Source: an optimization exercise on an open RTL-to-GDS flow (aim: small area, a short achievable clock period and few clock cycles). Production flows keep margins and buffers that such runs may drop.
RTL that was checked went through simulation tests only; none was proved equivalent to the original.
Not every run is shown, and edits may drop behaviour that the tests do not exercise.
For runs 2 and 4, only the layout was checked, not whether the RTL still works.

<file path="flow/design.v">
module divider(
	      input wire 	 clk,
	      input wire 	 resetn,
	      input wire 	 div,
	      input wire 	 isSigned,
	      input wire [31:0]  A,
	      input wire [31:0]  B,
	      output wire [31:0] Q,
	      output wire [31:0] R,
	      output wire 	 complete
	      );
    wire [31:0] 			 absoluteA;
    wire [31:0] 			 absoluteB;
    wire [32:0] 			 extendedA;
    wire [32:0] 			 extendedB;
    wire                  zeroCounter;
    reg [63:0] 			 tempResult;
    reg [6:0] 			 counter;
    reg [31:0] 			 regQ;
    reg [63:0] 			 regA;
    reg [32:0] 			 regB;
    wire 			 Less;
    wire [31:0] 			 remainder;
    assign absoluteA = (isSigned && A[31]) ? ~A+1 : A;
    assign absoluteB = (isSigned && B[31]) ? ~B+1 : B;
    assign extendedA = {32'b0, absoluteA[31:0]};
    assign extendedB = {1'b0, absoluteB[31:0]};
    assign Less = (tempResult[63:31] < extendedB);
    assign complete = (counter == 7'd33);
    assign zeroCounter = (counter == 7'b0);
    always@(posedge clk) begin
        counter <=  (!resetn )?         7'b0 :
	                (div && !complete)? counter + 1 : 
                                        counter;
        tempResult  <=  (!resetn) ?     64'b0 :
                        (complete)?     tempResult : 
	     	            (zeroCounter)?  extendedA : 
	     	            (Less) ?        tempResult << 1 :
                                        {tempResult[63:31] - extendedB, tempResult[30:0]} << 1;
        regQ <= (~resetn || zeroCounter) ? 32'b0 :
                (complete)? regQ :
	            (Less) ?    regQ << 1 : 
                            (regQ << 1) | 32'b1 ;
    end
    assign Q = (complete && (~isSigned)) ? regQ :
	          (complete && (A[31] ^ B[31])) ? ~regQ+1 : regQ;
    assign R = (complete && (~isSigned)) ? tempResult[63:32] :
	          (complete && A[31]) ? ~tempResult[63:32]+1 : tempResult[63:32];
endmodule
</file>
<file path="flow/run.sh">
#!/bin/bash
# synth_recipe.tcl (not shown) runs the flow's synth.tcl, then flattens the netlist and writes it again
# the make line also repeats each setting of config.mk as NAME=value (left out here)
make -C /OpenROAD-flow-scripts/flow DESIGN_CONFIG=/design/flow/config.mk WORK_HOME=/design/flow/orfs CLKGATE_MAP_FILE= SYNTH_SCRIPT=/design/flow/synth_recipe.tcl finish
</file>
<file path="flow/config.mk">
export PLATFORM = sky130hd
export DESIGN_NAME = divider
export DESIGN_NICKNAME = divider
export VERILOG_FILES = /design/flow/design.v
export SDC_FILE = /design/flow/constraint.sdc
export NUM_CORES = 4
export LEC_CHECK = 0
export CAP_MARGIN = 20
export CORE_MARGIN = 2
export CORE_UTILIZATION = 40
export PLACE_DENSITY = 0.6
export SLEW_MARGIN = 20
</file>
<file path="flow/constraint.sdc">
create_clock -name core_clock -period 5.5 [get_ports {clk}]
set_input_delay 1.1000 -clock core_clock [delete_from_list [all_inputs] [get_ports {clk}]]
set_output_delay 1.1000 -clock core_clock [all_outputs]
set_load 0.01 [all_outputs]
</file>
### Drive-strength map, run 1

The bar under the picture is 50 um long.
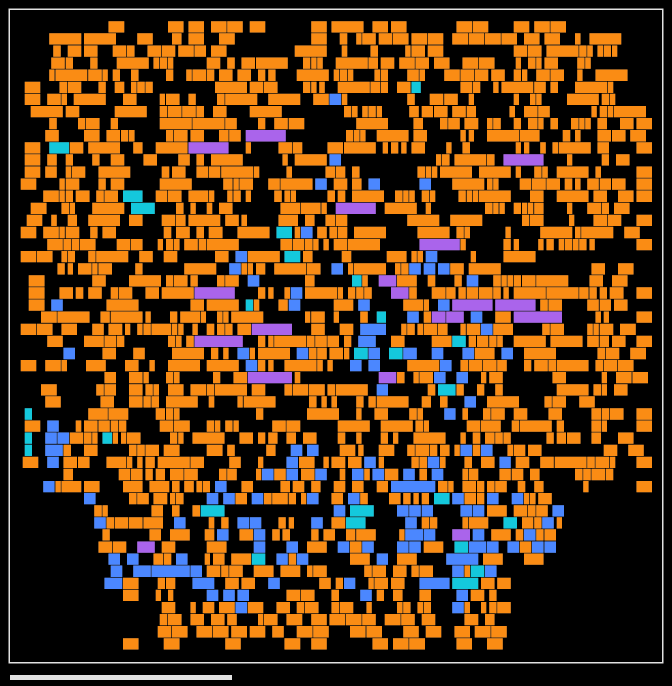
[cyan] _2 cells | cells: 26 | share: 2.0%
[orange] _0 and _1 cells | cells: 1111 | share: 86%
[purple] _6 and larger | cells: 19 | share: 1.5%
[blue] _3 and _4 cells | cells: 130 | share: 10%

### Clock distribution, run 1

The bar under the picture is 50 um long.
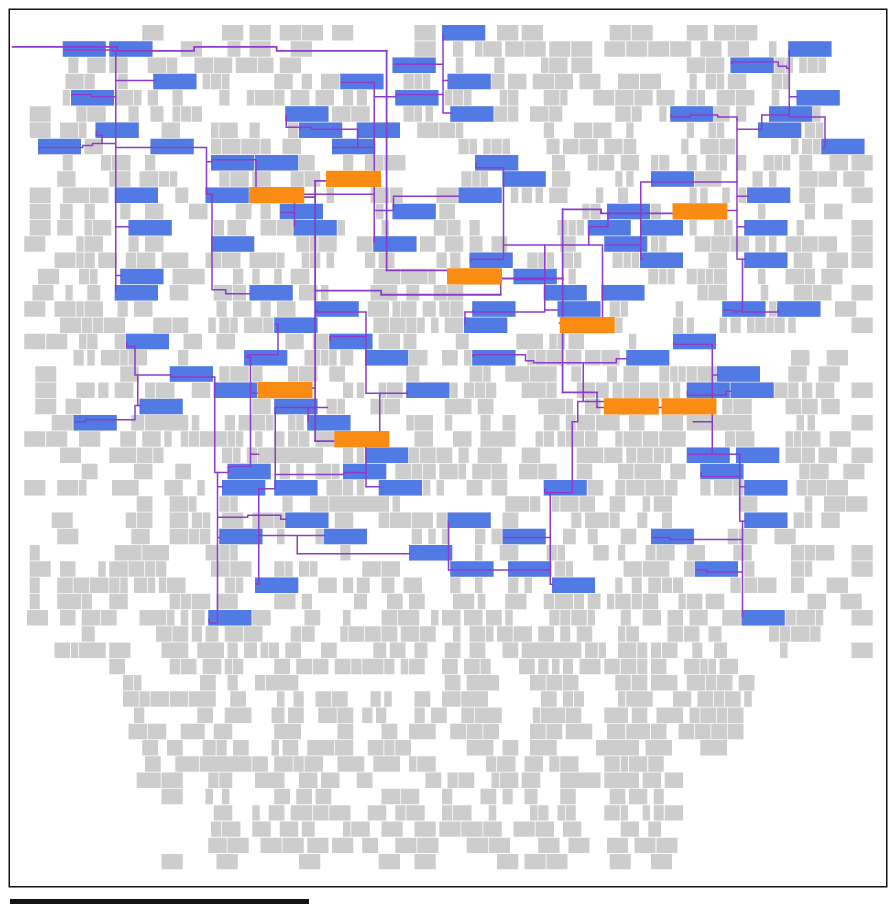
[blue] flip-flops | count: 103
[purple] clock wires | length: 1330 um
[orange] clock drivers | count: 9
routed clock nets: 10

### Placement view, run 1

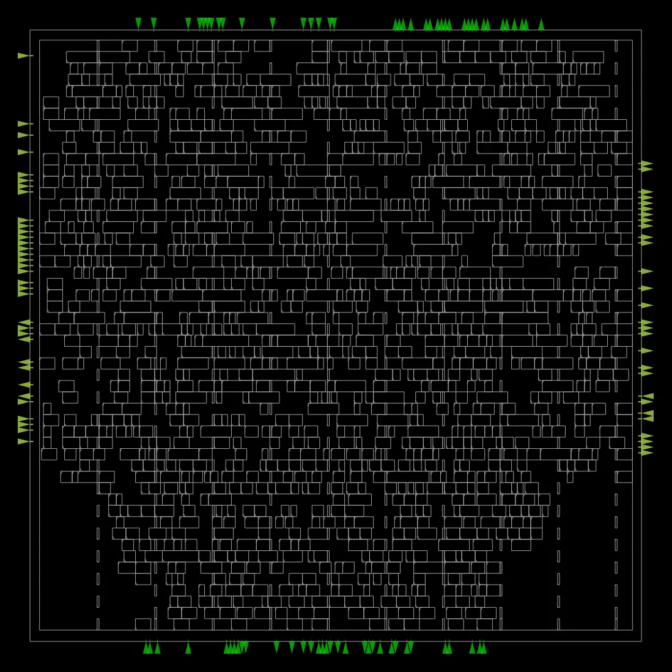
row count: 52
sequential cells: 103
fin cells: 1556

==> metrics.cfg, run 1 <==
[run_status]
status = timing/DRC/antenna clean

[layout]
diodes = 0
final_cell_mix = 136 x nand2_1, 128 x a21oi_1, 128 x clkdlybuf4s50_1, 116 x buf_4, 103 x dfxtp_1
final_common_cell = nand2_1

[route]
wl_per_cell_um = 15.8
dr_wl_met3_um = 806
via_per_inst = 5.50
wl_um = 24500
dr_total_vias = 8559
ant_nets = 0
top_layer = met4
drc = 0

[timing]
clock_skew_ns = 0.00793
fmax_mhz = 189
setup_tns_ns = 0
setup_ws_ns = 0.198
slew_violations = 0
grt_setup_unrepaired = no
min_period_ns = 5.30
whs_ns = 0.464
max_slew_margin_pct = 34.4
finalCritPeriodShare_pct = 96.4
setup_violations = 0
final-hold-violation-count = 0

[global_route]
gr-total-overflow = 0
grt_util_met1_pct = 31.0
busiest_layer = met2
grt_pass1_vias = 8056
antenna_found_initial = 0
gr-usage-met3_pct = 2.75
grt_pass1_wl_um = 40400
track_usage_pct = 22.6
grt_max_degree = 68

[logic_synthesis]
synth_cell_types = 65
synth_area_per_cell_um2 = 7.58
ys.flop_type = dfxtp_1
ys_ff_latch = 103
synthesis.nets = 1181
ys_seq_area_share_pct = 25.4
postSynthCellCount = 1073
yosysWarnings = 1
synth-edff-count = 0

[setup_path]
reg2regPathDepth = 14
cp_max_fo = 6
critPathRequiredTime_ns = 5.70
r2r_end = tempResult[60]
cp.arrival_ns = 5.50
critical_path.startpoint = B[2]
cp-end-kind = register
reg2reg_slack_ns = 2.16

[placement]
pre_cts_slack_ns = -0.517
dp_cells = 1534
gp_congestion = 0.909
io_buffers = 132

[clock_tree]
cts_hold_buf = 0
clk_path_buf_depth = 2
ctsHtreeMaxLevel = 3
cts.sinks = 103
clk_pin_slew_ns = 0.07

[floorplanning]
io-pin-count = 133
die_area_um2 = 21500
dieHeight_um = 147
core_area_um2 = 20100
dieWidth_um = 147

[hold_path]
hp-start = regQ[31]
hold_class = reg2reg
min_delay_worst_endpoint = regQ[31]
holdPathStages = 2

Testbench counts for the RTL of run 1, summed over its fixed seeds: cycles 81,600.
-- run 1: final cells by class --
cell class,count,area [um^2]
Multi-Input combinational cell,887,5850
Clock buffer,10,229
Timing Repair Buffer,255,2270
Tap cell,270,338
Sequential cell,103,2060
Fill cell,1950,9170
Inverter,26,97.6
Clock inverter,5,81.3
-- run 1: logic make-up after synthesis --
| family | synth area share [%] |
|---|---|
| AOI/OAI and AO/OA | 27.4 |
| and+or+nand+nor | 19.6 |
| xor gates and xnor gates | 15.8 |
| DFF | 25.4 |
| buffers and inverters | 4.02 |
| adders and majority gates | 6.25 |
| muxes | 1.49 |
-- run 1: synthesized netlist by cell type, types with 4 or more instances --
library cell  instances  share of area (%)
o21bai_1              4               0.37
a21boi_0              6               0.55
a21o_1               14                1.3
or4_1                 7               0.65
mux2i_1              11                1.4
a32oi_1               9               0.97
inv_1                26                1.2
o21ai_0              79                4.9
and2_1               11               0.85
a21oi_1             134                8.2
nor2_1               71                3.3
or3_1                 6               0.46
a211oi_1              4               0.37
o221ai_1             32                3.4
nand2b_1              7               0.54
nand3_1              17                1.0
xnor2_1              86                9.3
dfxtp_1             103                 25
o21a_1                4               0.37
o41ai_1              13                1.4
nor3_1               23                1.4
a22o_1                4               0.43
xor2_1               61                6.6
ha_1                 39                6.0
clkbuf_1             46                2.1
nor4_1               15                1.2
a31oi_1              11               0.85
nand4_1               9               0.69
o31ai_1              23                2.1
buf_1                 5               0.23
nand2_1             137                6.3
nor2b_1               4               0.31
-- run 1: flip-flops by register name, indices dropped and copies added, names as in the netlist --
| signal | flops |
|---|---|
| tempResult | 64 |
| counter | 7 |
| regQ | 32 |
-- run 1: repair_timing --
item,CTS,global route
pin swaps,18,16
endpoints found under the setup margin,32,33
endpoints found under the hold margin,0,0
setup buffers,7,0
gates cloned,1,0
resized for setup,32,16
-- run 1: worst max-delay path: stages --
cell and delay (ns):
clkbuf_2 0.09, or4_4 0.54, or4_4 0.44, buf_6 0.14
nor4b_4 0.23, buf_4 0.17, nand3b_1 0.13, o41ai_2 0.30
buf_4 0.17, xor2_1 0.06, ha_1 0.32, and4_4 0.22
or3b_4 0.39, o2bb2ai_4 0.16, and2_4 0.15, a21oi_2 0.05
buf_4 0.14, o21ai_4 0.17, buf_6 0.14, buf_16 0.11
mux2i_1 0.16, o21ai_0 0.09
### Placement density heat map, run 1

The bar under the picture is 50 um long. The die is cut into 15 by 15 equal tiles; dark blue is low, red is high, 0 to 100% covered.
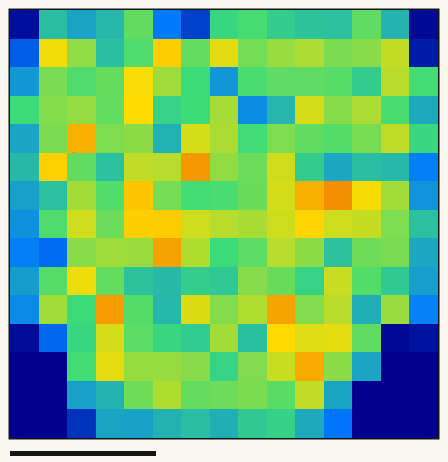

==> run 2: changes to the inputs <==
==> flow/design.v (replaced) <==
module divider(
	      input wire 	 clk,
	      input wire 	 resetn,
	      input wire 	 div,
	      input wire 	 isSigned,
	      input wire [31:0]  A,
	      input wire [31:0]  B,
	      output wire [31:0] Q,
	      output wire [31:0] R,
	      output wire 	 complete
	      );
    localparam IDLE = 2'd0, NORM = 2'd1, ITER = 2'd2, DONE = 2'd3;
    reg [1:0]  st;
    reg        sA, sB;      
    reg [31:0] P;           
    reg [33:0] M;           
    reg [31:0] Qr;          
    reg [4:0]  cnt;
    function [5:0] clz32(input [31:0] x);
        reg [15:0] x16; reg [7:0] x8; reg [3:0] x4; reg [1:0] x2;
        reg z16, z8, z4, z2, z1;
        begin
            z16 = ~|x[31:16]; x16 = z16 ? x[15:0]  : x[31:16];
            z8  = ~|x16[15:8]; x8 = z8  ? x16[7:0] : x16[15:8];
            z4  = ~|x8[7:4];   x4 = z4  ? x8[3:0]  : x8[7:4];
            z2  = ~|x4[3:2];   x2 = z2  ? x4[1:0]  : x4[3:2];
            z1  = ~x2[1];
            clz32 = (x == 32'd0) ? 6'd32 : {1'b0, z16, z8, z4, z2, z1};
        end
    endfunction
    wire [31:0] X   = P ^ {32{sA}};           
    wire [31:0] Y   = M[31:0] ^ {32{sB}};     
    wire [5:0]  cA  = clz32(X);
    wire [5:0]  cB  = clz32(Y);
    wire signed [7:0] s = $signed({2'b0, cB}) - $signed({2'b0, cA}) + $signed({7'b0, sA});
    wire [4:0]  sc  = (s > 8'sd31) ? 5'd31 : s[4:0];
    wire [33:0] Bx  = {{2{sB}}, M[31:0]};
    wire [33:0] Msh = (Bx << sc) ^ {34{~sB}};
    wire [31:0] absP = sA ? (~P + 32'd1) : P;
    wire [33:0] T   = {2'b0, P} + M + {33'd0, ~sB};
    wire        q   = ~T[33];
    always @(posedge clk) begin
        if (!resetn) begin
            st <= IDLE;
        end else begin
            case (st)
            IDLE: begin
                P  <= A;
                M  <= {2'b0, B};
                sA <= isSigned & A[31];
                sB <= isSigned & B[31];
                if (div) st <= NORM;
            end
            NORM: begin
                P   <= absP;
                M   <= Msh;
                cnt <= sc;
                Qr  <= 32'd0;
                st  <= s[7] ? DONE : ITER;
            end
            ITER: begin
                if (q) P <= T[31:0];
                M   <= {M[33], M[33:1]};
                Qr  <= {Qr[30:0], q};
                cnt <= cnt - 5'd1;
                if (cnt == 5'd0) st <= DONE;
            end
            default: ;
            endcase
        end
    end
    assign complete = (st == DONE);
    assign Q = (sA ^ sB) ? (~Qr + 32'd1) : Qr;
    assign R = sA ? (~P + 32'd1) : P;
endmodule
### Placement density heat map, run 2

The bar under the picture is 50 um long. The die is cut into 18 by 18 equal tiles; dark blue is low, red is high, 0 to 100% covered.
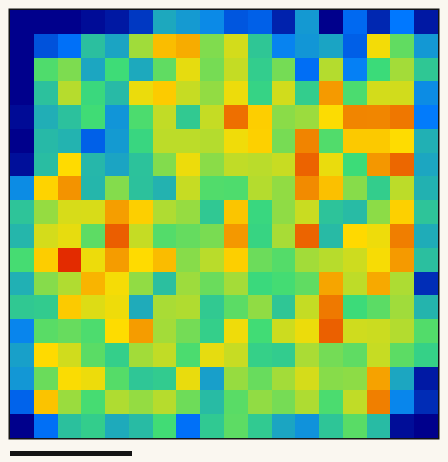
emptiest ninth of the die: north-west
mean over tiles: 54%
tiles over 75% full: 15%

### The metal 3 layer, run 2

Cells faint in the background.
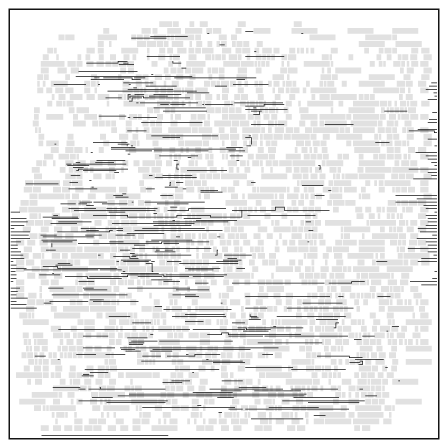
main direction: horizontal
share of all routed wire: 8.6%
wire length on this layer: 4480 um
nets with wire on the layer: 293

### Placement view, run 2

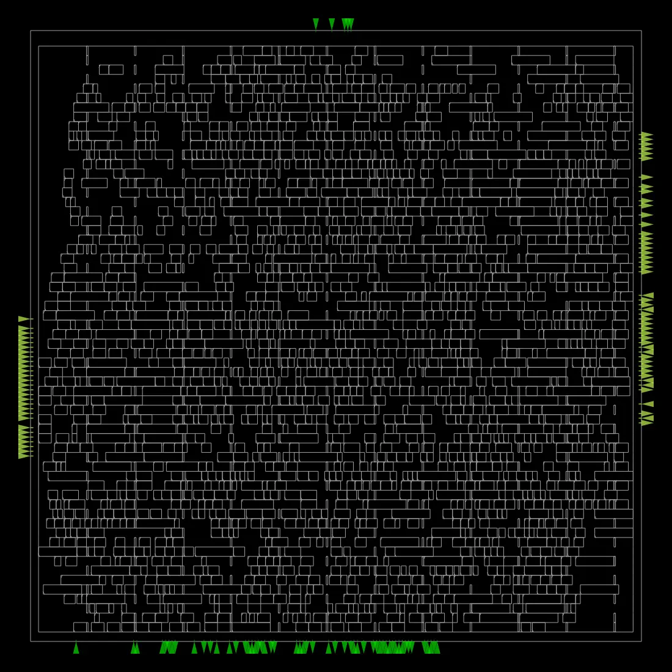
row count: 62
# fillers: 2668
fin util: 59.2%
tap cells: 384

==> run 2 against run 1 <==
Compared with the run above:
- the layout now fails its checks (negative setup slack)
- die area is 44% higher
- clock skew up 0.0011 ns
- synthesized cell count up 36%
- critical endpoint is now M[25]
- register-to-register slack worse by 3.9 ns
- area after synthesis grew 45%
- utilization is 4.8 points higher
- maximum frequency is 27% lower
- via count grew 58%
==> metrics.cfg, run 2 <==
[layout]
largest_register_ffs = 34  ; was 64
final_cell_mix = 339 x buf_4, 157 x nor2_1, 131 x clkdlybuf4s50_1, 105 x edfxtp_1, 91 x nand2_1  ; was 136 x nand2_1, 128 x a21oi_1, 128 x clkdlybuf4s50_1, 116 x buf_4, 103 x dfxtp_1
seq_area_um2 = 3190  ; was 2060 um^2
drive_above_1_share_pct = 27.5  ; was 13.6%
final_common_cell = buf_4  ; was nand2_1
nets = 1966  ; was 1390
multi_input_area_um2 = 8650  ; was 5850 um^2
area_growth_pct = 44.6  ; was 34.4%
stdcell_area_um2 = 17100  ; was 10900 um^2
diodes = 0  ; unchanged
top_regs = M (34), P (32), Qr (32)  ; was tempResult (64), regQ (32), counter (7)
regMostFlops = M  ; was tempResult

[setup_path]
r2r-start = sA  ; was tempResult[31]
cp_max_fo = 7  ; was 6
critPathRequiredTime_ns = 5.63  ; was 5.70 ns
critPathKind = reg2reg  ; was in2reg
startpoint_type = register  ; was input pin
cpPeakStageDelay_ns = 0.58  ; was 0.54 ns
critical_path.startpoint = sA  ; was B[2]
cp-end-kind = register  ; unchanged
cpMaxStageDelayCell = or4_4  ; unchanged
cp.arrival_ns = 7.35  ; was 5.50 ns

[global_route]
grt_max_degree = 57  ; was 68
busiest_layer = met2  ; unchanged
grt_pass1_wl_um = 78200  ; was 40400 um
antenna_found_initial = 0  ; unchanged
grt_pass1_vias = 12803  ; was 8056
met2_usage_pct = 51.3  ; was 38.2%
gr-usage-met3_pct = 5.32  ; was 2.75%
grt_util_met1_pct = 47.6  ; was 31.0%
track_usage_pct = 33.3  ; was 22.6%
gr-total-overflow = 0  ; unchanged

[logic_synthesis]
synth_common_cells = 167 x nor2_1, 105 x edfxtp_1, 94 x nand2_1  ; was 137 x nand2_1, 134 x a21oi_1, 103 x dfxtp_1
yosys.area_share.simple_pct = 20.7  ; was 19.6%
ys_ff_latch = 107  ; was 103
ys_seq_area_share_pct = 27.0  ; was 25.4%
ys.flop_type = edfxtp_1  ; was dfxtp_1
synth_fa_ha_area_share_pct = 5.49  ; was 6.25%
netlist_top_cells_area = edfxtp_1 27%, xnor2_1 6.3%, nor2_1 5.3%  ; was dfxtp_1 25%, xnor2_1 9.3%, a21oi_1 8.2%
synth_area_per_cell_um2 = 8.12  ; was 7.58 um^2
yosysTopAreaCell = edfxtp_1  ; was dfxtp_1
yosysTopAreaCellShare_pct = 26.7  ; was 25.4%
synthesis.nets = 1573  ; was 1181
synth_compound_area_share_pct = 26.9  ; was 27.4%
synth_most_common_cell = nor2_1  ; was nand2_1
muxShareOfSynthArea_pct = 5.85  ; was 1.49%
async_flop_share_pct = 0  ; unchanged
synth_top_family_by_area = compound AO/OA/AOI/OAI gates  ; unchanged
synth_cell_types = 79  ; was 65
postSynthCellCount = 1455  ; was 1073
synth_xor_area_share_pct = 8.60  ; was 15.8%
yosysWarnings = 1  ; unchanged
synth-edff-count = 105  ; was 0
netlist_area_um2 = 11800  ; was 8130 um^2

[route]
drtIter0Drc = 1514  ; was 494
dr.pass1.iters = 6  ; was 5
via_per_inst = 6.06  ; was 5.50
wl_per_cell_um = 23.4  ; was 15.8 um
ant_nets = 0  ; unchanged
dr_total_vias = 13559  ; was 8559
drc = 0  ; unchanged
wl_um = 52400  ; was 24500 um

[timing]
max_slew_margin_pct = 44.6  ; was 34.4%
setup_violations = 39  ; was 0
clock_skew_ns = 0.00908  ; was 0.00793 ns
setup_tns_ns = -53.67  ; was 0 ns
grt_setup_unrepaired = yes  ; was no
finalCritPeriodShare_pct = 131  ; was 96.4%
min_period_ns = 7.22  ; was 5.30 ns
slew_violations = 0  ; unchanged
setup_ws_ns = -1.72  ; was 0.198 ns
whs_ns = 0.613  ; was 0.464 ns
final-hold-violation-count = 0  ; unchanged
worst_slew_pin_slew_ns = 0.831  ; was 0.982 ns
fmax_mhz = 139  ; was 189 MHz

[clock_tree]
clk_pin_slew_ns = 0.09  ; was 0.07 ns
clk_path_buf_depth = 2  ; unchanged
clk_latency_ns = 0.38  ; was 0.34 ns
cts.sinks = 107  ; was 103
cts_tree = built  ; unchanged
cts-root-buf = clkbuf_16  ; unchanged
ctsHtreeMaxLevel = 3  ; unchanged
cts_buffers = 9  ; unchanged

[hold_path]
hold_class = reg2reg  ; unchanged
hp-start = Qr[4]  ; was regQ[31]

[placement]
dp_hpwl_um = 40200  ; was 18400 um
dpl_cell_area_um2 = 15800  ; was 10500 um^2
io_buffers = 132  ; unchanged
gp_congestion = 1.01  ; was 0.909

[floorplanning]
io-pin-count = 133  ; unchanged
dieHeight_um = 176  ; was 147 um
initial_utilization_pct = 40.9  ; was 40.5%
die_area_um2 = 30900  ; was 21500 um^2
core_area_um2 = 28900  ; was 20100 um^2
dieWidth_um = 176  ; was 147 um

[run_status]
status = finished with violations  ; was timing/DRC/antenna clean
violatedChecks = negative setup slack

[run]
drv_cap = 0  ; unchanged

run 2: changes by cell type after synthesis, moves of 30 or more:
cell and change:
a21oi_1 -47, nand2_1 -43, xor2_1 -30, clkbuf_1 +42, nor2_1 +96, and2_1 +30, mux2i_1 +49, edfxtp_1 +105
a221o_1 +31, a221oi_1 +35, dfxtp_1 -101
run 2: path summary, 6_finish.rpt:
path	slack (ns)	cells after the start	to
worst max-delay path	-1.72	31	M[25]
worst min-delay path	0.61	1	Qr[5]
worst max register to register	-1.72	31	M[25]
worst min register to register	0.61	1	Qr[5]
run 2: logic make-up after synthesis:
group | count (synthesis)
buffers and inverters | 161
muxes | 68
and+or+nand+nor | 497
DFF | 107
adders and majority gates | 50
xor gates and xnor gates | 116
AOI/OAI and AO/OA | 456
run 2: layout make-up:
cell class | count | share of cell area (%)
well taps | 384 | 2.81
repair buffers | 499 | 25.1
multi-input cells | 1187 | 50.6
flip-flops and latches | 107 | 18.7
inverters | 44 | 0.967
clock buffers | 9 | 1.32
clock inverters | 7 | 0.462
run 2: timing repair:
| action | in CTS | in global routing |
|---|---|---|
| hold buffers | 0 | 0 |
| buffers inserted | 17 | 17 |
| pin swaps | 18 | 13 |
| gates cloned | 2 | 2 |
| endpoints found under the setup margin | 39 | 42 |
| resized for setup | 71 | 59 |
run 2: per-stage QoR:
stage	instances	worst slack, ns
after CTS	2219	-1.55
after global placement	2184	-1.80
after detailed placement	2184	-1.90
after floorplan	1455	-1.13
after global routing	2237	-1.91
final	2237	-1.72
run 2: routing by layer:
metal  up-vias  share of wire, %
li1       6264                 -
met1      6483                45
met2       712                44
met3       100               8.5
met4         0               3.1
met5         -                 0
run 2: worst max-delay path: cells and delay by family (launching register included):
kind / cells / cell delay, ns
muxes: 4 / 0.84
and+or+nand+nor: 7 / 1.81
adders and majority gates: 2 / 0.65
buffers and inverters: 5 / 0.71
AOI/OAI and AO/OA: 13 / 2.39
DFF: 1 / 0.53
### Clock distribution, run 2

The bar under the picture is 50 um long.
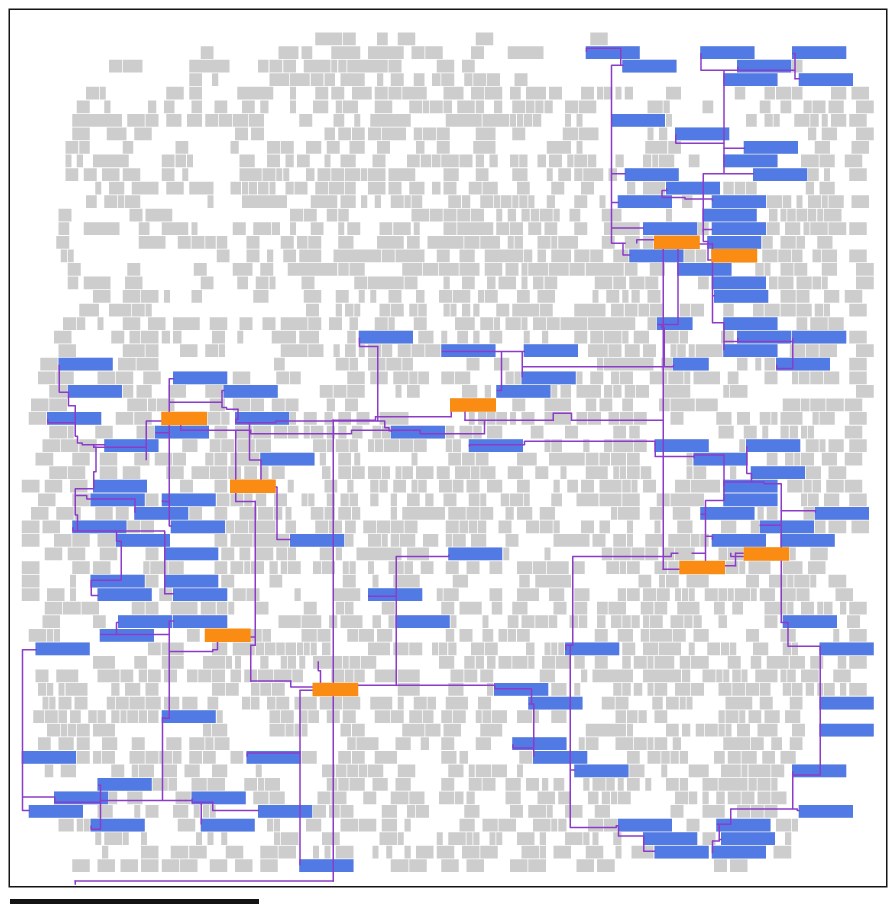

==> run 3: changes to the inputs <==
--- a/flow/design.v
+++ b/flow/design.v
@@ -18,2 +18,3 @@
     reg [4:0]  cnt;
+    reg [5:0]  cA, cB;      
     function [5:0] clz32(input [31:0] x);
@@ -30,8 +31,6 @@
     endfunction
-    wire [31:0] X   = P ^ {32{sA}};           
-    wire [31:0] Y   = M[31:0] ^ {32{sB}};     
-    wire [5:0]  cA  = clz32(X);
-    wire [5:0]  cB  = clz32(Y);
-    wire signed [7:0] s = $signed({2'b0, cB}) - $signed({2'b0, cA}) + $signed({7'b0, sA});
-    wire [4:0]  sc  = (s > 8'sd31) ? 5'd31 : s[4:0];
+    wire       nA = isSigned & A[31];
+    wire       nB = isSigned & B[31];
+    wire [6:0]  s   = {1'b0, cB} - {1'b0, cA} + {6'd0, sA};
+    wire [4:0]  sc  = s[4:0] | {5{s[5]}};
     wire [33:0] Bx  = {{2{sB}}, M[31:0]};
@@ -49,4 +48,6 @@
                 M  <= {2'b0, B};
-                sA <= isSigned & A[31];
-                sB <= isSigned & B[31];
+                sA <= nA;
+                sB <= nB;
+                cA <= clz32(A ^ {32{nA}});
+                cB <= clz32(B ^ {32{nB}});
                 if (div) st <= NORM;
@@ -58,3 +59,3 @@
                 Qr  <= 32'd0;
-                st  <= s[7] ? DONE : ITER;
+                st  <= s[6] ? DONE : ITER;
             end
### Clock distribution, run 3

The bar under the picture is 50 um long.
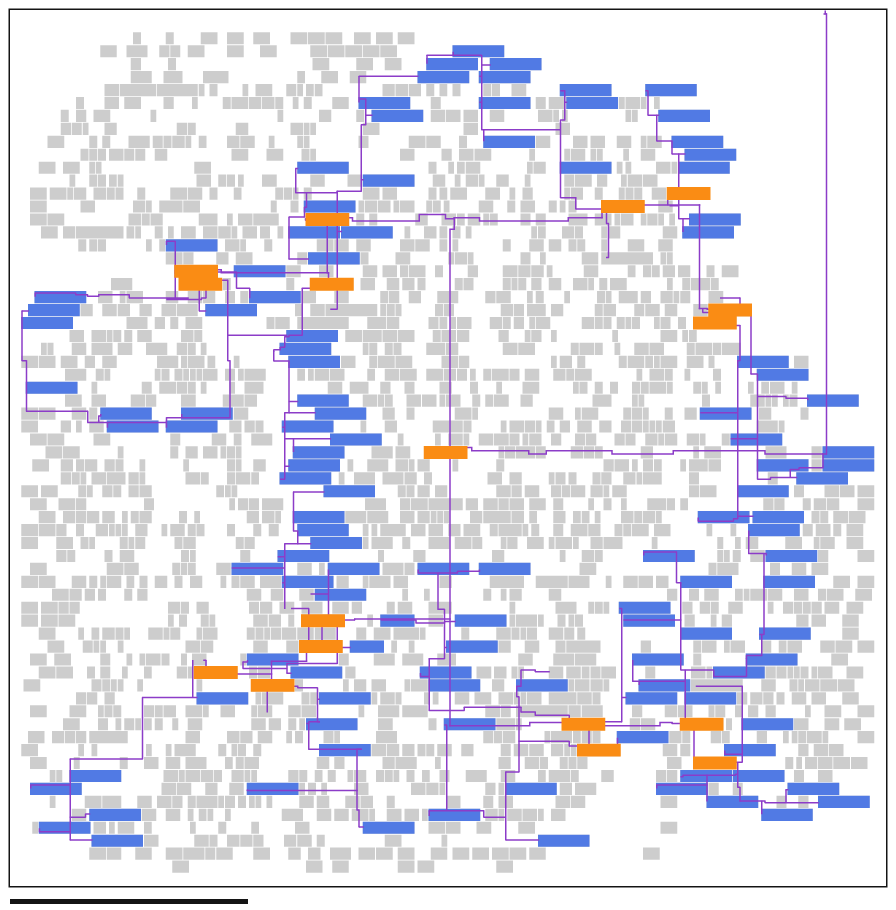
[orange] clock drivers | count: 17
[blue] flip-flops | count: 119
[purple] clock wires | length: 2100 um
routed clock nets: 18

### Drive-strength map, run 3

The bar under the picture is 50 um long.
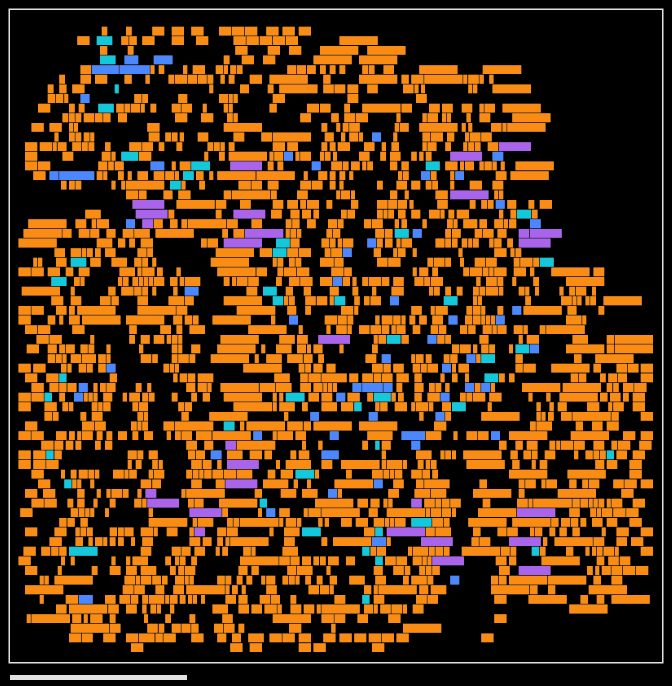
[cyan] _2 cells | cells: 45 | share: 2.7%
[blue] _3 and _4 cells | cells: 58 | share: 3.4%
[purple] _6 and larger | cells: 28 | share: 1.7%
[orange] _0 and _1 cells | cells: 1555 | share: 92%

### The metal 3 layer, run 3

Cells faint in the background.
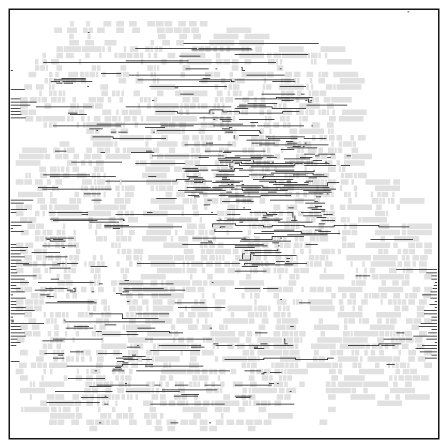
main direction: horizontal
longest straight run: 99.8 um
share of all routed wire: 9.6%
nets with wire on the layer: 315
wire length on this layer: 4940 um

==> run 3 against run 2 <==
Compared with the run above:
- sequential cell count is 12 higher
- critical endpoint is now Q[31]
- synthesized cell count is 9.0% higher
- now clean on timing, DRC and antenna
- die area is 9.6% higher
==> metrics.cfg, run 3 <==
[route]
via_per_inst = 6.59  ; was 6.06
dr_total_vias = 13764  ; was 13559
wl_per_cell_um = 24.6  ; was 23.4 um
drtIter0Drc = 1916  ; was 1514
drc = 0  ; unchanged
dr.pass1.iters = 6  ; unchanged
ant_nets = 0  ; unchanged
wl_um = 51500  ; was 52400 um

[floorplanning]
dieHeight_um = 184  ; was 176 um
rows = 65  ; was 62
dieWidth_um = 184  ; was 176 um
initial_utilization_pct = 40.9  ; about the same
die_area_um2 = 33900  ; was 30900 um^2
io-pin-count = 133  ; unchanged
core_area_um2 = 31700  ; was 28900 um^2

[logic_synthesis]
synth_most_common_cell = nor2_1  ; unchanged
ys_ff_latch = 119  ; was 107
yosysWarnings = 1  ; unchanged
netlist_area_um2 = 13000  ; was 11800 um^2
yosysTopAreaCellShare_pct = 27.1  ; was 26.7%
synth_common_cells = 163 x nor2_1, 117 x edfxtp_1, 112 x nand2_1  ; was 167 x nor2_1, 105 x edfxtp_1, 94 x nand2_1
synth_xor_area_share_pct = 8.91  ; was 8.60%
synth-edff-count = 117  ; was 105
ys_seq_area_share_pct = 27.4  ; was 27.0%
synthesis.nets = 1708  ; was 1573
synth_cell_types = 95  ; was 79
yosysTopAreaCell = edfxtp_1  ; unchanged
async_flop_share_pct = 0  ; unchanged
netlist_top_cells_area = edfxtp_1 27%, xnor2_1 7.2%, ha_1 4.9%  ; was edfxtp_1 27%, xnor2_1 6.3%, nor2_1 5.3%
synth_top_family_by_area = compound AO/OA/AOI/OAI gates  ; unchanged
synth_compound_area_share_pct = 26.9  ; about the same
synth_fa_ha_area_share_pct = 5.38  ; was 5.49%
muxShareOfSynthArea_pct = 4.42  ; was 5.85%
ys.flop_type = edfxtp_1  ; unchanged
yosys.area_share.simple_pct = 22.0  ; was 20.7%
postSynthCellCount = 1586  ; was 1455
synth_area_per_cell_um2 = 8.18  ; was 8.12 um^2

[setup_path]
r2r-start = M[0]  ; was sA
cpMaxStageDelayCell = clkdlybuf4s50_1  ; was or4_4
cp_common_cell = nand2_1
cp-end-kind = output pin  ; was register
critPathKind = reg2out  ; was reg2reg
cp.arrival_ns = 3.86  ; was 7.35 ns
r2r_end = P[22]  ; was M[25]
critPathRequiredTime_ns = 4.40  ; was 5.63 ns
worst-path-buf-inv = 1  ; was 5
cpPeakStageDelay_ns = 0.55  ; was 0.58 ns
startpoint_type = register  ; unchanged
cp_num_cells = 9  ; was 31
reg2regPathDepth = 12  ; was 31
critical_path.endpoint = Q[31]  ; was M[25]
path_cells = or4_1 -> or3_1 -> nor3_1 -> or3b_1 -> nand2_1 -> nand2_1 -> a21oi_1 -> xnor2_1 -> clkdlybuf4s50_1
reg2reg_slack_ns = 0.98  ; was -1.72 ns
critical_path.startpoint = Qr[6]  ; was sA
critical_path.top_delay_family = simple AND/OR/NAND/NOR gates  ; was compound AO/OA/AOI/OAI gates
cp_max_fo = 6  ; was 7

[timing]
fmax_mhz = 202  ; was 139 MHz
clock_skew_ns = 0.0131  ; was 0.00908 ns
slew_violations = 0  ; unchanged
max_slew_margin_pct = 25.7  ; was 44.6%
final-hold-violation-count = 0  ; unchanged
setup_violations = 0  ; was 39
min_period_ns = 4.96  ; was 7.22 ns
finalCritPeriodShare_pct = 90.2  ; was 131%
setup_tns_ns = 0  ; was -53.67 ns
grt_setup_unrepaired = no  ; was yes
worst_slew_pin_slew_ns = 1.11  ; was 0.831 ns

[layout]
area_growth_pct = 18.5  ; was 44.6%
final_cell_mix = 162 x nor2_1, 132 x clkdlybuf4s50_1, 117 x edfxtp_1, 112 x nand2_1, 107 x xnor2_1  ; was 339 x buf_4, 157 x nor2_1, 131 x clkdlybuf4s50_1, 105 x edfxtp_1, 91 x nand2_1
top_regs = M (34), P (32), Qr (32)  ; unchanged
regMostFlops = M  ; unchanged
nets = 1795  ; was 1966
drive_above_1_share_pct = 7.77  ; was 27.5%
stdcell_area_um2 = 15400  ; was 17100 um^2
final_common_cell = nor2_1  ; was buf_4
largest_register_ffs = 34  ; unchanged
fin_util_pct = 48.5  ; was 59.2%
diodes = 0  ; unchanged

[global_route]
gr-total-overflow = 0  ; unchanged
antenna_found_initial = 0  ; unchanged
grt_pass1_wl_um = 77400  ; was 78200 um
track_usage_pct = 30.1  ; was 33.3%
grt_pass1_vias = 12589  ; was 12803
grt_max_degree = 62  ; was 57

[clock_tree]
cts_resized = 0  ; was 71
cts_tree = built  ; unchanged
ctsHtreeMaxLevel = 4  ; was 3
cts.sinks = 119  ; was 107
cts-root-buf = clkbuf_16  ; unchanged
cts_hold_buf = 0  ; unchanged
clk_latency_ns = 0.45  ; was 0.38 ns
cts_buffers = 17  ; was 9
cts_setup_buffers = 0  ; was 17
clk_pin_slew_ns = 0.06  ; was 0.09 ns
clk_path_buf_depth = 2  ; unchanged

[hold_path]
hold_class = reg2reg  ; unchanged

[placement]
io_buffers = 132  ; unchanged
gp_congestion = 0.974  ; was 1.01
dpl_cell_area_um2 = 14700  ; was 15800 um^2
dp_hpwl_um = 38400  ; was 40200 um

[run]
drv_cap = 0  ; unchanged

[run_status]
status = timing/DRC/antenna clean  ; was finished with violations

Testbench counts for the RTL of run 3, summed over its fixed seeds: cycles 27,305.
==> run 3: cell types whose count changed after synthesis, moves of 12 or more <==
cell | previous run | this run
mux2i_1 | 60 | 35
nand3_1 | 36 | 59
xnor2_1 | 85 | 107
a21oi_1 | 87 | 105
nand2_1 | 94 | 112
nor3_1 | 31 | 49
nor4_1 | 7 | 24
o31ai_1 | 32 | 17
o221ai_1 | 3 | 17
a221o_1 | 31 | 18
edfxtp_1 | 105 | 117
nor2b_1 | 24 | 12
==> run 3: how the worst min path moves through the flow <==
stage | depth (start not counted) | endpoint | slack, ns | start
2_1_floorplan | 2 | st[1] | 0.53 | st[1]
3_3_place_gp | 2 | st[1] | 0.56 | st[1]
3_5_place_dp | 2 | st[1] | 0.57 | st[1]
4_1_cts | 2 | st[1] | 0.58 | st[1]
5_1_grt | 2 | st[1] | 0.61 | st[1]
6_report | 2 | st[1] | 0.58 | st[1]
==> run 3: area by class of cell <==
| cell class | count | area [um^2] |
|---|---|---|
| repair buffers | 174 | 1640 |
| inverters | 54 | 203 |
| fillers | 3153 | 16300 |
| flip-flops and latches | 119 | 3550 |
| clock buffers | 17 | 425 |
| well taps | 402 | 503 |
| clock inverters | 15 | 236 |
| multi-input cells | 1307 | 8810 |
==> run 3: metrics by stage <==
step / instances / hold slack, ns / worst slack, ns
finish: 2088 / 0.582 / 0.538
detailed placement: 2056 / 0.566 / 0.638
floorplan: 1586 / 0.528 / 0.787
global placement: 2056 / 0.559 / 0.752
global route: 2088 / 0.615 / 0.329
CTS: 2088 / 0.575 / 0.490
==> run 3: metal layers <==
layer / global-route usage (%) / up-vias / share of wire [%]
met5: 0 / - / 0
met4: 13.7 / 0 / 4.5
li1: - / 6220 / -
met3: 4.96 / 137 / 9.6
met1: 41.8 / 6574 / 42
met2: 45.8 / 833 / 44
==> run 3: worst register-to-register path: stages, from the launching register on <==
cell	delay, ns
edfxtp_1	0.66
fa_1	0.31
inv_1	0.07
fa_1	0.39
nor2b_1	0.19
o2111ai_1	0.19
a2111oi_0	0.93
nor2_1	0.25
o21ai_1	0.47
a21oi_1	0.17
or3b_1	0.38
a31o_2	0.25
a21oi_1	0.12
### Placement density heat map, run 3

The bar under the picture is 50 um long. The die is cut into 18 by 18 equal tiles; dark blue is low, red is high, 0 to 100% covered.
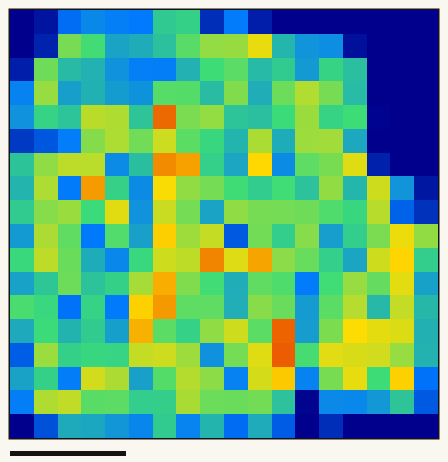

==> run 4: changes to the inputs <==
--- a/flow/design.v
+++ b/flow/design.v
@@ -20,19 +20,33 @@
     function [5:0] clz32(input [31:0] x);
-        reg [15:0] x16; reg [7:0] x8; reg [3:0] x4; reg [1:0] x2;
-        reg z16, z8, z4, z2, z1;
+        reg [15:0] v1, c1; reg [7:0] v2; reg [15:0] c2;
+        reg [3:0] v3; reg [11:0] c3; reg [1:0] v4; reg [7:0] c4; reg [4:0] c5;
+        integer i;
         begin
-            z16 = ~|x[31:16]; x16 = z16 ? x[15:0]  : x[31:16];
-            z8  = ~|x16[15:8]; x8 = z8  ? x16[7:0] : x16[15:8];
-            z4  = ~|x8[7:4];   x4 = z4  ? x8[3:0]  : x8[7:4];
-            z2  = ~|x4[3:2];   x2 = z2  ? x4[1:0]  : x4[3:2];
-            z1  = ~x2[1];
-            clz32 = (x == 32'd0) ? 6'd32 : {1'b0, z16, z8, z4, z2, z1};
+            for (i = 0; i < 16; i = i + 1) begin
+                v1[i] = x[2*i+1] | x[2*i];
+                c1[i] = ~x[2*i+1];
+            end
+            for (i = 0; i < 8; i = i + 1) begin
+                v2[i] = v1[2*i+1] | v1[2*i];
+                c2[2*i+:2] = v1[2*i+1] ? {1'b0, c1[2*i+1]} : {1'b1, c1[2*i]};
+            end
+            for (i = 0; i < 4; i = i + 1) begin
+                v3[i] = v2[2*i+1] | v2[2*i];
+                c3[3*i+:3] = v2[2*i+1] ? {1'b0, c2[4*i+2+:2]} : {1'b1, c2[4*i+:2]};
+            end
+            for (i = 0; i < 2; i = i + 1) begin
+                v4[i] = v3[2*i+1] | v3[2*i];
+                c4[4*i+:4] = v3[2*i+1] ? {1'b0, c3[6*i+3+:3]} : {1'b1, c3[6*i+:3]};
+            end
+            c5 = v4[1] ? {1'b0, c4[7:4]} : {1'b1, c4[3:0]};
+            clz32 = (v4[1] | v4[0]) ? {1'b0, c5} : 6'd32;
         end
     endfunction
-    wire       nA = isSigned & A[31];
-    wire       nB = isSigned & B[31];
-    wire [6:0]  s   = {1'b0, cB} - {1'b0, cA} + {6'd0, sA};
+    wire        nA = isSigned & A[31];
+    wire        nB = isSigned & B[31];
+    wire [31:0] XA = nA ? {~A[30:0], 1'b1} : A;
+    wire [31:0] YB = B ^ {32{nB}};
+    wire [6:0]  s   = {1'b0, cB} - {1'b0, cA};
     wire [4:0]  sc  = s[4:0] | {5{s[5]}};
-    wire [33:0] Bx  = {{2{sB}}, M[31:0]};
-    wire [33:0] Msh = (Bx << sc) ^ {34{~sB}};
+    wire [33:0] Msh = ({2'b11, M[31:0]} << sc) | ~({34{1'b1}} << sc) & {34{~sB}};
     wire [31:0] absP = sA ? (~P + 32'd1) : P;
@@ -47,7 +61,7 @@
                 P  <= A;
-                M  <= {2'b0, B};
+                M  <= {2'b11, ~YB};
                 sA <= nA;
                 sB <= nB;
-                cA <= clz32(A ^ {32{nA}});
-                cB <= clz32(B ^ {32{nB}});
+                cA <= clz32(XA);
+                cB <= clz32(YB);
                 if (div) st <= NORM;
--- a/flow/config.mk
+++ b/flow/config.mk
@@ -11,2 +11,3 @@
 export PLACE_DENSITY = 0.6
+export SETUP_SLACK_MARGIN = 1.5
 export SLEW_MARGIN = 20
### Placement density heat map, run 4

The bar under the picture is 50 um long. The die is cut into 18 by 18 equal tiles; dark blue is low, red is high, 0 to 100% covered.
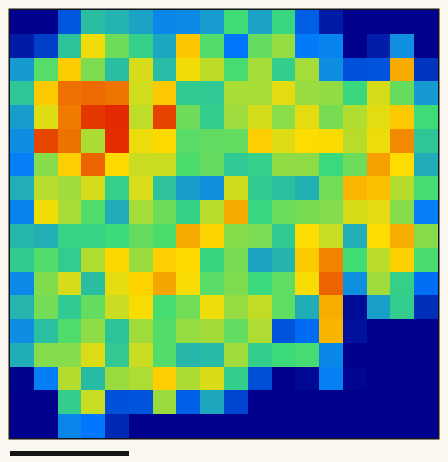
nearly empty tiles: 14%
fullest tile: 95%
tiles over 75% full: 13%
emptiest ninth of the die: south-east

### Placement view, run 4

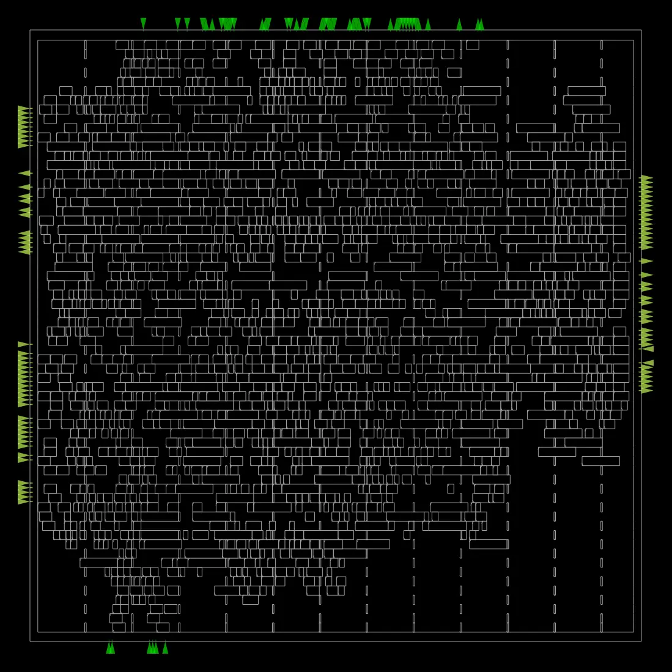
tap cells: 396
row count: 64
fin cells: 2054
sequential share of cell area: 22.9%

==> run 4 against run 3 <==
Compared with the run above:
- still clean
- maximum frequency up 20%
- clock skew grew 0.00053 ns
- worst hold slack worse by 0.018 ns
- count of clock-buffer cells in the layout did not move
- area after synthesis down 4.7%
- global-route usage fell by 3.7 points
- synthesized cell count down 5.0%
- first-iteration DRC count decreased by 25%
- critical path depth down 1
- critical path type unchanged
==> metrics.cfg, run 4 <==
[run]
drv_cap = 0  ; unchanged

[clock_tree]
clk_pin_slew_ns = 0.06  ; about the same
cts_tree = built  ; unchanged
cts.sinks = 119  ; unchanged
cts_hold_buf = 0  ; unchanged
clk_path_buf_depth = 2  ; unchanged
cts-root-buf = clkbuf_16  ; unchanged
clk_latency_ns = 0.43  ; was 0.45 ns
cts_buffers = 17  ; unchanged
ctsHtreeMaxLevel = 4  ; unchanged

[timing]
worst_slew_pin_slew_ns = 1.05  ; was 1.11 ns
final-hold-violation-count = 0  ; unchanged
slew_violations = 0  ; unchanged
finalCritPeriodShare_pct = 75.3  ; was 90.2%
clock_skew_ns = 0.0136  ; was 0.0131 ns
min_period_ns = 4.14  ; was 4.96 ns
setup_violations = 0  ; unchanged
max_slew_margin_pct = 29.7  ; was 25.7%
setup_ws_ns = 1.36  ; was 0.538 ns
grt_setup_unrepaired = yes  ; was no
setup_tns_ns = 0  ; unchanged

[placement]
io_buffers = 132  ; unchanged
gp_congestion = 0.999  ; was 0.974
pre_cts_slack_ns = 0.875  ; was 0.638 ns

[global_route]
track_usage_pct = 26.4  ; was 30.1%
grt_pass1_vias = 11741  ; was 12589
grt_pass1_wl_um = 68100  ; was 77400 um
antenna_found_initial = 0  ; unchanged
gr-total-overflow = 0  ; unchanged
grt_max_degree = 71  ; was 62

[logic_synthesis]
yosysTopAreaCellShare_pct = 28.4  ; was 27.1%
ys_ff_latch = 119  ; unchanged
yosysTopAreaCell = edfxtp_1  ; unchanged
synth_compound_area_share_pct = 26.2  ; was 26.9%
muxShareOfSynthArea_pct = 6.86  ; was 4.42%
synth_area_per_cell_um2 = 8.21  ; was 8.18 um^2
synth_cell_types = 80  ; was 95
netlist_top_cells_area = edfxtp_1 28%, xnor2_1 6.7%, mux2i_1 6.3%  ; was edfxtp_1 27%, xnor2_1 7.2%, ha_1 4.9%
synth-edff-count = 117  ; unchanged
synth_xor_area_share_pct = 8.43  ; was 8.91%
synth_most_common_cell = nand2_1  ; was nor2_1
yosys.area_share.simple_pct = 19.6  ; was 22.0%
synth_fa_ha_area_share_pct = 5.04  ; was 5.38%
ys.flop_type = edfxtp_1  ; unchanged
synth_common_cells = 142 x nand2_1, 125 x nor2_1, 124 x a21oi_1  ; was 163 x nor2_1, 117 x edfxtp_1, 112 x nand2_1
yosysWarnings = 1  ; unchanged
synthesis.nets = 1623  ; was 1708
async_flop_share_pct = 0  ; unchanged
postSynthCellCount = 1507  ; was 1586
ys_seq_area_share_pct = 28.7  ; was 27.4%
netlist_area_um2 = 12400  ; was 13000 um^2

[layout]
nFillCells = 2884  ; was 3153
regMostFlops = M  ; unchanged
top_regs = M (34), P (32), Qr (32)  ; unchanged
final_common_cell = nand2_1  ; was nor2_1
area_growth_pct = 25.6  ; was 18.5%
diodes = 0  ; unchanged
drive_above_1_share_pct = 13.5  ; was 7.77%
largest_register_ffs = 34  ; unchanged
final_cell_mix = 139 x nand2_1, 123 x a21oi_1, 122 x nor2_1, 117 x edfxtp_1, 104 x clkdlybuf4s50_1  ; was 162 x nor2_1, 132 x clkdlybuf4s50_1, 117 x edfxtp_1, 112 x nand2_1, 107 x xnor2_1

[floorplanning]
die_area_um2 = 32300  ; was 33900 um^2
dieHeight_um = 180  ; was 184 um
core_area_um2 = 30500  ; was 31700 um^2
dieWidth_um = 180  ; was 184 um
initial_utilization_pct = 40.5  ; was 40.9%

[route]
wl_per_cell_um = 22.0  ; was 24.6 um
wl_met2_um = 19900  ; was 22600 um
wl_um = 45100  ; was 51500 um
dr_total_vias = 12907  ; was 13764
ant_nets = 0  ; unchanged
via_per_inst = 6.28  ; was 6.59
m1WireLength_um = 18900  ; was 21600 um
dr_wl_met3_um = 4330  ; was 4940 um
drc = 0  ; unchanged
drtIter0Drc = 1436  ; was 1916

[hold_path]
hold_class = reg2reg  ; unchanged
min_delay_worst_endpoint = Qr[31]  ; was st[1]
hp-start = Qr[30]  ; was st[1]
holdPathStages = 1  ; was 2

[setup_path]
cp_max_fo = 7  ; was 6
cp-end-kind = output pin  ; unchanged
startpoint_type = register  ; unchanged
cp.arrival_ns = 3.04  ; was 3.86 ns
r2r_end = M[25]  ; was P[22]
critPathKind = reg2out  ; unchanged
critPathRequiredTime_ns = 4.40  ; about the same
reg2regPathDepth = 12  ; unchanged
reg2reg_slack_ns = 1.48  ; was 0.98 ns

[run_status]
status = timing/DRC/antenna clean  ; unchanged

### Clock distribution, run 4

The bar under the picture is 50 um long.
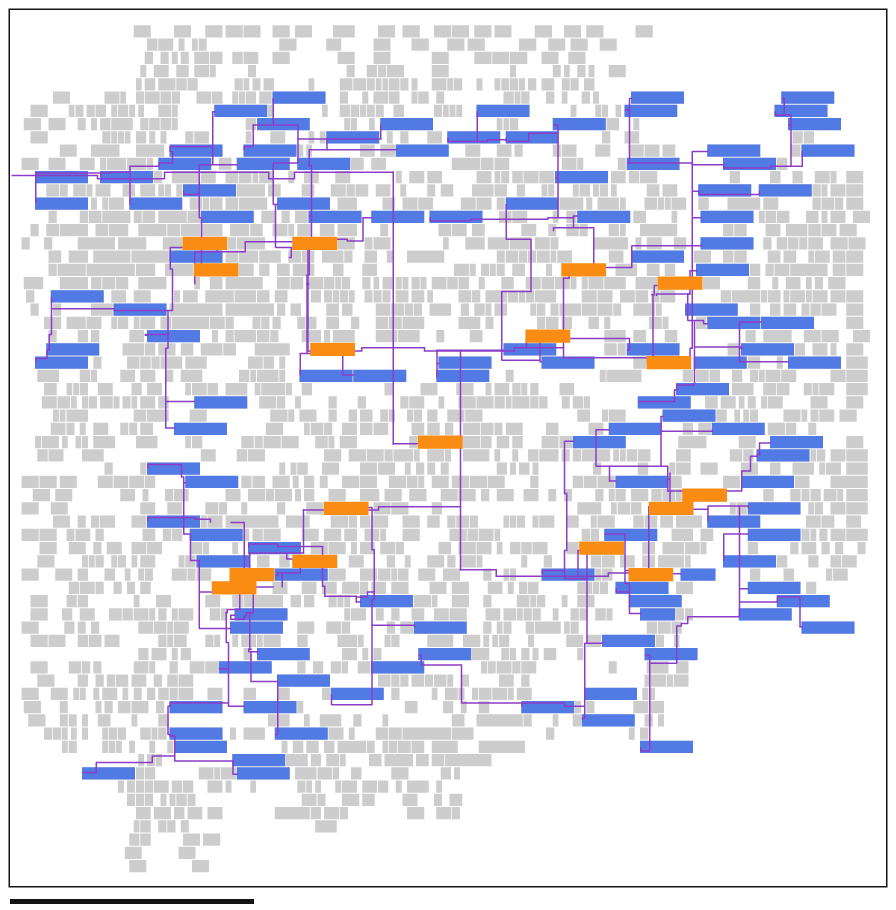
[blue] flip-flops | count: 119
[purple] clock wires | length: 2110 um
[orange] clock drivers | count: 17
routed clock nets: 18

-- run 4: worst max path at each step --
stage / startpoint / end / cells past startpoint
2_1_floorplan: sB / P[0] / 12
4_1_cts: Qr[0] / Q[30] / 11
3_5_place_dp: isSigned / cA[0] / 11
3_3_place_gp: isSigned / cA[0] / 11
6_report: P[10] / R[23] / 8
5_1_grt: P[10] / R[23] / 8
-- run 4: per-stage QoR --
stage	cells	hold WS (ns)	area, um^2	util, %
after floorplan	1507	0.528	12400	-
final	2054	0.564	15500	50.9
after global placement	1965	0.543	14100	46.1
after global routing	2054	0.606	15500	50.9
after CTS	2030	0.575	15000	49.3
after detailed placement	1965	0.559	14100	46.1
-- run 4: per-layer routing --
metal / vias up / GRT usage (%)
met1: 6058 / 35.9
met3: 128 / 5.59
met2: 750 / 40.7
li1: 5971 / -
met5: - / 0
met4: 0 / 11.2
-- run 4: what timing repair did --
action	in CTS	in global routing
pin swaps	12	20
cloned	1	2
buffers inserted	32	22
endpoints found under the setup margin	84	86
resized for setup	82	81
-- run 4: cells by family (layout without fill, tap and decap cells) --
kind of cell | after synthesis | after routing
AOI/OAI and AO/OA | 481 | 484
xor gates and xnor gates | 119 | 119
adders and majority gates | 48 | 48
buffers and inverters | 158 | 306
DFF | 119 | 119
muxes | 83 | 83
and+or+nand+nor | 499 | 499
-- run 4: worst max-delay path, cell delays in order (launching register included) --
cell and delay, ns:
edfxtp_1 0.41, or4_4 0.58, nor4_4 0.20, nand2b_2 0.11, or4_4 0.52, buf_4 0.19, o31ai_4 0.26, xnor2_2 0.17
buf_2 0.17
-- run 4: layout make-up --
| class | instances | area (um^2) | share of cell area (%) |
|---|---|---|---|
| clock buffers | 17 | 425 | 2.74 |
| multi-input cells | 1233 | 8740 | 56.3 |
| clock inverters | 15 | 153 | 0.983 |
| inverters | 59 | 223 | 1.43 |
| flip-flops and latches | 119 | 3550 | 22.9 |
| repair buffers | 215 | 1940 | 12.5 |
| well taps | 396 | 495 | 3.19 |
### Drive-strength map, run 4

The bar under the picture is 50 um long.
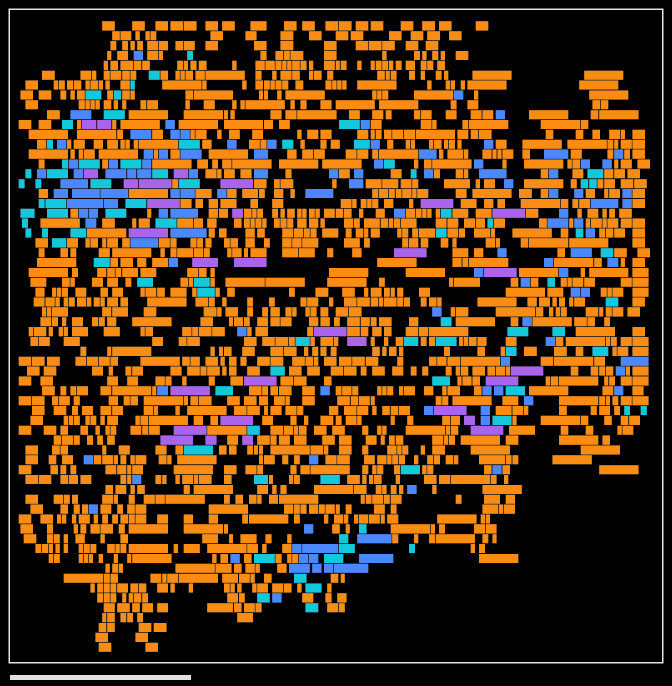

==> run 5: changes to the inputs <==
--- a/flow/design.v
+++ b/flow/design.v
@@ -11,7 +11,7 @@
 	      );
-    localparam IDLE = 2'd0, NORM = 2'd1, ITER = 2'd2, DONE = 2'd3;
-    reg [1:0]  st;
+    localparam IDLE = 3'd0, NORM = 3'd1, ITER = 3'd2, FIX = 3'd3, DONE = 3'd4;
+    reg [2:0]  st;
     reg        sA, sB;      
     reg [31:0] P;           
-    reg [33:0] M;           
+    reg [32:0] M;           
     reg [31:0] Qr;          
@@ -50,6 +50,7 @@
     wire [4:0]  sc  = s[4:0] | {5{s[5]}};
-    wire [33:0] Msh = ({2'b11, M[31:0]} << sc) | ~({34{1'b1}} << sc) & {34{~sB}};
+    wire [32:0] Msh = ({1'b1, M[31:0]} << sc) | ~({33{1'b1}} << sc) & {33{~sB}};
     wire [31:0] absP = sA ? (~P + 32'd1) : P;
-    wire [33:0] T   = {2'b0, P} + M + {33'd0, ~sB};
-    wire        q   = ~T[33];
+    wire [31:0] negQ = (sA ^ sB) ? (~Qr + 32'd1) : Qr;
+    wire [32:0] T   = {1'b0, P} + M + {32'd0, ~sB};
+    wire        q   = ~T[32];
     always @(posedge clk) begin
@@ -61,3 +62,3 @@
                 P  <= A;
-                M  <= {2'b11, ~YB};
+                M  <= {1'b1, ~YB};
                 sA <= nA;
@@ -69,3 +70,3 @@
             NORM: begin
-                P   <= absP;
+                if (!s[6]) P <= absP;
                 M   <= Msh;
@@ -77,6 +78,11 @@
                 if (q) P <= T[31:0];
-                M   <= {M[33], M[33:1]};
+                M   <= {M[32], M[32:1]};
                 Qr  <= {Qr[30:0], q};
                 cnt <= cnt - 5'd1;
-                if (cnt == 5'd0) st <= DONE;
+                if (cnt == 5'd0) st <= (sA | sB) ? FIX : DONE;
+            end
+            FIX: begin
+                P   <= absP;
+                Qr  <= negQ;
+                st  <= DONE;
             end
@@ -87,4 +93,4 @@
     assign complete = (st == DONE);
-    assign Q = (sA ^ sB) ? (~Qr + 32'd1) : Qr;
-    assign R = sA ? (~P + 32'd1) : P;
+    assign Q = Qr;
+    assign R = P;
 endmodule
--- a/flow/config.mk
+++ b/flow/config.mk
@@ -7,2 +7,3 @@
 export LEC_CHECK = 0
+export ABC_AREA = 1
 export CAP_MARGIN = 20
@@ -11,3 +12,3 @@
 export PLACE_DENSITY = 0.6
-export SETUP_SLACK_MARGIN = 1.5
+export SETUP_SLACK_MARGIN = 2.5
 export SLEW_MARGIN = 20
### Drive-strength map, run 5

The bar under the picture is 50 um long.
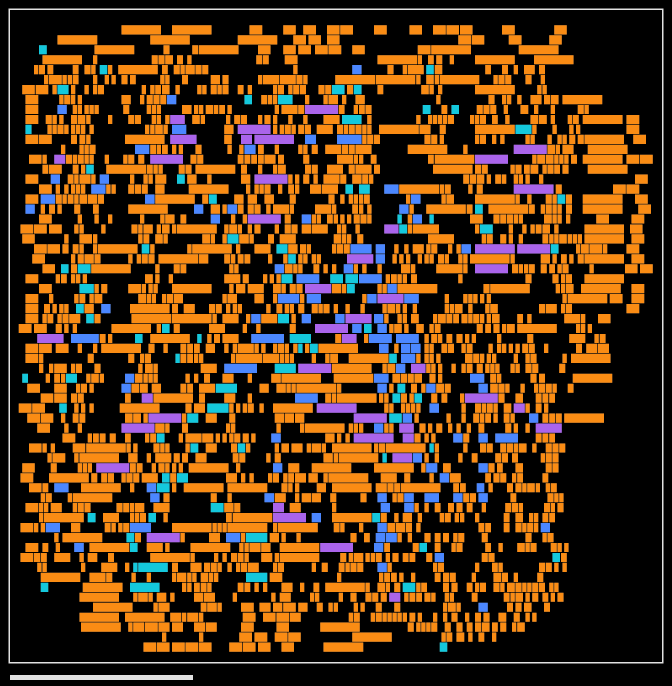
[cyan] _2 cells | cells: 83 | share: 4.1%
[blue] _3 and _4 cells | cells: 98 | share: 4.9%
[orange] _0 and _1 cells | cells: 1789 | share: 89%
[purple] _6 and larger | cells: 44 | share: 2.2%

### Clock distribution, run 5

The bar under the picture is 50 um long.
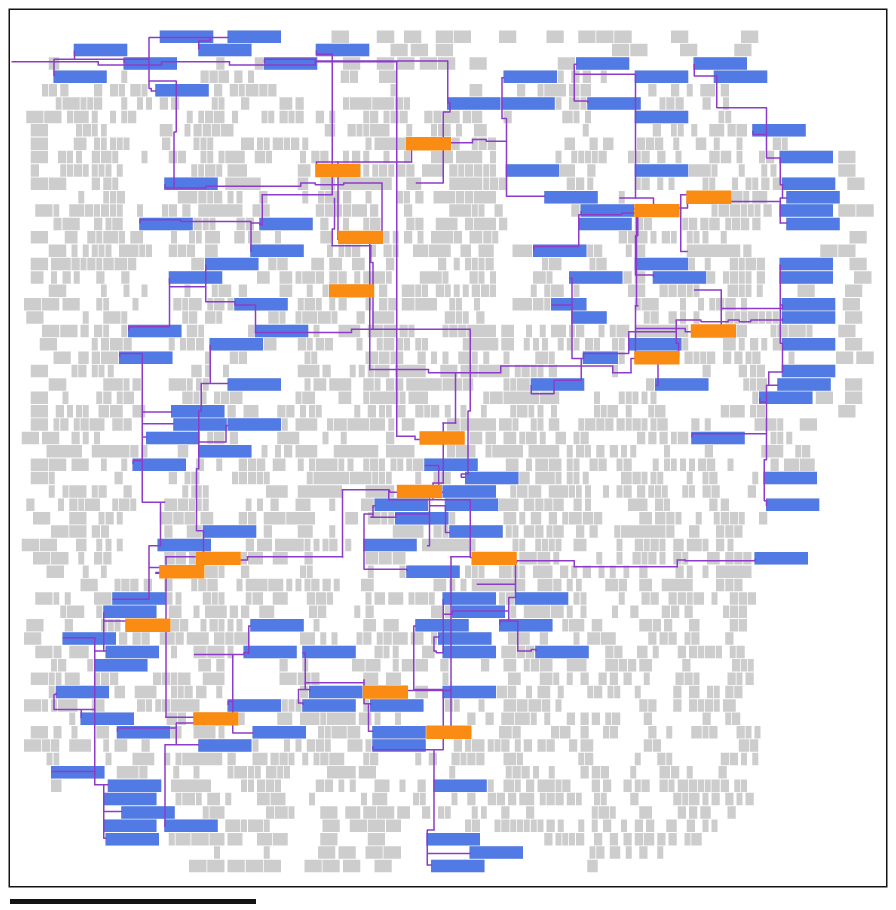
[orange] clock drivers | count: 17
[blue] flip-flops | count: 119
[purple] clock wires | length: 2190 um
flops lie: all over the die

==> run 5 against run 4 <==
Compared with the run above:
- still clean on timing, DRC and antenna
- setup slack better by 1.2 ns
- maximum frequency is 40% higher
- area after synthesis is 1.9% lower
- sequential share of layout area is 0.23 points higher
- first-iteration DRC count is 3.3% higher
- non-clock buffer count is 12 lower
- utilization is 0.69 points higher
- critical path type is now reg2reg
- critical endpoint is now P[25]
==> metrics.cfg, run 5 <==
[route]
ant_nets = 0  ; unchanged
top_layer = met4  ; unchanged
drtIter0Drc = 1484  ; was 1436
dr_wl_met3_um = 4560  ; was 4330 um
wl_um = 48800  ; was 45100 um
dr.pass1.iters = 8  ; was 5
m1WireLength_um = 20800  ; was 18900 um
dr_total_vias = 14092  ; was 12907
drc = 0  ; unchanged
wl_met2_um = 21800  ; was 19900 um
via_per_inst = 5.86  ; was 6.28
wl_per_cell_um = 20.3  ; was 22.0 um

[logic_synthesis]
synth_xor_area_share_pct = 2.82  ; was 8.43%
ys.flop_type = edfxtp_1  ; unchanged
yosysTopAreaCell = edfxtp_1  ; unchanged
synth_area_per_cell_um2 = 6.60  ; was 8.21 um^2
synth_common_cells = 459 x nand2_1, 251 x nand3_1, 206 x inv_1  ; was 142 x nand2_1, 125 x nor2_1, 124 x a21oi_1
synth_fa_ha_area_share_pct = 4.83  ; was 5.04%
netlist_area_um2 = 12100  ; was 12400 um^2
yosys.area_share.simple_pct = 36.2  ; was 19.6%
ys_seq_area_share_pct = 29.2  ; was 28.7%
synth_cell_types = 57  ; was 80
yosysWarnings = 1  ; unchanged
synthesis.nets = 1950  ; was 1623
async_flop_share_pct = 0  ; unchanged
netlist_top_cells_area = edfxtp_1 29%, nand2_1 14%, nand3_1 10%  ; was edfxtp_1 28%, xnor2_1 6.7%, mux2i_1 6.3%
ys_ff_latch = 119  ; unchanged
postSynthCellCount = 1837  ; was 1507
synth_top_family_by_area = simple AND/OR/NAND/NOR gates  ; was compound AO/OA/AOI/OAI gates
synth-edff-count = 116  ; was 117
yosysTopAreaCellShare_pct = 28.7  ; was 28.4%
muxShareOfSynthArea_pct = 0.0928  ; was 6.86%
synth_most_common_cell = nand2_1  ; unchanged
synth_compound_area_share_pct = 17.4  ; was 26.2%

[layout]
nFillCells = 2974  ; was 2884
final_cell_mix = 447 x nand2_1, 244 x nand3_1, 200 x inv_1, 135 x o21ai_0, 129 x clkdlybuf4s50_1  ; was 139 x nand2_1, 123 x a21oi_1, 122 x nor2_1, 117 x edfxtp_1, 104 x clkdlybuf4s50_1
final_common_cell = nand2_1  ; unchanged
drive_above_1_share_pct = 11.2  ; was 13.5%
multi_input_area_um2 = 7820  ; was 8740 um^2
top_regs = M (33), P (32), Qr (32)  ; was M (34), P (32), Qr (32)
regMostFlops = M  ; unchanged
largest_register_ffs = 33  ; was 34
nets = 2114  ; was 1761
area_growth_pct = 26.4  ; was 25.6%
stdcell_area_um2 = 15300  ; was 15500 um^2
diodes = 0  ; unchanged
seq_area_um2 = 3540  ; was 3550 um^2

[setup_path]
critPathKind = reg2reg  ; was reg2out
critPathRequiredTime_ns = 5.65  ; was 4.40 ns
startpoint_type = register  ; unchanged
r2r-start = M[10]  ; was cA[0]
reg2regPathDepth = 13  ; was 12
critical_path.top_delay_family = simple AND/OR/NAND/NOR gates  ; unchanged
critical_path.endpoint = P[25]  ; was R[23]
critical_path.startpoint = M[10]  ; was P[10]
cp.arrival_ns = 3.10  ; was 3.04 ns
cp_max_fo = 8  ; was 7
path_cells = ha_1 -> nand2_1 -> o21a_1 -> o21ai_0 -> a21oi_1 -> inv_1 -> nand3_2 -> nand2_1 -> nand2_2 -> nand3_2 -> nand3_4 -> clkinvlp_4 -> buf_12  ; was or4_4 -> nor4_4 -> nand2b_2 -> or4_4 -> buf_4 -> o31ai_4 -> xnor2_2 -> buf_2
cpPeakStageDelay_ns = 0.57  ; was 0.58 ns
reg2reg_slack_ns = 2.55  ; was 1.48 ns
worst-path-buf-inv = 3  ; was 2
cp-end-kind = register  ; was output pin
r2r_end = P[25]  ; was M[25]
cpMaxStageDelayCell = edfxtp_1  ; was or4_4
cp_num_cells = 13  ; was 8

[timing]
setup_violations = 0  ; unchanged
final-hold-violation-count = 0  ; unchanged
max_slew_margin_pct = 48.0  ; was 29.7%
clock_skew_ns = 0.0139  ; was 0.0136 ns
grt_setup_unrepaired = yes  ; unchanged
min_period_ns = 2.95  ; was 4.14 ns
worst_slew_pin_slew_ns = 0.772  ; was 1.05 ns
fmax_mhz = 339  ; was 242 MHz
slew_violations = 0  ; unchanged
setup_tns_ns = 0  ; unchanged
finalCritPeriodShare_pct = 53.6  ; was 75.3%

[global_route]
track_usage_pct = 30.1  ; was 26.4%
gr-total-overflow = 0  ; unchanged
antenna_found_initial = 0  ; unchanged
grt_pass1_wl_um = 72500  ; was 68100 um
grt_pass1_vias = 12750  ; was 11741
grt_max_degree = 57  ; was 71

[clock_tree]
clk_path_buf_depth = 2  ; unchanged
cts.sinks = 119  ; unchanged
cts-root-buf = clkbuf_16  ; unchanged
clk_latency_ns = 0.45  ; was 0.43 ns
cts_buffers = 17  ; unchanged
cts_tree = built  ; unchanged
cts_hold_buf = 0  ; unchanged
ctsHtreeMaxLevel = 4  ; unchanged
clk_pin_slew_ns = 0.06  ; about the same

[floorplanning]
core_area_um2 = 29700  ; was 30500 um^2
die_area_um2 = 31700  ; was 32300 um^2
initial_utilization_pct = 40.8  ; was 40.5%
dieHeight_um = 178  ; was 180 um
dieWidth_um = 178  ; was 180 um
rows = 63  ; was 64
io-pin-count = 133  ; unchanged

[placement]
io_buffers = 132  ; unchanged
gp_congestion = 0.959  ; was 0.999
dpl_cell_area_um2 = 13800  ; was 14100 um^2
dp_hpwl_um = 35900  ; was 32000 um

[hold_path]
hold_class = reg2reg  ; unchanged

[run]
drv_cap = 0  ; unchanged

[run_status]
status = timing/DRC/antenna clean  ; unchanged

Testbench counts for the RTL of run 5, summed over its fixed seeds: cycles 27,961.
### Placement view, run 5

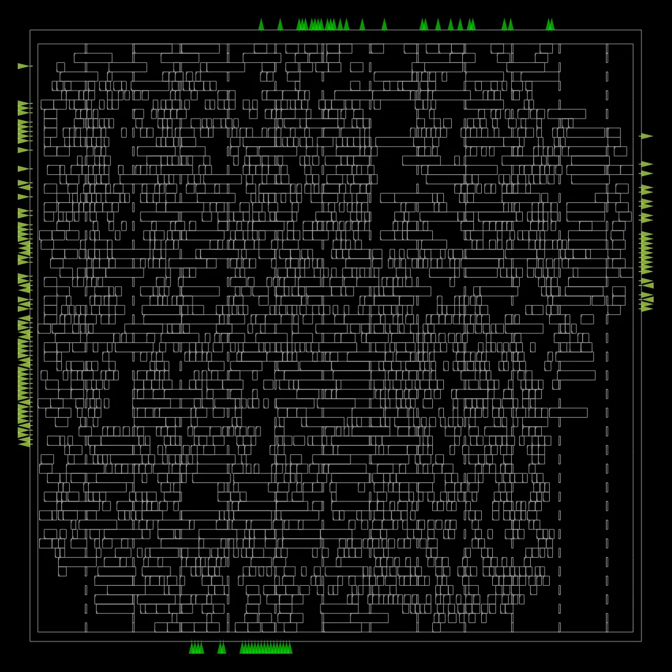
fin util: 51.6%
tap cells: 390

==> run 5: cell types whose count changed after synthesis, moves of 42 or more <==
cell	previous run	this run
and2_1	47	0
inv_1	57	206
mux2i_1	78	0
nand2_1	142	459
nand3_1	44	251
nand4_1	13	55
o21ai_0	73	147
xnor2_1	94	5
==> run 5: what timing repair did <==
item	4_1_cts	5_1_grt
gates cloned	5	3
resized for setup	53	63
endpoints found under the setup margin	118	117
buffers inserted	19	30
pin swaps	6	20
==> run 5: through the flow <==
step           hold WS [ns]  worst slack [ns]  cells
4_1_cts               0.515              2.46   2371
6_report              0.523              2.55   2404
3_5_place_dp          0.509              1.47   2315
3_3_place_gp          0.501              1.56   2315
5_1_grt               0.557              2.41   2404
2_1_floorplan         0.472              2.51   1837
==> run 5: how the worst min path moves through the flow <==
stage | from | end | slack (ns) | cells past startpoint
2_1_floorplan | st[1] | st[1] | 0.47 | 2
3_3_place_gp | st[1] | st[1] | 0.50 | 2
3_5_place_dp | st[1] | st[1] | 0.51 | 2
4_1_cts | st[1] | st[1] | 0.52 | 2
5_1_grt | st[1] | st[1] | 0.56 | 2
6_report | st[1] | st[1] | 0.52 | 2
==> run 5: cell type report <==
class / count / area share (%)
clock inverters: 15 / 1.46
repair inverters: 2 / 0.0979
multi-input cells: 1441 / 51.0
repair buffers: 203 / 12.8
flip-flops and latches: 119 / 23.1
clock buffers: 17 / 2.77
inverters: 217 / 5.57
well taps: 390 / 3.18
==> run 5: worst reg2reg max path, stage by stage (launching register included) <==
cell        delay [ns]
edfxtp_1          0.57
ha_1              0.45
nand2_1           0.15
o21a_1            0.25
o21ai_0           0.25
a21oi_1           0.07
inv_1             0.13
nand3_2           0.08
nand2_1           0.09
nand2_2           0.06
nand3_2           0.09
nand3_4           0.14
clkinvlp_4        0.17
buf_12            0.16
==> run 5: layer usage <==
| metal | GRT usage, % | up-vias |
|---|---|---|
| li1 | - | 6682 |
| met1 | 41.2 | 6583 |
| met2 | 47.8 | 719 |
| met3 | 5.33 | 108 |
| met4 | 10.5 | 0 |
| met5 | 0 | - |
### Placement density heat map, run 5

The bar under the picture is 50 um long. The die is cut into 18 by 18 equal tiles; dark blue is low, red is high, 0 to 100% covered.
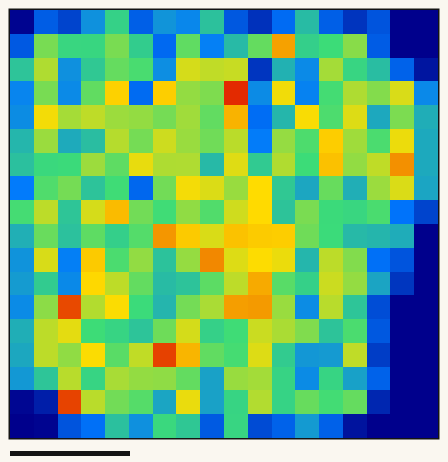

==> run 6: changes to the inputs <==
--- a/flow/design.v
+++ b/flow/design.v
@@ -11,3 +11,3 @@
 	      );
-    localparam IDLE = 3'd0, NORM = 3'd1, ITER = 3'd2, FIX = 3'd3, DONE = 3'd4;
+    localparam IDLE = 3'd0, NORM = 3'd1, ITER = 3'd2, NEGR = 3'd3, NEGQ = 3'd4, DONE = 3'd5;
     reg [2:0]  st;
@@ -51,6 +51,37 @@
     wire [32:0] Msh = ({1'b1, M[31:0]} << sc) | ~({33{1'b1}} << sc) & {33{~sB}};
-    wire [31:0] absP = sA ? (~P + 32'd1) : P;
-    wire [31:0] negQ = (sA ^ sB) ? (~Qr + 32'd1) : Qr;
-    wire [32:0] T   = {1'b0, P} + M + {32'd0, ~sB};
+    wire [31:0] ngi = (st == NEGQ) ? Qr : P;
+    wire [31:0] ngo = ~ngi + 32'd1;
+    reg  [33:0] g, p, gn, pn;
+    reg  [32:0] T;
+    integer i, k;
+    always @* begin
+        g[0] = ~sB; p[0] = 1'b0;
+        for (i = 0; i < 33; i = i + 1) begin
+            g[i+1] = (i < 32 ? P[i] : 1'b0) & M[i];
+            p[i+1] = (i < 32 ? P[i] : 1'b0) ^ M[i];
+        end
+        for (k = 1; k < 34; k = k * 2) begin
+            gn = g; pn = p;
+            for (i = 0; i < 34; i = i + 1)
+                if (i >= k) begin
+                    gn[i] = g[i] | (p[i] & g[i-k]);
+                    pn[i] = p[i] & p[i-k];
+                end
+            g = gn; p = pn;
+        end
+        for (i = 0; i < 33; i = i + 1)
+            T[i] = (i < 32 ? P[i] : 1'b0) ^ M[i] ^ g[i];
+    end
     wire        q   = ~T[32];
+    always @(posedge clk) begin
+        sA <= nA;
+        sB <= nB;
+        cA <= clz32(XA);
+        cB <= clz32(YB);
+    end
+    always @(posedge clk) begin
+        cnt <= (st == NORM) ? sc : cnt - 5'd1;
+        M   <= (st == IDLE) ? {1'b1, ~YB} :
+               (st == NORM) ? Msh : {M[32], M[32:1]};
+    end
     always @(posedge clk) begin
@@ -62,7 +93,2 @@
                 P  <= A;
-                M  <= {1'b1, ~YB};
-                sA <= nA;
-                sB <= nB;
-                cA <= clz32(XA);
-                cB <= clz32(YB);
                 if (div) st <= NORM;
@@ -70,5 +96,3 @@
             NORM: begin
-                if (!s[6]) P <= absP;
-                M   <= Msh;
-                cnt <= sc;
+                if (!s[6] && sA) P <= ngo;
                 Qr  <= 32'd0;
@@ -78,10 +102,11 @@
                 if (q) P <= T[31:0];
-                M   <= {M[32], M[32:1]};
                 Qr  <= {Qr[30:0], q};
-                cnt <= cnt - 5'd1;
-                if (cnt == 5'd0) st <= (sA | sB) ? FIX : DONE;
+                if (cnt == 5'd0) st <= sA ? NEGR : sB ? NEGQ : DONE;
             end
-            FIX: begin
-                P   <= absP;
-                Qr  <= negQ;
+            NEGR: begin
+                P   <= ngo;
+                st  <= sB ? DONE : NEGQ;
+            end
+            NEGQ: begin
+                Qr  <= ngo;
                 st  <= DONE;
--- a/flow/config.mk
+++ b/flow/config.mk
@@ -12,3 +12,3 @@
 export PLACE_DENSITY = 0.6
-export SETUP_SLACK_MARGIN = 2.5
+export SETUP_SLACK_MARGIN = 2.8
 export SLEW_MARGIN = 20
### Placement density heat map, run 6

The bar under the picture is 50 um long. The die is cut into 18 by 18 equal tiles; dark blue is low, red is high, 0 to 100% covered.
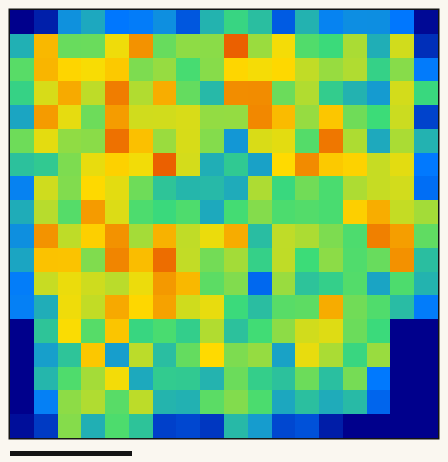
emptiest ninth of the die: south-east
fullest tile: 89%
mean over tiles: 53%

### Clock distribution, run 6

The bar under the picture is 50 um long.
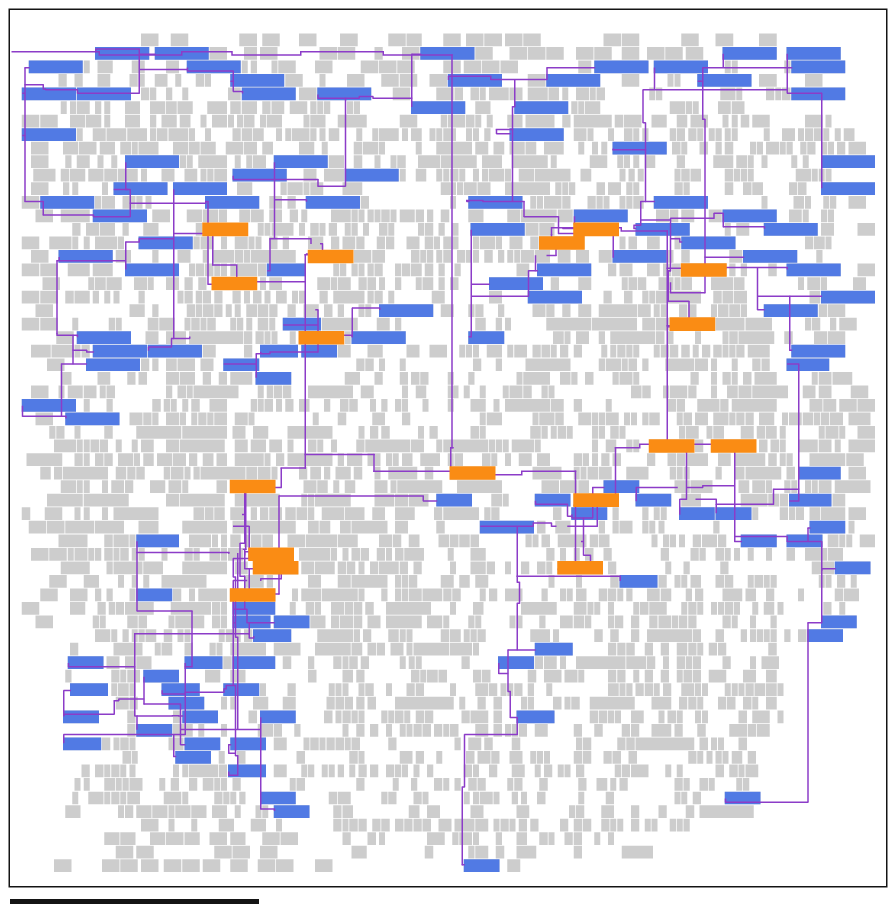
[purple] clock wires | length: 2360 um
[orange] clock drivers | count: 17
[blue] flip-flops | count: 119
flops lie: all over the die

==> run 6 against run 5 <==
Compared with the run above:
- final cell count grew 4.8%
- die area shrank 2.4%
- count of clock-buffer cells in the layout is the same
- critical path type is now reg2out
- synthesized cell count grew 2.0%
==> metrics.cfg, run 6 <==
[run_status]
status = timing/DRC/antenna clean  ; unchanged

[route]
wl_per_cell_um = 22.5  ; was 20.3 um
dr.pass1.iters = 6  ; was 8
drtIter0Drc = 1993  ; was 1484
via_per_inst = 5.92  ; was 5.86
drc = 0  ; unchanged
dr_total_vias = 14910  ; was 14092
ant_nets = 0  ; unchanged
wl_um = 56800  ; was 48800 um

[timing]
fmax_mhz = 358  ; was 339 MHz
min_period_ns = 2.80  ; was 2.95 ns
whs_ns = 0.493  ; was 0.523 ns
final-hold-violation-count = 0  ; unchanged
worst_slew_pin_slew_ns = 0.808  ; was 0.772 ns
finalCritPeriodShare_pct = 50.8  ; was 53.6%
setup_tns_ns = 0  ; unchanged
setup_violations = 0  ; unchanged
grt_setup_unrepaired = yes  ; unchanged
max_slew_margin_pct = 46.1  ; was 48.0%
clock_skew_ns = 0.0206  ; was 0.0139 ns
slew_violations = 0  ; unchanged

[layout]
largest_register_ffs = 33  ; unchanged
diodes = 0  ; unchanged
final_common_cell = nand2_1  ; unchanged
nets = 2233  ; was 2114
drive_above_1_share_pct = 22.4  ; was 11.2%
fin_util_pct = 58.2  ; was 51.6%
top_regs = M (33), P (32), Qr (32)  ; unchanged
area_growth_pct = 42.3  ; was 26.4%
final_cell_mix = 436 x nand2_1, 242 x nand3_1, 213 x inv_1, 128 x buf_4, 122 x clkdlybuf4s50_1  ; was 447 x nand2_1, 244 x nand3_1, 200 x inv_1, 135 x o21ai_0, 129 x clkdlybuf4s50_1

[setup_path]
critical_path.startpoint = P[6]  ; was M[10]
startpoint_type = register  ; unchanged
cp-end-kind = output pin  ; was register
r2r-start = P[6]  ; was M[10]
r2r_end = P[28]  ; was P[25]
critical_path.endpoint = R[6]  ; was P[25]
reg2reg_slack_ns = 2.77  ; was 2.55 ns
cp.arrival_ns = 1.70  ; was 3.10 ns
critPathKind = reg2out  ; was reg2reg
path_cells = buf_4 -> buf_4 -> clkdlybuf4s50_1  ; was ha_1 -> nand2_1 -> o21a_1 -> o21ai_0 -> a21oi_1 -> inv_1 -> nand3_2 -> nand2_1 -> nand2_2 -> nand3_2 -> nand3_4 -> clkinvlp_4 -> buf_12
critPathRequiredTime_ns = 4.40  ; was 5.65 ns
cp_common_cell = buf_4
cp_max_fo = 2  ; was 8
cpMaxStageDelayCell = clkdlybuf4s50_1  ; was edfxtp_1
reg2regPathDepth = 13  ; unchanged
cpPeakStageDelay_ns = 0.50  ; was 0.57 ns

[logic_synthesis]
synthesis.nets = 1984  ; was 1950
synth_cell_types = 56  ; was 57
synth_most_common_cell = nand2_1  ; unchanged
postSynthCellCount = 1873  ; was 1837
yosysTopAreaCell = edfxtp_1  ; unchanged
netlist_area_um2 = 11800  ; was 12100 um^2
synth-edff-count = 65  ; was 116
synth_area_per_cell_um2 = 6.32  ; was 6.60 um^2
yosysTopAreaCellShare_pct = 16.5  ; was 28.7%
yosysWarnings = 1  ; unchanged
netlist_top_cells_area = edfxtp_1 16%, nand2_1 15%, nand3_1 11%  ; was edfxtp_1 29%, nand2_1 14%, nand3_1 10%
ys_ff_latch = 119  ; unchanged
ys.flop_type = edfxtp_1  ; unchanged
ys_seq_area_share_pct = 25.6  ; was 29.2%
async_flop_share_pct = 0  ; unchanged
synth_common_cells = 476 x nand2_1, 262 x nand3_1, 227 x inv_1  ; was 459 x nand2_1, 251 x nand3_1, 206 x inv_1

[global_route]
gr-total-overflow = 0  ; unchanged
grt_pass1_vias = 13307  ; was 12750
antenna_found_initial = 2  ; was 0
grt_pass1_wl_um = 80000  ; was 72500 um
grt_max_degree = 40  ; was 57
track_usage_pct = 34.2  ; was 30.1%

[floorplanning]
rows = 62  ; was 63
dieWidth_um = 176  ; was 178 um
core_area_um2 = 28900  ; was 29700 um^2
io-pin-count = 133  ; unchanged
dieHeight_um = 176  ; was 178 um
initial_utilization_pct = 40.9  ; was 40.8%

[clock_tree]
clk_latency_ns = 0.44  ; was 0.45 ns
cts_hold_buf = 0  ; unchanged
cts-root-buf = clkbuf_16  ; unchanged
clk_pin_slew_ns = 0.07  ; was 0.06 ns
clk_path_buf_depth = 2  ; unchanged
cts_buffers = 17  ; unchanged
ctsHtreeMaxLevel = 4  ; unchanged
cts.sinks = 119  ; unchanged

[placement]
gp_congestion = 1.02  ; was 0.959
dp_hpwl_um = 38500  ; was 35900 um
io_buffers = 132  ; unchanged
dp_cells = 2337  ; was 2315

[hold_path]
hp-start = cnt[0]  ; was st[1]
holdPathStages = 1  ; was 2
min_delay_worst_endpoint = cnt[0]  ; was st[1]
hold_class = reg2reg  ; unchanged

[run]
drv_cap = 0  ; unchanged

Testbench counts for the RTL of run 6, summed over its fixed seeds: cycles 28,255.
### Placement view, run 6

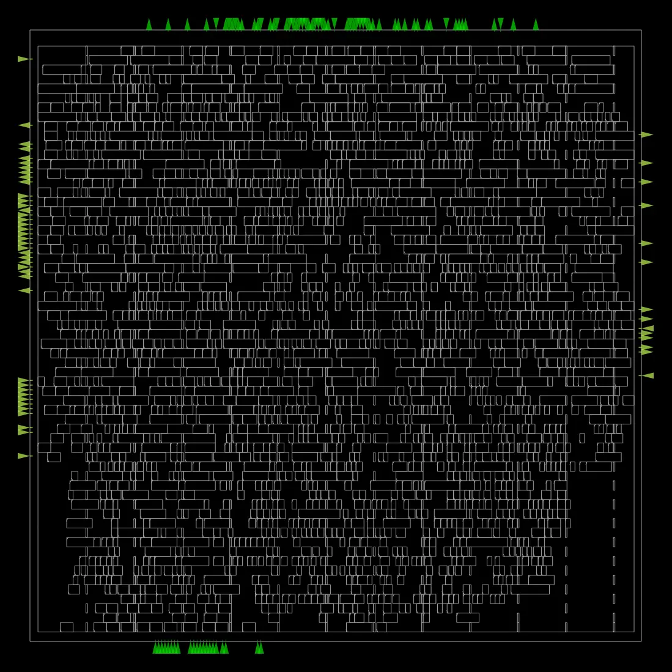
fin cells: 2519
tap cells: 384

-- run 6: changes by cell type after synthesis, moves of 13 or more --
| cell | delta |
|---|---|
| a22oi_1 | -19 |
| dfxtp_1 | +51 |
| edfxtp_1 | -51 |
| inv_1 | +21 |
| nand2_1 | +17 |
| nand4_1 | -30 |
| o21ai_0 | -17 |
| o21ai_2 | +15 |
| xor2_1 | +13 |
-- run 6: routing by layer --
| layer | vias to the layer above | part of all wire [%] | global-route usage, % | wire [um] |
|---|---|---|---|---|
| met5 | - | 0 | 0 | 0 |
| met4 | 0 | 3.0 | 11.3 | 1720 |
| met3 | 130 | 11 | 6.52 | 6150 |
| met2 | 929 | 43 | 51.3 | 24600 |
| met1 | 7022 | 43 | 49.3 | 24300 |
| li1 | 6829 | - | - | - |
-- run 6: critical path, delay by kind of cell (launching register included) --
kind                   cells  cell delay [ns]
buffers and inverters      3             0.80
flip-flops                 1             0.47
-- run 6: what timing repair did --
action,CTS,global route
resized for setup,147,212
gates cloned,11,9
pin swaps,31,71
buffers inserted,59,71
endpoints found under the setup margin,127,145
hold endpoints to repair,0,0
-- run 6: area by class of cell --
class / count / area, um^2
Clock buffer: 17 / 425
Clock inverter: 15 / 160
Fill cell: 2779 / 12100
Inverter: 243 / 963
Multi-Input combinational cell: 1444 / 8780
Sequential cell: 119 / 3070
Tap cell: 384 / 480
Timing Repair Buffer: 294 / 2930
Timing Repair inverter: 3 / 26.3
-- run 6: cells by family after synthesis --
group                    synth area share [%]
flip-flops                               25.6
AO/OA/AOI/OAI                            19.1
AND/OR/NAND/NOR                          35.6
XOR/XNOR                                 4.29
buffers and inverters                    10.6
adder cells (fa/ha/maj)                  4.67
multiplexers                           0.0846
-- run 6: metrics by stage --
stage	instance area, um^2	worst slack, ns
floorplan	11800	2.80
global placement	13500	1.55
detailed placement	13500	1.40
CTS	15300	2.73
global route	16800	2.69
finish	16800	2.70
### Drive-strength map, run 6

The bar under the picture is 50 um long.
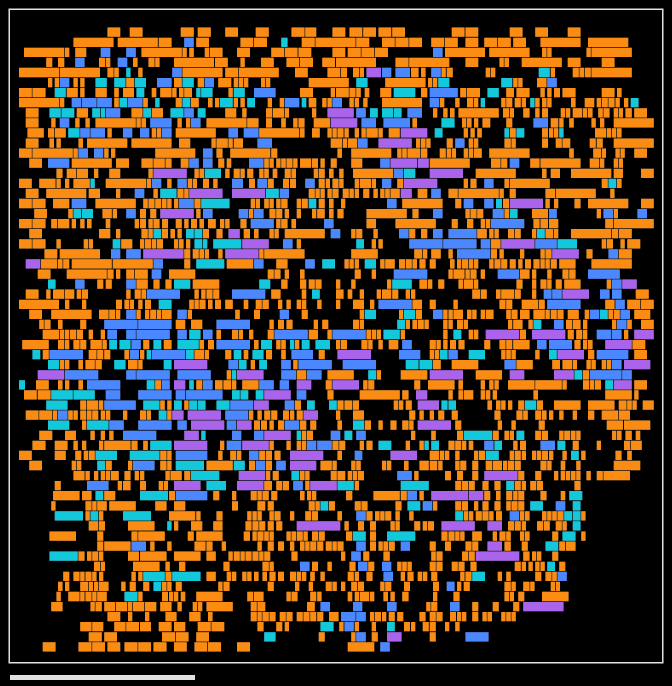

==> run 7: changes to the inputs <==
==> flow/flow/run.sh (new file) <==
#!/bin/bash
# The standard layout, with the smallest buffer (buf_1) on every input and
# output port instead of ORFS's default port buffer.
set -euo pipefail
bash standard.sh "BUFFER_PORTS_ARGS=-buffer_cell sky130_fd_sc_hd__buf_1" finish > flow_make.log 2>&1
==> flow/standard.sh (new file) <==
#!/bin/bash
# synth_recipe.tcl (not shown) runs the flow's synth.tcl, then flattens the netlist and writes it again
# the make line also repeats each setting of config.mk as NAME=value (left out here)
make -C /OpenROAD-flow-scripts/flow DESIGN_CONFIG=/design/flow/config.mk WORK_HOME=/design/flow/orfs CLKGATE_MAP_FILE= SYNTH_SCRIPT=/design/flow/synth_recipe.tcl "${@:-finish}"
--- a/flow/config.mk
+++ b/flow/config.mk
@@ -14 +14,2 @@
 export SLEW_MARGIN = 20
+export TNS_END_PERCENT = 0
removed: flow/run.sh
### Drive-strength map, run 7

The bar under the picture is 50 um long.
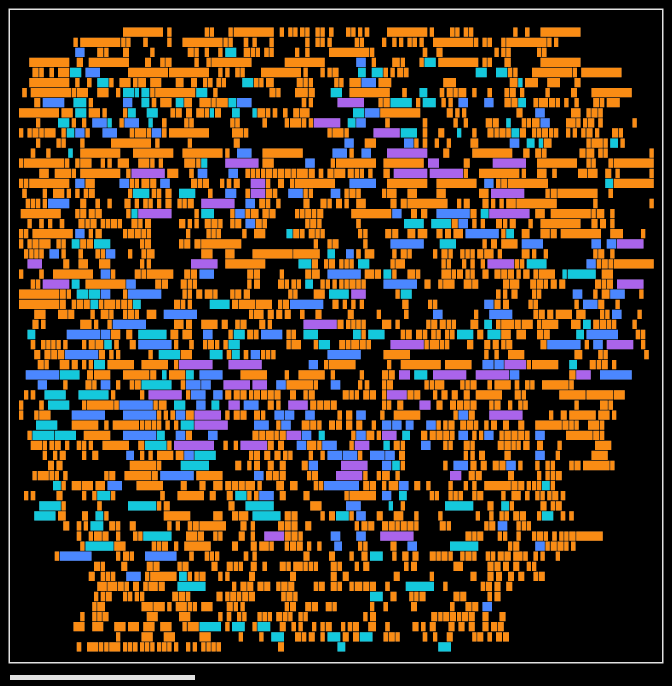
[purple] _6 and larger | cells: 53 | share: 2.6%
[blue] _3 and _4 cells | cells: 153 | share: 7.4%
[cyan] _2 cells | cells: 147 | share: 7.1%
[orange] _0 and _1 cells | cells: 1722 | share: 83%

### Placement view, run 7

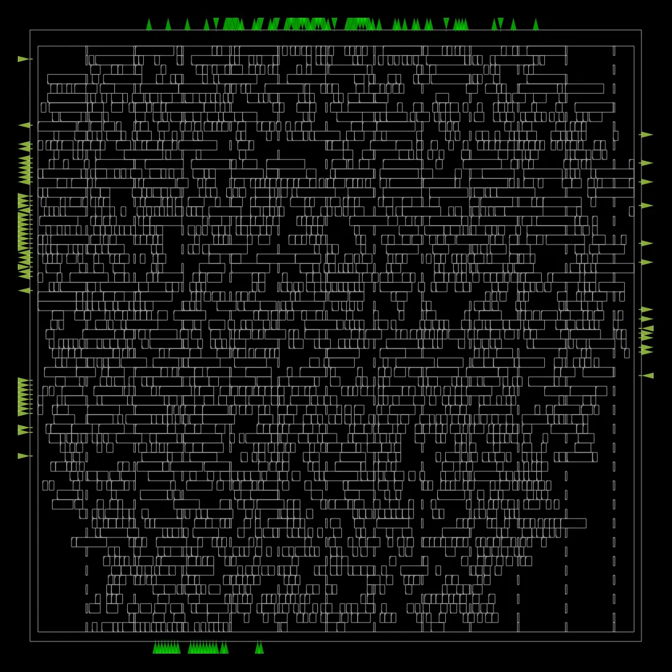
# fillers: 3017
Core Region: 28900 um^2
sequential share of cell area: 20.4%
row count: 62
fin util: 51.8%

### The metal 3 layer, run 7

Cells faint in the background.
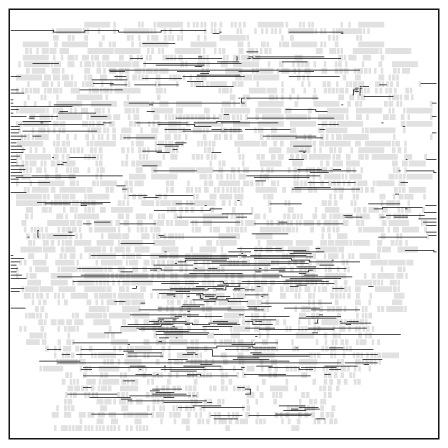
longest straight run: 116 um
share of all routed wire: 10%
main direction: horizontal
nets with wire on the layer: 301

==> run 7 against run 6 <==
Compared with the run above:
- still clean on timing, DRC and antenna
- maximum frequency is 1.4% higher
- die area stayed put
- global-route usage is 1.6 points lower
- sequential cell count stayed put
- sequential share of layout area is 2.2 points higher
- worst hold slack better by 0.015 ns
- critical path depth is 14 higher
- critical endpoint is now M[18]
==> metrics.cfg, run 7 <==
[run_status]
status = timing/DRC/antenna clean  ; unchanged

[global_route]
grt_pass1_wl_um = 76200  ; was 80000 um
antenna_found_initial = 0  ; was 2
grt_util_met1_pct = 46.4  ; was 49.3%
grt_pass1_vias = 12754  ; was 13307
grt_max_degree = 40  ; unchanged
met2_usage_pct = 49.1  ; was 51.3%
busiest_layer = met2  ; unchanged
gr-usage-met3_pct = 6.91  ; was 6.52%
track_usage_pct = 32.6  ; was 34.2%
gr-total-overflow = 0  ; unchanged

[clock_tree]
cts_hold_buf = 0  ; unchanged
clk_pin_slew_ns = 0.07  ; about the same
cts.sinks = 119  ; unchanged
cts-root-buf = clkbuf_16  ; unchanged
cts_tree = built  ; unchanged
ctsHtreeMaxLevel = 4  ; unchanged
cts_buffers = 17  ; unchanged
clk_latency_ns = 0.43  ; was 0.44 ns
clk_path_buf_depth = 2  ; unchanged

[floorplanning]
dieWidth_um = 176  ; unchanged
initial_utilization_pct = 40.9  ; unchanged
io-pin-count = 133  ; unchanged
die_area_um2 = 31000  ; unchanged
dieHeight_um = 176  ; unchanged

[layout]
diodes = 0  ; unchanged
seq_area_um2 = 3060  ; was 3070 um^2
final_cell_mix = 456 x nand2_1, 247 x nand3_1, 220 x inv_1, 129 x buf_1, 114 x o21ai_0  ; was 436 x nand2_1, 242 x nand3_1, 213 x inv_1, 128 x buf_4, 122 x clkdlybuf4s50_1
final_common_cell = nand2_1  ; unchanged
regMostFlops = M  ; unchanged
multi_input_area_um2 = 8450  ; was 8780 um^2
largest_register_ffs = 33  ; unchanged
area_growth_pct = 26.6  ; was 42.3%
top_regs = M (33), P (32), Qr (32)  ; unchanged
nets = 2173  ; was 2233
drive_above_1_share_pct = 17.0  ; was 22.4%

[logic_synthesis]
ys_seq_area_share_pct = 25.6  ; unchanged
yosysWarnings = 1  ; unchanged
synth_most_common_cell = nand2_1  ; unchanged
postSynthCellCount = 1873  ; unchanged
async_flop_share_pct = 0  ; unchanged
synth_common_cells = 476 x nand2_1, 262 x nand3_1, 227 x inv_1  ; unchanged
synth_area_per_cell_um2 = 6.32  ; unchanged
synth_cell_types = 56  ; unchanged
yosysTopAreaCellShare_pct = 16.5  ; unchanged
netlist_area_um2 = 11800  ; unchanged
yosysTopAreaCell = edfxtp_1  ; unchanged
synthesis.nets = 1984  ; unchanged
synth-edff-count = 65  ; unchanged
ys_ff_latch = 119  ; unchanged
ys.flop_type = edfxtp_1  ; unchanged
netlist_top_cells_area = edfxtp_1 16%, nand2_1 15%, nand3_1 11%  ; unchanged

[placement]
gp_congestion = 1.01  ; was 1.02
io_buffers = 132  ; unchanged
dp_hpwl_um = 38700  ; was 38500 um

[route]
via_per_inst = 5.81  ; was 5.92
ant_nets = 0  ; unchanged
wl_per_cell_um = 21.7  ; was 22.5 um
wl_um = 53400  ; was 56800 um
drtIter0Drc = 1786  ; was 1993
dr_total_vias = 14283  ; was 14910
dr.pass1.iters = 6  ; unchanged
drc = 0  ; unchanged

[setup_path]
cpMaxStageDelayCell = dfxtp_1  ; was clkdlybuf4s50_1
critical_path.top_delay_family = simple AND/OR/NAND/NOR gates  ; was buffers and inverters
reg2reg_slack_ns = 2.74  ; was 2.77 ns
reg2regPathDepth = 17  ; was 13
r2r-start = cA[2]  ; was P[6]
startpoint_type = register  ; unchanged
critical_path.startpoint = cA[2]  ; was P[6]
r2r_end = M[18]  ; was P[28]
critPathKind = reg2reg  ; was reg2out
critPathRequiredTime_ns = 5.81  ; was 4.40 ns
cp_max_fo = 8  ; was 2
worst-path-buf-inv = 3  ; unchanged
cp-end-kind = register  ; was output pin
path_cells = inv_1 -> ha_4 -> nand2_1 -> nor2_1 -> nand2_1 -> nand4_1 -> buf_4 -> nand3_4 -> nor2_4 -> buf_4 -> nor2_1 -> o21ai_1 -> o21ai_1 -> nand2_1 -> nand4_1 -> nand2_1 -> o21ai_1  ; was buf_4 -> buf_4 -> clkdlybuf4s50_1
cpPeakStageDelay_ns = 0.33  ; was 0.50 ns
cp_common_cell = nand2_1  ; was buf_4
cp.arrival_ns = 3.07  ; was 1.70 ns

[timing]
slew_violations = 0  ; unchanged
grt_setup_unrepaired = yes  ; unchanged
setup_tns_ns = 0  ; unchanged
max_slew_margin_pct = 50.1  ; was 46.1%
worst_slew_pin_slew_ns = 0.748  ; was 0.808 ns
finalCritPeriodShare_pct = 50.1  ; was 50.8%
final-hold-violation-count = 0  ; unchanged
setup_violations = 0  ; unchanged
whs_ns = 0.507  ; was 0.493 ns
clock_skew_ns = 0.0158  ; was 0.0206 ns
fmax_mhz = 363  ; was 358 MHz
min_period_ns = 2.76  ; was 2.80 ns

[hold_path]
holdPathStages = 1  ; unchanged
hp-start = cnt[0]  ; unchanged
min_delay_worst_endpoint = cnt[0]  ; unchanged
hold_class = reg2reg  ; unchanged

[run]
drv_cap = 0  ; unchanged

[run 7: cell counts after synthesis]
No cell type changed its count.
[run 7: per-layer routing]
layer  vias to the layer above  routed length (um)  part of all wire, %
met1                      6720               23100                   43
met5                         -                   0                    0
met2                       763               23500                   44
met3                        94                5380                   10
met4                         0                1430                  2.7
li1                       6706                   -                    -
[run 7: timing repair]
action                                  4_1_cts  5_1_grt
buffers inserted                             26       56
endpoints found under the setup margin      168      121
gates resized for setup                      67      168
pin swaps                                    12       34
gates cloned                                  4        6
[run 7: worst max-delay path by stage]
stage | slack [ns] | depth (start not counted) | to
finish | 2.74 | 17 | M[18]
global route | 2.63 | 18 | M[31]
CTS | 2.67 | 13 | M[8]
detailed placement | 1.72 | 11 | cA[3]
global placement | 1.81 | 11 | cB[2]
floorplan | 2.80 | 12 | P[0]
[run 7: final cells by class]
type | count | share of cell area [%]
Clock buffer | 17 | 2.84
Clock inverter | 15 | 1.17
Inverter | 243 | 6.32
Multi-Input combinational cell | 1445 | 56.4
Sequential cell | 119 | 20.4
Tap cell | 384 | 3.21
Timing Repair Buffer | 234 | 9.54
Timing Repair inverter | 2 | 0.109
[run 7: metrics by stage]
step	instance area [um^2]	worst slack [ns]	instances
after CTS	13800	2.67	2397
final	15000	2.74	2459
after floorplan	11800	2.80	1873
after global routing	15000	2.63	2459
after detailed placement	12600	1.72	2335
after global placement	12600	1.81	2334
[run 7: cell families after synthesis]
| kind of cell | Yosys count | share of synthesized area (%) |
|---|---|---|
| XOR/XNOR | 58 | 4.29 |
| flip-flops | 119 | 25.6 |
| adder cells (fa/ha/maj) | 43 | 4.67 |
| buffers and inverters | 316 | 10.6 |
| AO/OA/AOI/OAI | 381 | 19.1 |
| AND/OR/NAND/NOR | 955 | 35.6 |
| multiplexers | 1 | 0.0846 |
### Placement density heat map, run 7

The bar under the picture is 50 um long. The die is cut into 18 by 18 equal tiles; dark blue is low, red is high, 0 to 100% covered.
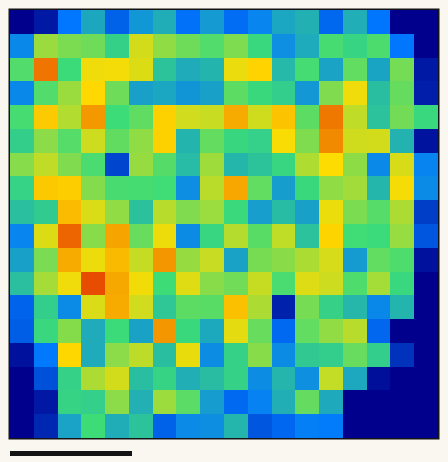

==> run 8: changes to the inputs <==
--- a/flow/design.v
+++ b/flow/design.v
@@ -19,2 +19,3 @@
     reg [5:0]  cA, cB;      
+    reg        cA1;         
     function [5:0] clz32(input [31:0] x);
@@ -47,4 +48,5 @@
     wire [31:0] XA = nA ? {~A[30:0], 1'b1} : A;
+    wire        A2k = &(A[31:1] | ~A[30:0]);
     wire [31:0] YB = B ^ {32{nB}};
-    wire [6:0]  s   = {1'b0, cB} - {1'b0, cA};
+    wire [6:0]  s   = {1'b0, cB} - {1'b0, cA} - {6'd0, cA1};
     wire [4:0]  sc  = s[4:0] | {5{s[5]}};
@@ -79,2 +81,3 @@
         cA <= clz32(XA);
+        cA1 <= nA & ~A2k;
         cB <= clz32(YB);
### Placement density heat map, run 8

The bar under the picture is 50 um long. The die is cut into 18 by 18 equal tiles; dark blue is low, red is high, 0 to 100% covered.
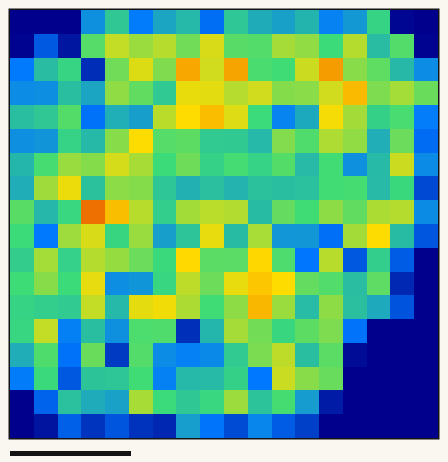
mean over tiles: 43%
emptiest ninth of the die: south-east
nearly empty tiles: 9.6%
tiles over 75% full: 3.7%
fullest tile: 87%

### The metal 3 layer, run 8

Cells faint in the background.
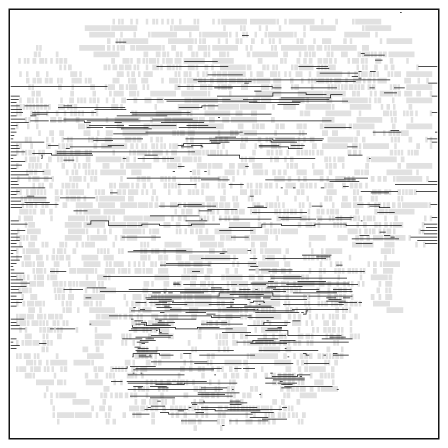
wire length on this layer: 5350 um
longest straight run: 101 um
share of all routed wire: 11%

### Placement view, run 8

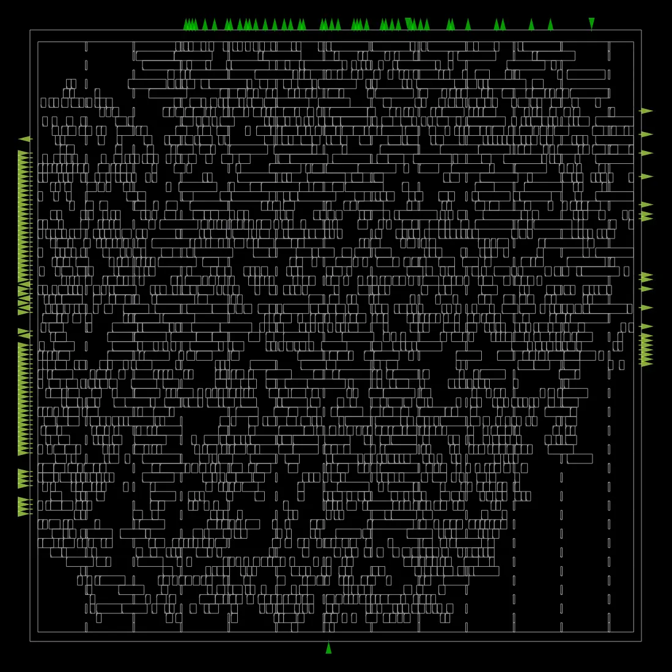
sequential share of cell area: 21.6%
sequential cells: 120
Core Region: 29600 um^2

==> run 8 against run 7 <==
Compared with the run above:
- critical path type unchanged
- utilization down 4.1 points
- synthesized cell count up 1.4%
- still clean on timing, DRC and antenna
- setup slack worse by 0.44 ns
- final area down 5.6%
- clock skew down 0.0065 ns
- critical endpoint is now M[28]
- count of clock-buffer cells in the layout up 1
- final cell count down 0.81%
- non-clock buffer count down 48
- sequential share of layout area up 1.2 points
==> metrics.cfg, run 8 <==
[route]
top_layer = met5  ; was met4
drc = 0  ; unchanged
dr_wl_met3_um = 5350  ; was 5380 um
drtIter0Drc = 1614  ; was 1786
ant_nets = 0  ; unchanged
wl_um = 50600  ; was 53400 um
dr_total_vias = 14126  ; was 14283
via_per_inst = 5.79  ; was 5.81
m1WireLength_um = 22400  ; was 23100 um
dr.pass1.iters = 6  ; unchanged
wl_per_cell_um = 20.8  ; was 21.7 um
wl_met2_um = 21000  ; was 23500 um

[timing]
slew_violations = 0  ; unchanged
max_slew_margin_pct = 44.1  ; was 50.1%
final-hold-violation-count = 0  ; unchanged
grt_setup_unrepaired = yes  ; unchanged
setup_violations = 0  ; unchanged
whs_ns = 0.496  ; was 0.507 ns
clock_skew_ns = 0.00929  ; was 0.0158 ns
setup_tns_ns = 0  ; unchanged
setup_ws_ns = 2.31  ; was 2.74 ns
fmax_mhz = 313  ; was 363 MHz
min_period_ns = 3.19  ; was 2.76 ns
finalCritPeriodShare_pct = 58.1  ; was 50.1%

[logic_synthesis]
synth_area_per_cell_um2 = 6.34  ; was 6.32 um^2
netlist_area_um2 = 12000  ; was 11800 um^2
synth_cell_types = 58  ; was 56
ys_ff_latch = 120  ; was 119
synth-edff-count = 65  ; unchanged
yosysTopAreaCell = edfxtp_1  ; unchanged
yosysWarnings = 1  ; unchanged
ys.flop_type = edfxtp_1  ; unchanged
synth_most_common_cell = nand2_1  ; unchanged
ys_seq_area_share_pct = 25.4  ; was 25.6%
yosysTopAreaCellShare_pct = 16.2  ; was 16.5%
synthesis.nets = 2015  ; was 1984

[setup_path]
critical_path.endpoint = M[28]  ; was M[18]
cp_num_cells = 18  ; was 17
cp.arrival_ns = 3.50  ; was 3.07 ns
cp_max_fo = 5  ; was 8
worst-path-buf-inv = 5  ; was 3
startpoint_type = register  ; unchanged
critical_path.top_delay_family = simple AND/OR/NAND/NOR gates  ; unchanged
cp-end-kind = register  ; unchanged
path_cells = inv_2 -> fa_2 -> inv_2 -> ha_4 -> or2_1 -> nand2_2 -> nand2_2 -> nand2_2 -> buf_12 -> nand2_8 -> nor2_4 -> clkinvlp_4 -> buf_6 -> nand4_1 -> nand2_1 -> nand3b_1 -> nand3_1 -> a21oi_1  ; was inv_1 -> ha_4 -> nand2_1 -> nor2_1 -> nand2_1 -> nand4_1 -> buf_4 -> nand3_4 -> nor2_4 -> buf_4 -> nor2_1 -> o21ai_1 -> o21ai_1 -> nand2_1 -> nand4_1 -> nand2_1 -> o21ai_1
r2r_end = M[28]  ; was M[18]
critical_path.startpoint = cA[0]  ; was cA[2]
reg2regPathDepth = 18  ; was 17
critPathRequiredTime_ns = 5.81  ; about the same
cpPeakStageDelay_ns = 0.57  ; was 0.33 ns

[layout]
final_cell_mix = 494 x nand2_1, 223 x inv_1, 213 x nand3_1, 132 x buf_1, 128 x nor2_1  ; was 456 x nand2_1, 247 x nand3_1, 220 x inv_1, 129 x buf_1, 114 x o21ai_0
regMostFlops = M  ; unchanged
multi_input_area_um2 = 7940  ; was 8450 um^2
final_common_cell = nand2_1  ; unchanged
top_regs = M (33), P (32), Qr (32)  ; unchanged
diodes = 0  ; unchanged
nFillCells = 3200  ; was 3017
seq_area_um2 = 3060  ; about the same
largest_register_ffs = 33  ; unchanged
nets = 2152  ; was 2173
area_growth_pct = 17.4  ; was 26.6%
drive_above_1_share_pct = 10.5  ; was 17.0%

[placement]
io_buffers = 132  ; unchanged
gp_congestion = 0.996  ; was 1.01
pre_cts_slack_ns = 1.61  ; was 1.72 ns

[global_route]
grt_max_degree = 50  ; was 40
antenna_found_initial = 2  ; was 0
gr-total-overflow = 0  ; unchanged
grt_pass1_vias = 12838  ; was 12754
grt_pass1_wl_um = 75500  ; was 76200 um

[clock_tree]
cts_buffers = 17  ; unchanged
ctsHtreeMaxLevel = 4  ; unchanged
clk_pin_slew_ns = 0.06  ; was 0.07 ns
cts.sinks = 120  ; was 119
clk_path_buf_depth = 2  ; unchanged
cts_hold_buf = 0  ; unchanged
clk_latency_ns = 0.44  ; was 0.43 ns

[hold_path]
hold_class = reg2reg  ; unchanged
holdPathStages = 1  ; unchanged

[floorplanning]
io-pin-count = 133  ; unchanged
dieHeight_um = 178  ; was 176 um
rows = 63  ; was 62
initial_utilization_pct = 40.6  ; was 40.9%

[run]
drv_cap = 0  ; unchanged

[run_status]
status = timing/DRC/antenna clean  ; unchanged

Testbench counts for the RTL of run 8, summed over its fixed seeds: cycles 27,699.
## run 8: cell types whose count changed in the layout (fill, tap and decap cells not counted), sizes merged, moves of 9 or more
| cell | before | now |
|---|---|---|
| buf | 230 | 185 |
| nand2 | 489 | 510 |
| nand3 | 264 | 223 |
| nand4 | 26 | 35 |
| o211ai | 23 | 13 |
| o22ai | 5 | 21 |
## run 8: routing by layer
metal,vias up,global-route usage (%)
li1,6695,-
met1,6517,45.8
met2,797,46.5
met3,113,6.45
met4,4,12.3
met5,-,0
## run 8: how the worst min path moves through the flow
| stage | from | endpoint | slack, ns |
|---|---|---|---|
| after global routing | cnt[0] | cnt[0] | 0.53 |
| after detailed placement | cnt[0] | cnt[0] | 0.49 |
| after global placement | cnt[0] | cnt[0] | 0.49 |
| after CTS | cnt[0] | cnt[0] | 0.49 |
| after floorplan | cnt[0] | cnt[0] | 0.45 |
| final | cnt[0] | cnt[0] | 0.50 |
## run 8: layout make-up
| type | count | area share, % |
|---|---|---|
| multi-input cells | 1461 | 56.2 |
| flip-flops and latches | 120 | 21.6 |
| repair buffers | 186 | 7.50 |
| inverters | 246 | 6.78 |
| well taps | 390 | 3.45 |
| clock buffers | 18 | 3.03 |
| clock inverters | 14 | 1.28 |
| repair inverters | 4 | 0.195 |
## run 8: logic make-up (layout without fill, tap and decap cells)
logic type               count (synthesis)  in the layout  share of synthesized area, %
flip-flops                             120            120                          25.4
adder cells (fa/ha/maj)                 48             48                          5.17
XOR/XNOR                                60             60                          4.43
buffers and inverters                  318            468                          10.6
AND/OR/NAND/NOR                        969            969                          35.6
AO/OA/AOI/OAI                          384            384                          18.8
## run 8: repair_timing
item | CTS | global route
gates resized for setup | 76 | 16
cloned | 5 | 0
setup buffers | 31 | 4
pin swaps | 9 | 10
setup endpoints to repair | 135 | 136
## run 8: metrics by stage
| step | utilization, % | area (um^2) | cells |
|---|---|---|---|
| final | 47.7 | 14100 | 2439 |
| after CTS | 47.4 | 14100 | 2435 |
| after floorplan | - | 12200 | 1899 |
| after detailed placement | 43.4 | 12900 | 2367 |
| after global routing | 47.7 | 14100 | 2439 |
| after global placement | 43.4 | 12900 | 2367 |
### Clock distribution, run 8

The bar under the picture is 50 um long.
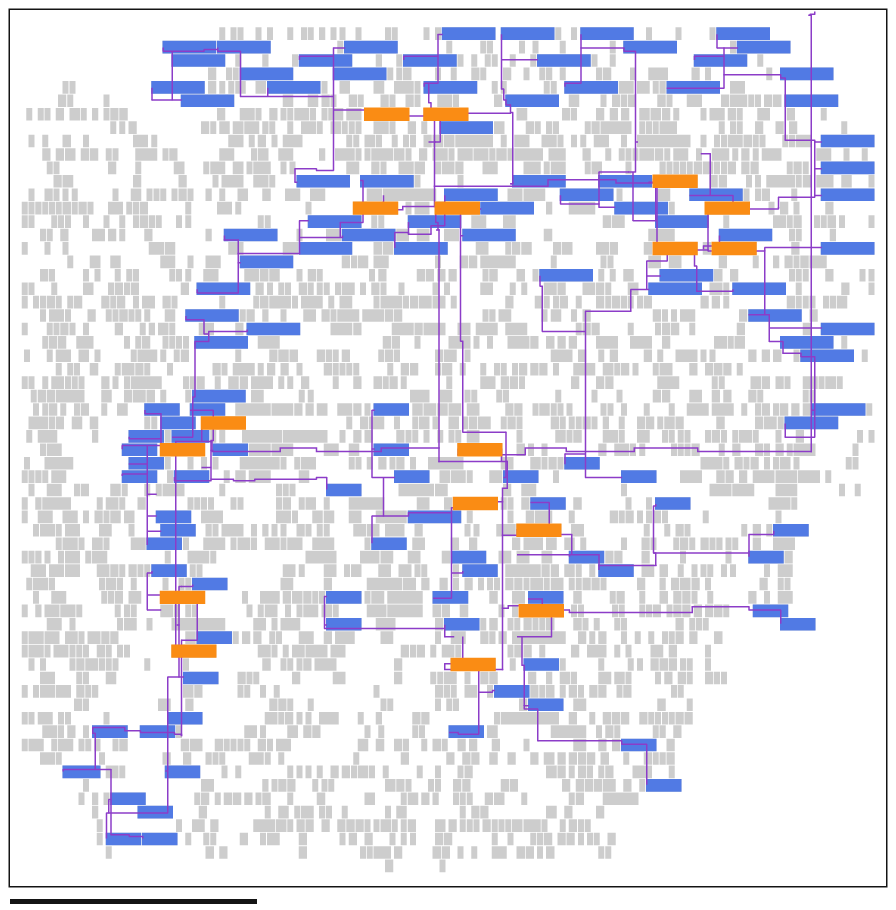

==> run 9: changes to the inputs <==
--- a/flow/design.v
+++ b/flow/design.v
@@ -50,3 +50,4 @@
     wire [31:0] YB = B ^ {32{nB}};
-    wire [6:0]  s   = {1'b0, cB} - {1'b0, cA} - {6'd0, cA1};
+    wire [7:0]  s2  = {1'b0, cB, 1'b1} + {1'b1, ~cA, ~cA1};
+    wire [6:0]  s   = s2[7:1];
     wire [4:0]  sc  = s[4:0] | {5{s[5]}};
@@ -77,2 +78,9 @@
     wire        q   = ~T[32];
+    reg  [32:0] TM;
+    integer j;
+    always @* begin
+        TM[32] = M[32];
+        for (j = 31; j >= 0; j = j - 1) TM[j] = TM[j+1] & M[j];
+    end
+    wire        skip2 = ~|(P & {1'b1, TM[32:2]}) & (cnt != 5'd0);
     always @(posedge clk) begin
@@ -85,5 +93,6 @@
     always @(posedge clk) begin
-        cnt <= (st == NORM) ? sc : cnt - 5'd1;
+        cnt <= (st == NORM) ? sc : skip2 ? cnt - 5'd2 : cnt - 5'd1;
         M   <= (st == IDLE) ? {1'b1, ~YB} :
-               (st == NORM) ? Msh : {M[32], M[32:1]};
+               (st == NORM) ? Msh :
+               skip2 ? {M[32], M[32], M[32:2]} : {M[32], M[32:1]};
     end
@@ -104,5 +113,9 @@
             ITER: begin
-                if (q) P <= T[31:0];
-                Qr  <= {Qr[30:0], q};
-                if (cnt == 5'd0) st <= sA ? NEGR : sB ? NEGQ : DONE;
+                if (skip2) begin
+                    Qr  <= {Qr[29:0], 2'b00};
+                end else begin
+                    if (q) P <= T[31:0];
+                    Qr  <= {Qr[30:0], q};
+                end
+                if (cnt == 5'd0 || (skip2 && cnt == 5'd1)) st <= sA ? NEGR : sB ? NEGQ : DONE;
             end
### Clock distribution, run 9

The bar under the picture is 50 um long.
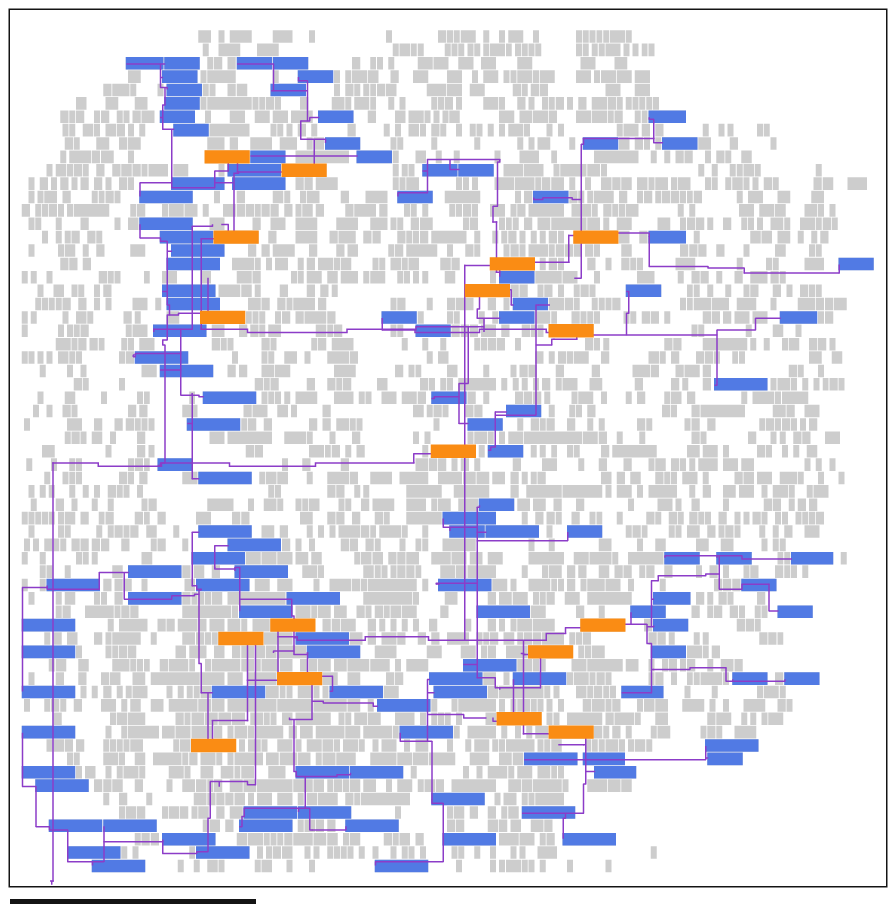
[blue] flip-flops | count: 120
[orange] clock drivers | count: 17
[purple] clock wires | length: 2100 um
routed clock nets: 18
flops lie: all over the die

### Drive-strength map, run 9

The bar under the picture is 50 um long.
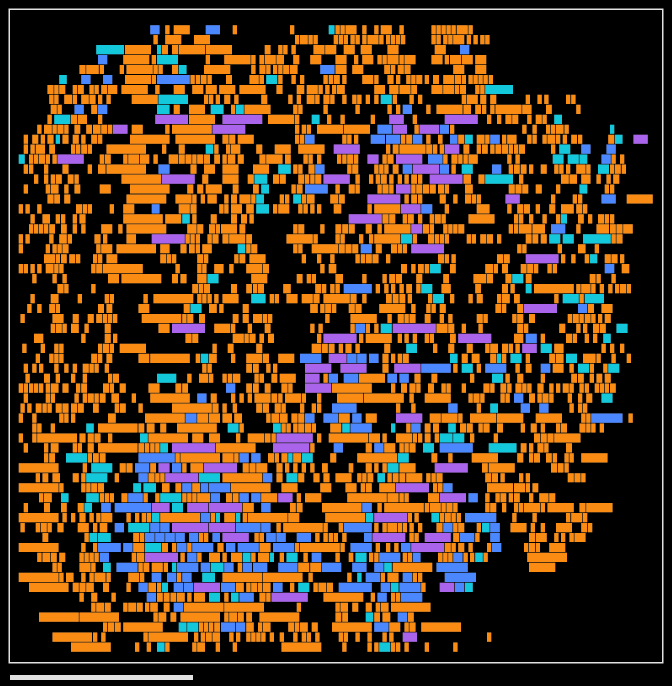
[cyan] _2 cells | cells: 132 | share: 6.2%
[purple] _6 and larger | cells: 65 | share: 3.0%
[orange] _0 and _1 cells | cells: 1782 | share: 83%
[blue] _3 and _4 cells | cells: 160 | share: 7.5%

### Placement density heat map, run 9

The bar under the picture is 50 um long. The die is cut into 18 by 18 equal tiles; dark blue is low, red is high, 0 to 100% covered.
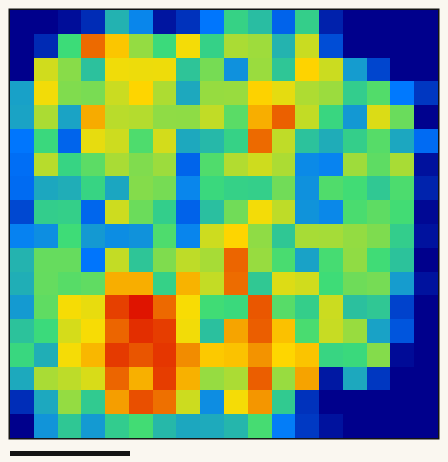
mean over tiles: 48%
tiles over 75% full: 14%
emptiest ninth of the die: south-east
densest ninth of the die: south
nearly empty tiles: 9.9%
fullest tile: 98%

==> run 9 against run 8 <==
Compared with the run above:
- first-iteration DRC count is 24% higher
- register-to-register slack is essentially flat
- critical path depth is 3 higher
- global-route usage is 3.1 points higher
- non-clock buffer count is 78 higher
==> metrics.cfg, run 9 <==
[global_route]
track_usage_pct = 34.9  ; was 31.9%
grt_pass1_vias = 14067  ; was 12838
grt_max_degree = 49  ; was 50
grt_pass1_wl_um = 83000  ; was 75500 um
antenna_found_initial = 0  ; was 2

[timing]
setup_violations = 0  ; unchanged
fmax_mhz = 312  ; was 313 MHz
slew_violations = 0  ; unchanged
min_period_ns = 3.20  ; was 3.19 ns
finalCritPeriodShare_pct = 58.2  ; was 58.1%
clock_skew_ns = 0.0113  ; was 0.00929 ns
max_slew_margin_pct = 39.7  ; was 44.1%

[logic_synthesis]
synth-edff-count = 66  ; was 65
synthesis.nets = 2033  ; was 2015
synth_area_per_cell_um2 = 6.32  ; was 6.34 um^2
ys_ff_latch = 120  ; unchanged
ys_seq_area_share_pct = 25.3  ; was 25.4%
synth_most_common_cell = nand2_1  ; unchanged
ys.flop_type = edfxtp_1  ; unchanged

[run]
drv_cap = 0  ; unchanged

[route]
dr_total_vias = 15270  ; was 14126
drc = 0  ; unchanged
dr.pass1.iters = 8  ; was 6

[layout]
final_common_cell = nand2_1  ; unchanged
diodes = 0  ; unchanged

[run_status]
status = timing/DRC/antenna clean  ; unchanged

[clock_tree]
cts_buffers = 17  ; unchanged
cts.sinks = 120  ; unchanged
cts_tree = built  ; unchanged
clk_pin_slew_ns = 0.06  ; about the same
clk_latency_ns = 0.44  ; about the same

[floorplanning]
dieHeight_um = 178  ; about the same
initial_utilization_pct = 40.8  ; was 40.6%
io-pin-count = 133  ; unchanged

[setup_path]
cp.arrival_ns = 3.36  ; was 3.50 ns
startpoint_type = register  ; unchanged
critPathRequiredTime_ns = 5.65  ; was 5.81 ns

Testbench counts for the RTL of run 9, summed over its fixed seeds: cycles 25,708.
[run 9: logic make-up (layout without fill, tap and decap cells)]
group,Yosys count,in the layout,synth area share [%]
and+or+nand+nor,821,824,28.8
AOI/OAI and AO/OA,527,528,25.0
buffers and inverters,329,544,10.5
DFF,120,120,25.3
xor gates and xnor gates,69,69,4.98
adders and majority gates,45,45,4.77
muxes,9,9,0.743
[run 9: layout make-up]
class | count | share of cell area (%)
sequential | 120 | 19.8
inverter | 246 | 6.14
tap | 390 | 3.13
multi-input combinational | 1475 | 54.9
clock buffer | 20 | 3.00
clock inverter | 12 | 0.706
timing repair buffer | 264 | 12.3
timing repair inverter | 2 | 0.0883
[run 9: per-layer routing]
metal	track usage, %	vias to the layer above	routed length [um]
met5	0	-	0
met4	22.2	0	4060
met3	5.39	233	5540
met2	54.1	975	25300
met1	45.4	7134	22200
li1	-	6928	-
[run 9: worst max-delay path, stage by stage, from the launching register on]
cell and delay (ns):
dfxtp_4 0.36, nor2_4 0.22, nand2_8 0.16, buf_16 0.18, buf_12 0.12, nand2_1 0.09, o21ai_4 0.08, inv_2 0.10
nor2_4 0.05, nand3_2 0.07, nor3_4 0.05, buf_4 0.13, buf_4 0.13, buf_4 0.12, buf_4 0.12, buf_4 0.12
buf_4 0.12, buf_4 0.12, buf_4 0.13, nand2_2 0.10, xor2_2 0.22, o221ai_1 0.13
[run 9: worst paths after layout]
| kind | startpoint | to | depth (start not counted) | slack, ns |
|---|---|---|---|---|
| worst max-delay path | st[0] | P[15] | 21 | 2.30 |
| worst min-delay path | st[1] | st[1] | 2 | 0.52 |
| worst max register to register | st[0] | P[15] | 21 | 2.30 |
| worst min register to register | st[1] | st[1] | 2 | 0.52 |
[run 9: through the flow]
stage | utilization [%] | setup slack, ns | std cells | cell area (um^2)
floorplan | - | 2.32 | 1920 | 12200
global placement | 43.7 | 0.947 | 2381 | 13000
detailed placement | 43.8 | 0.987 | 2382 | 13000
CTS | 49.6 | 2.29 | 2493 | 14800
global route | 52.5 | 2.09 | 2529 | 15600
finish | 52.5 | 2.30 | 2529 | 15600

separate check: timing with driven ports:
How much do the figures lean on ideal ports? The routed layouts below were timed once more, with nothing changed but the port constraints. Step 1 assumes that a clkbuf_16 drives the clock port and a buf_2 every other input. Step 2 also shifts input and output timing later by t, the mid clock arrival at the registers, as if the neighbouring blocks saw the same clock. a / b / c = no drivers / after step 1 / after step 2; a / b = the first two.
run	t, ns	slack for setup (ns)	pins driven straight from the clock port
run 1	0.380	0.198 / 0.217 / -0.163	1
run 2	0.430	-1.715 / -1.715 / -1.715	1
run 3	0.490	0.538 / 0.486 / 0.603	1
run 4	0.477	1.360 / 1.310 / 1.364	1
run 5	0.493	2.550 / 2.547 / 2.229	1
run 6	0.481	2.704 / 2.651 / 2.416	1
run 7	0.474	2.742 / 2.742 / 2.419	1
run 8	0.485	2.306 / 2.306 / 1.977	1
run 9	0.489	2.299 / 2.299 / 1.983	1
Met with ideal ports but missed after step 2: setup timing in run 1. For run 1, which loses most, drivers alone change the setup slack by +0.019 ns; drivers and shift together by -0.361 ns.
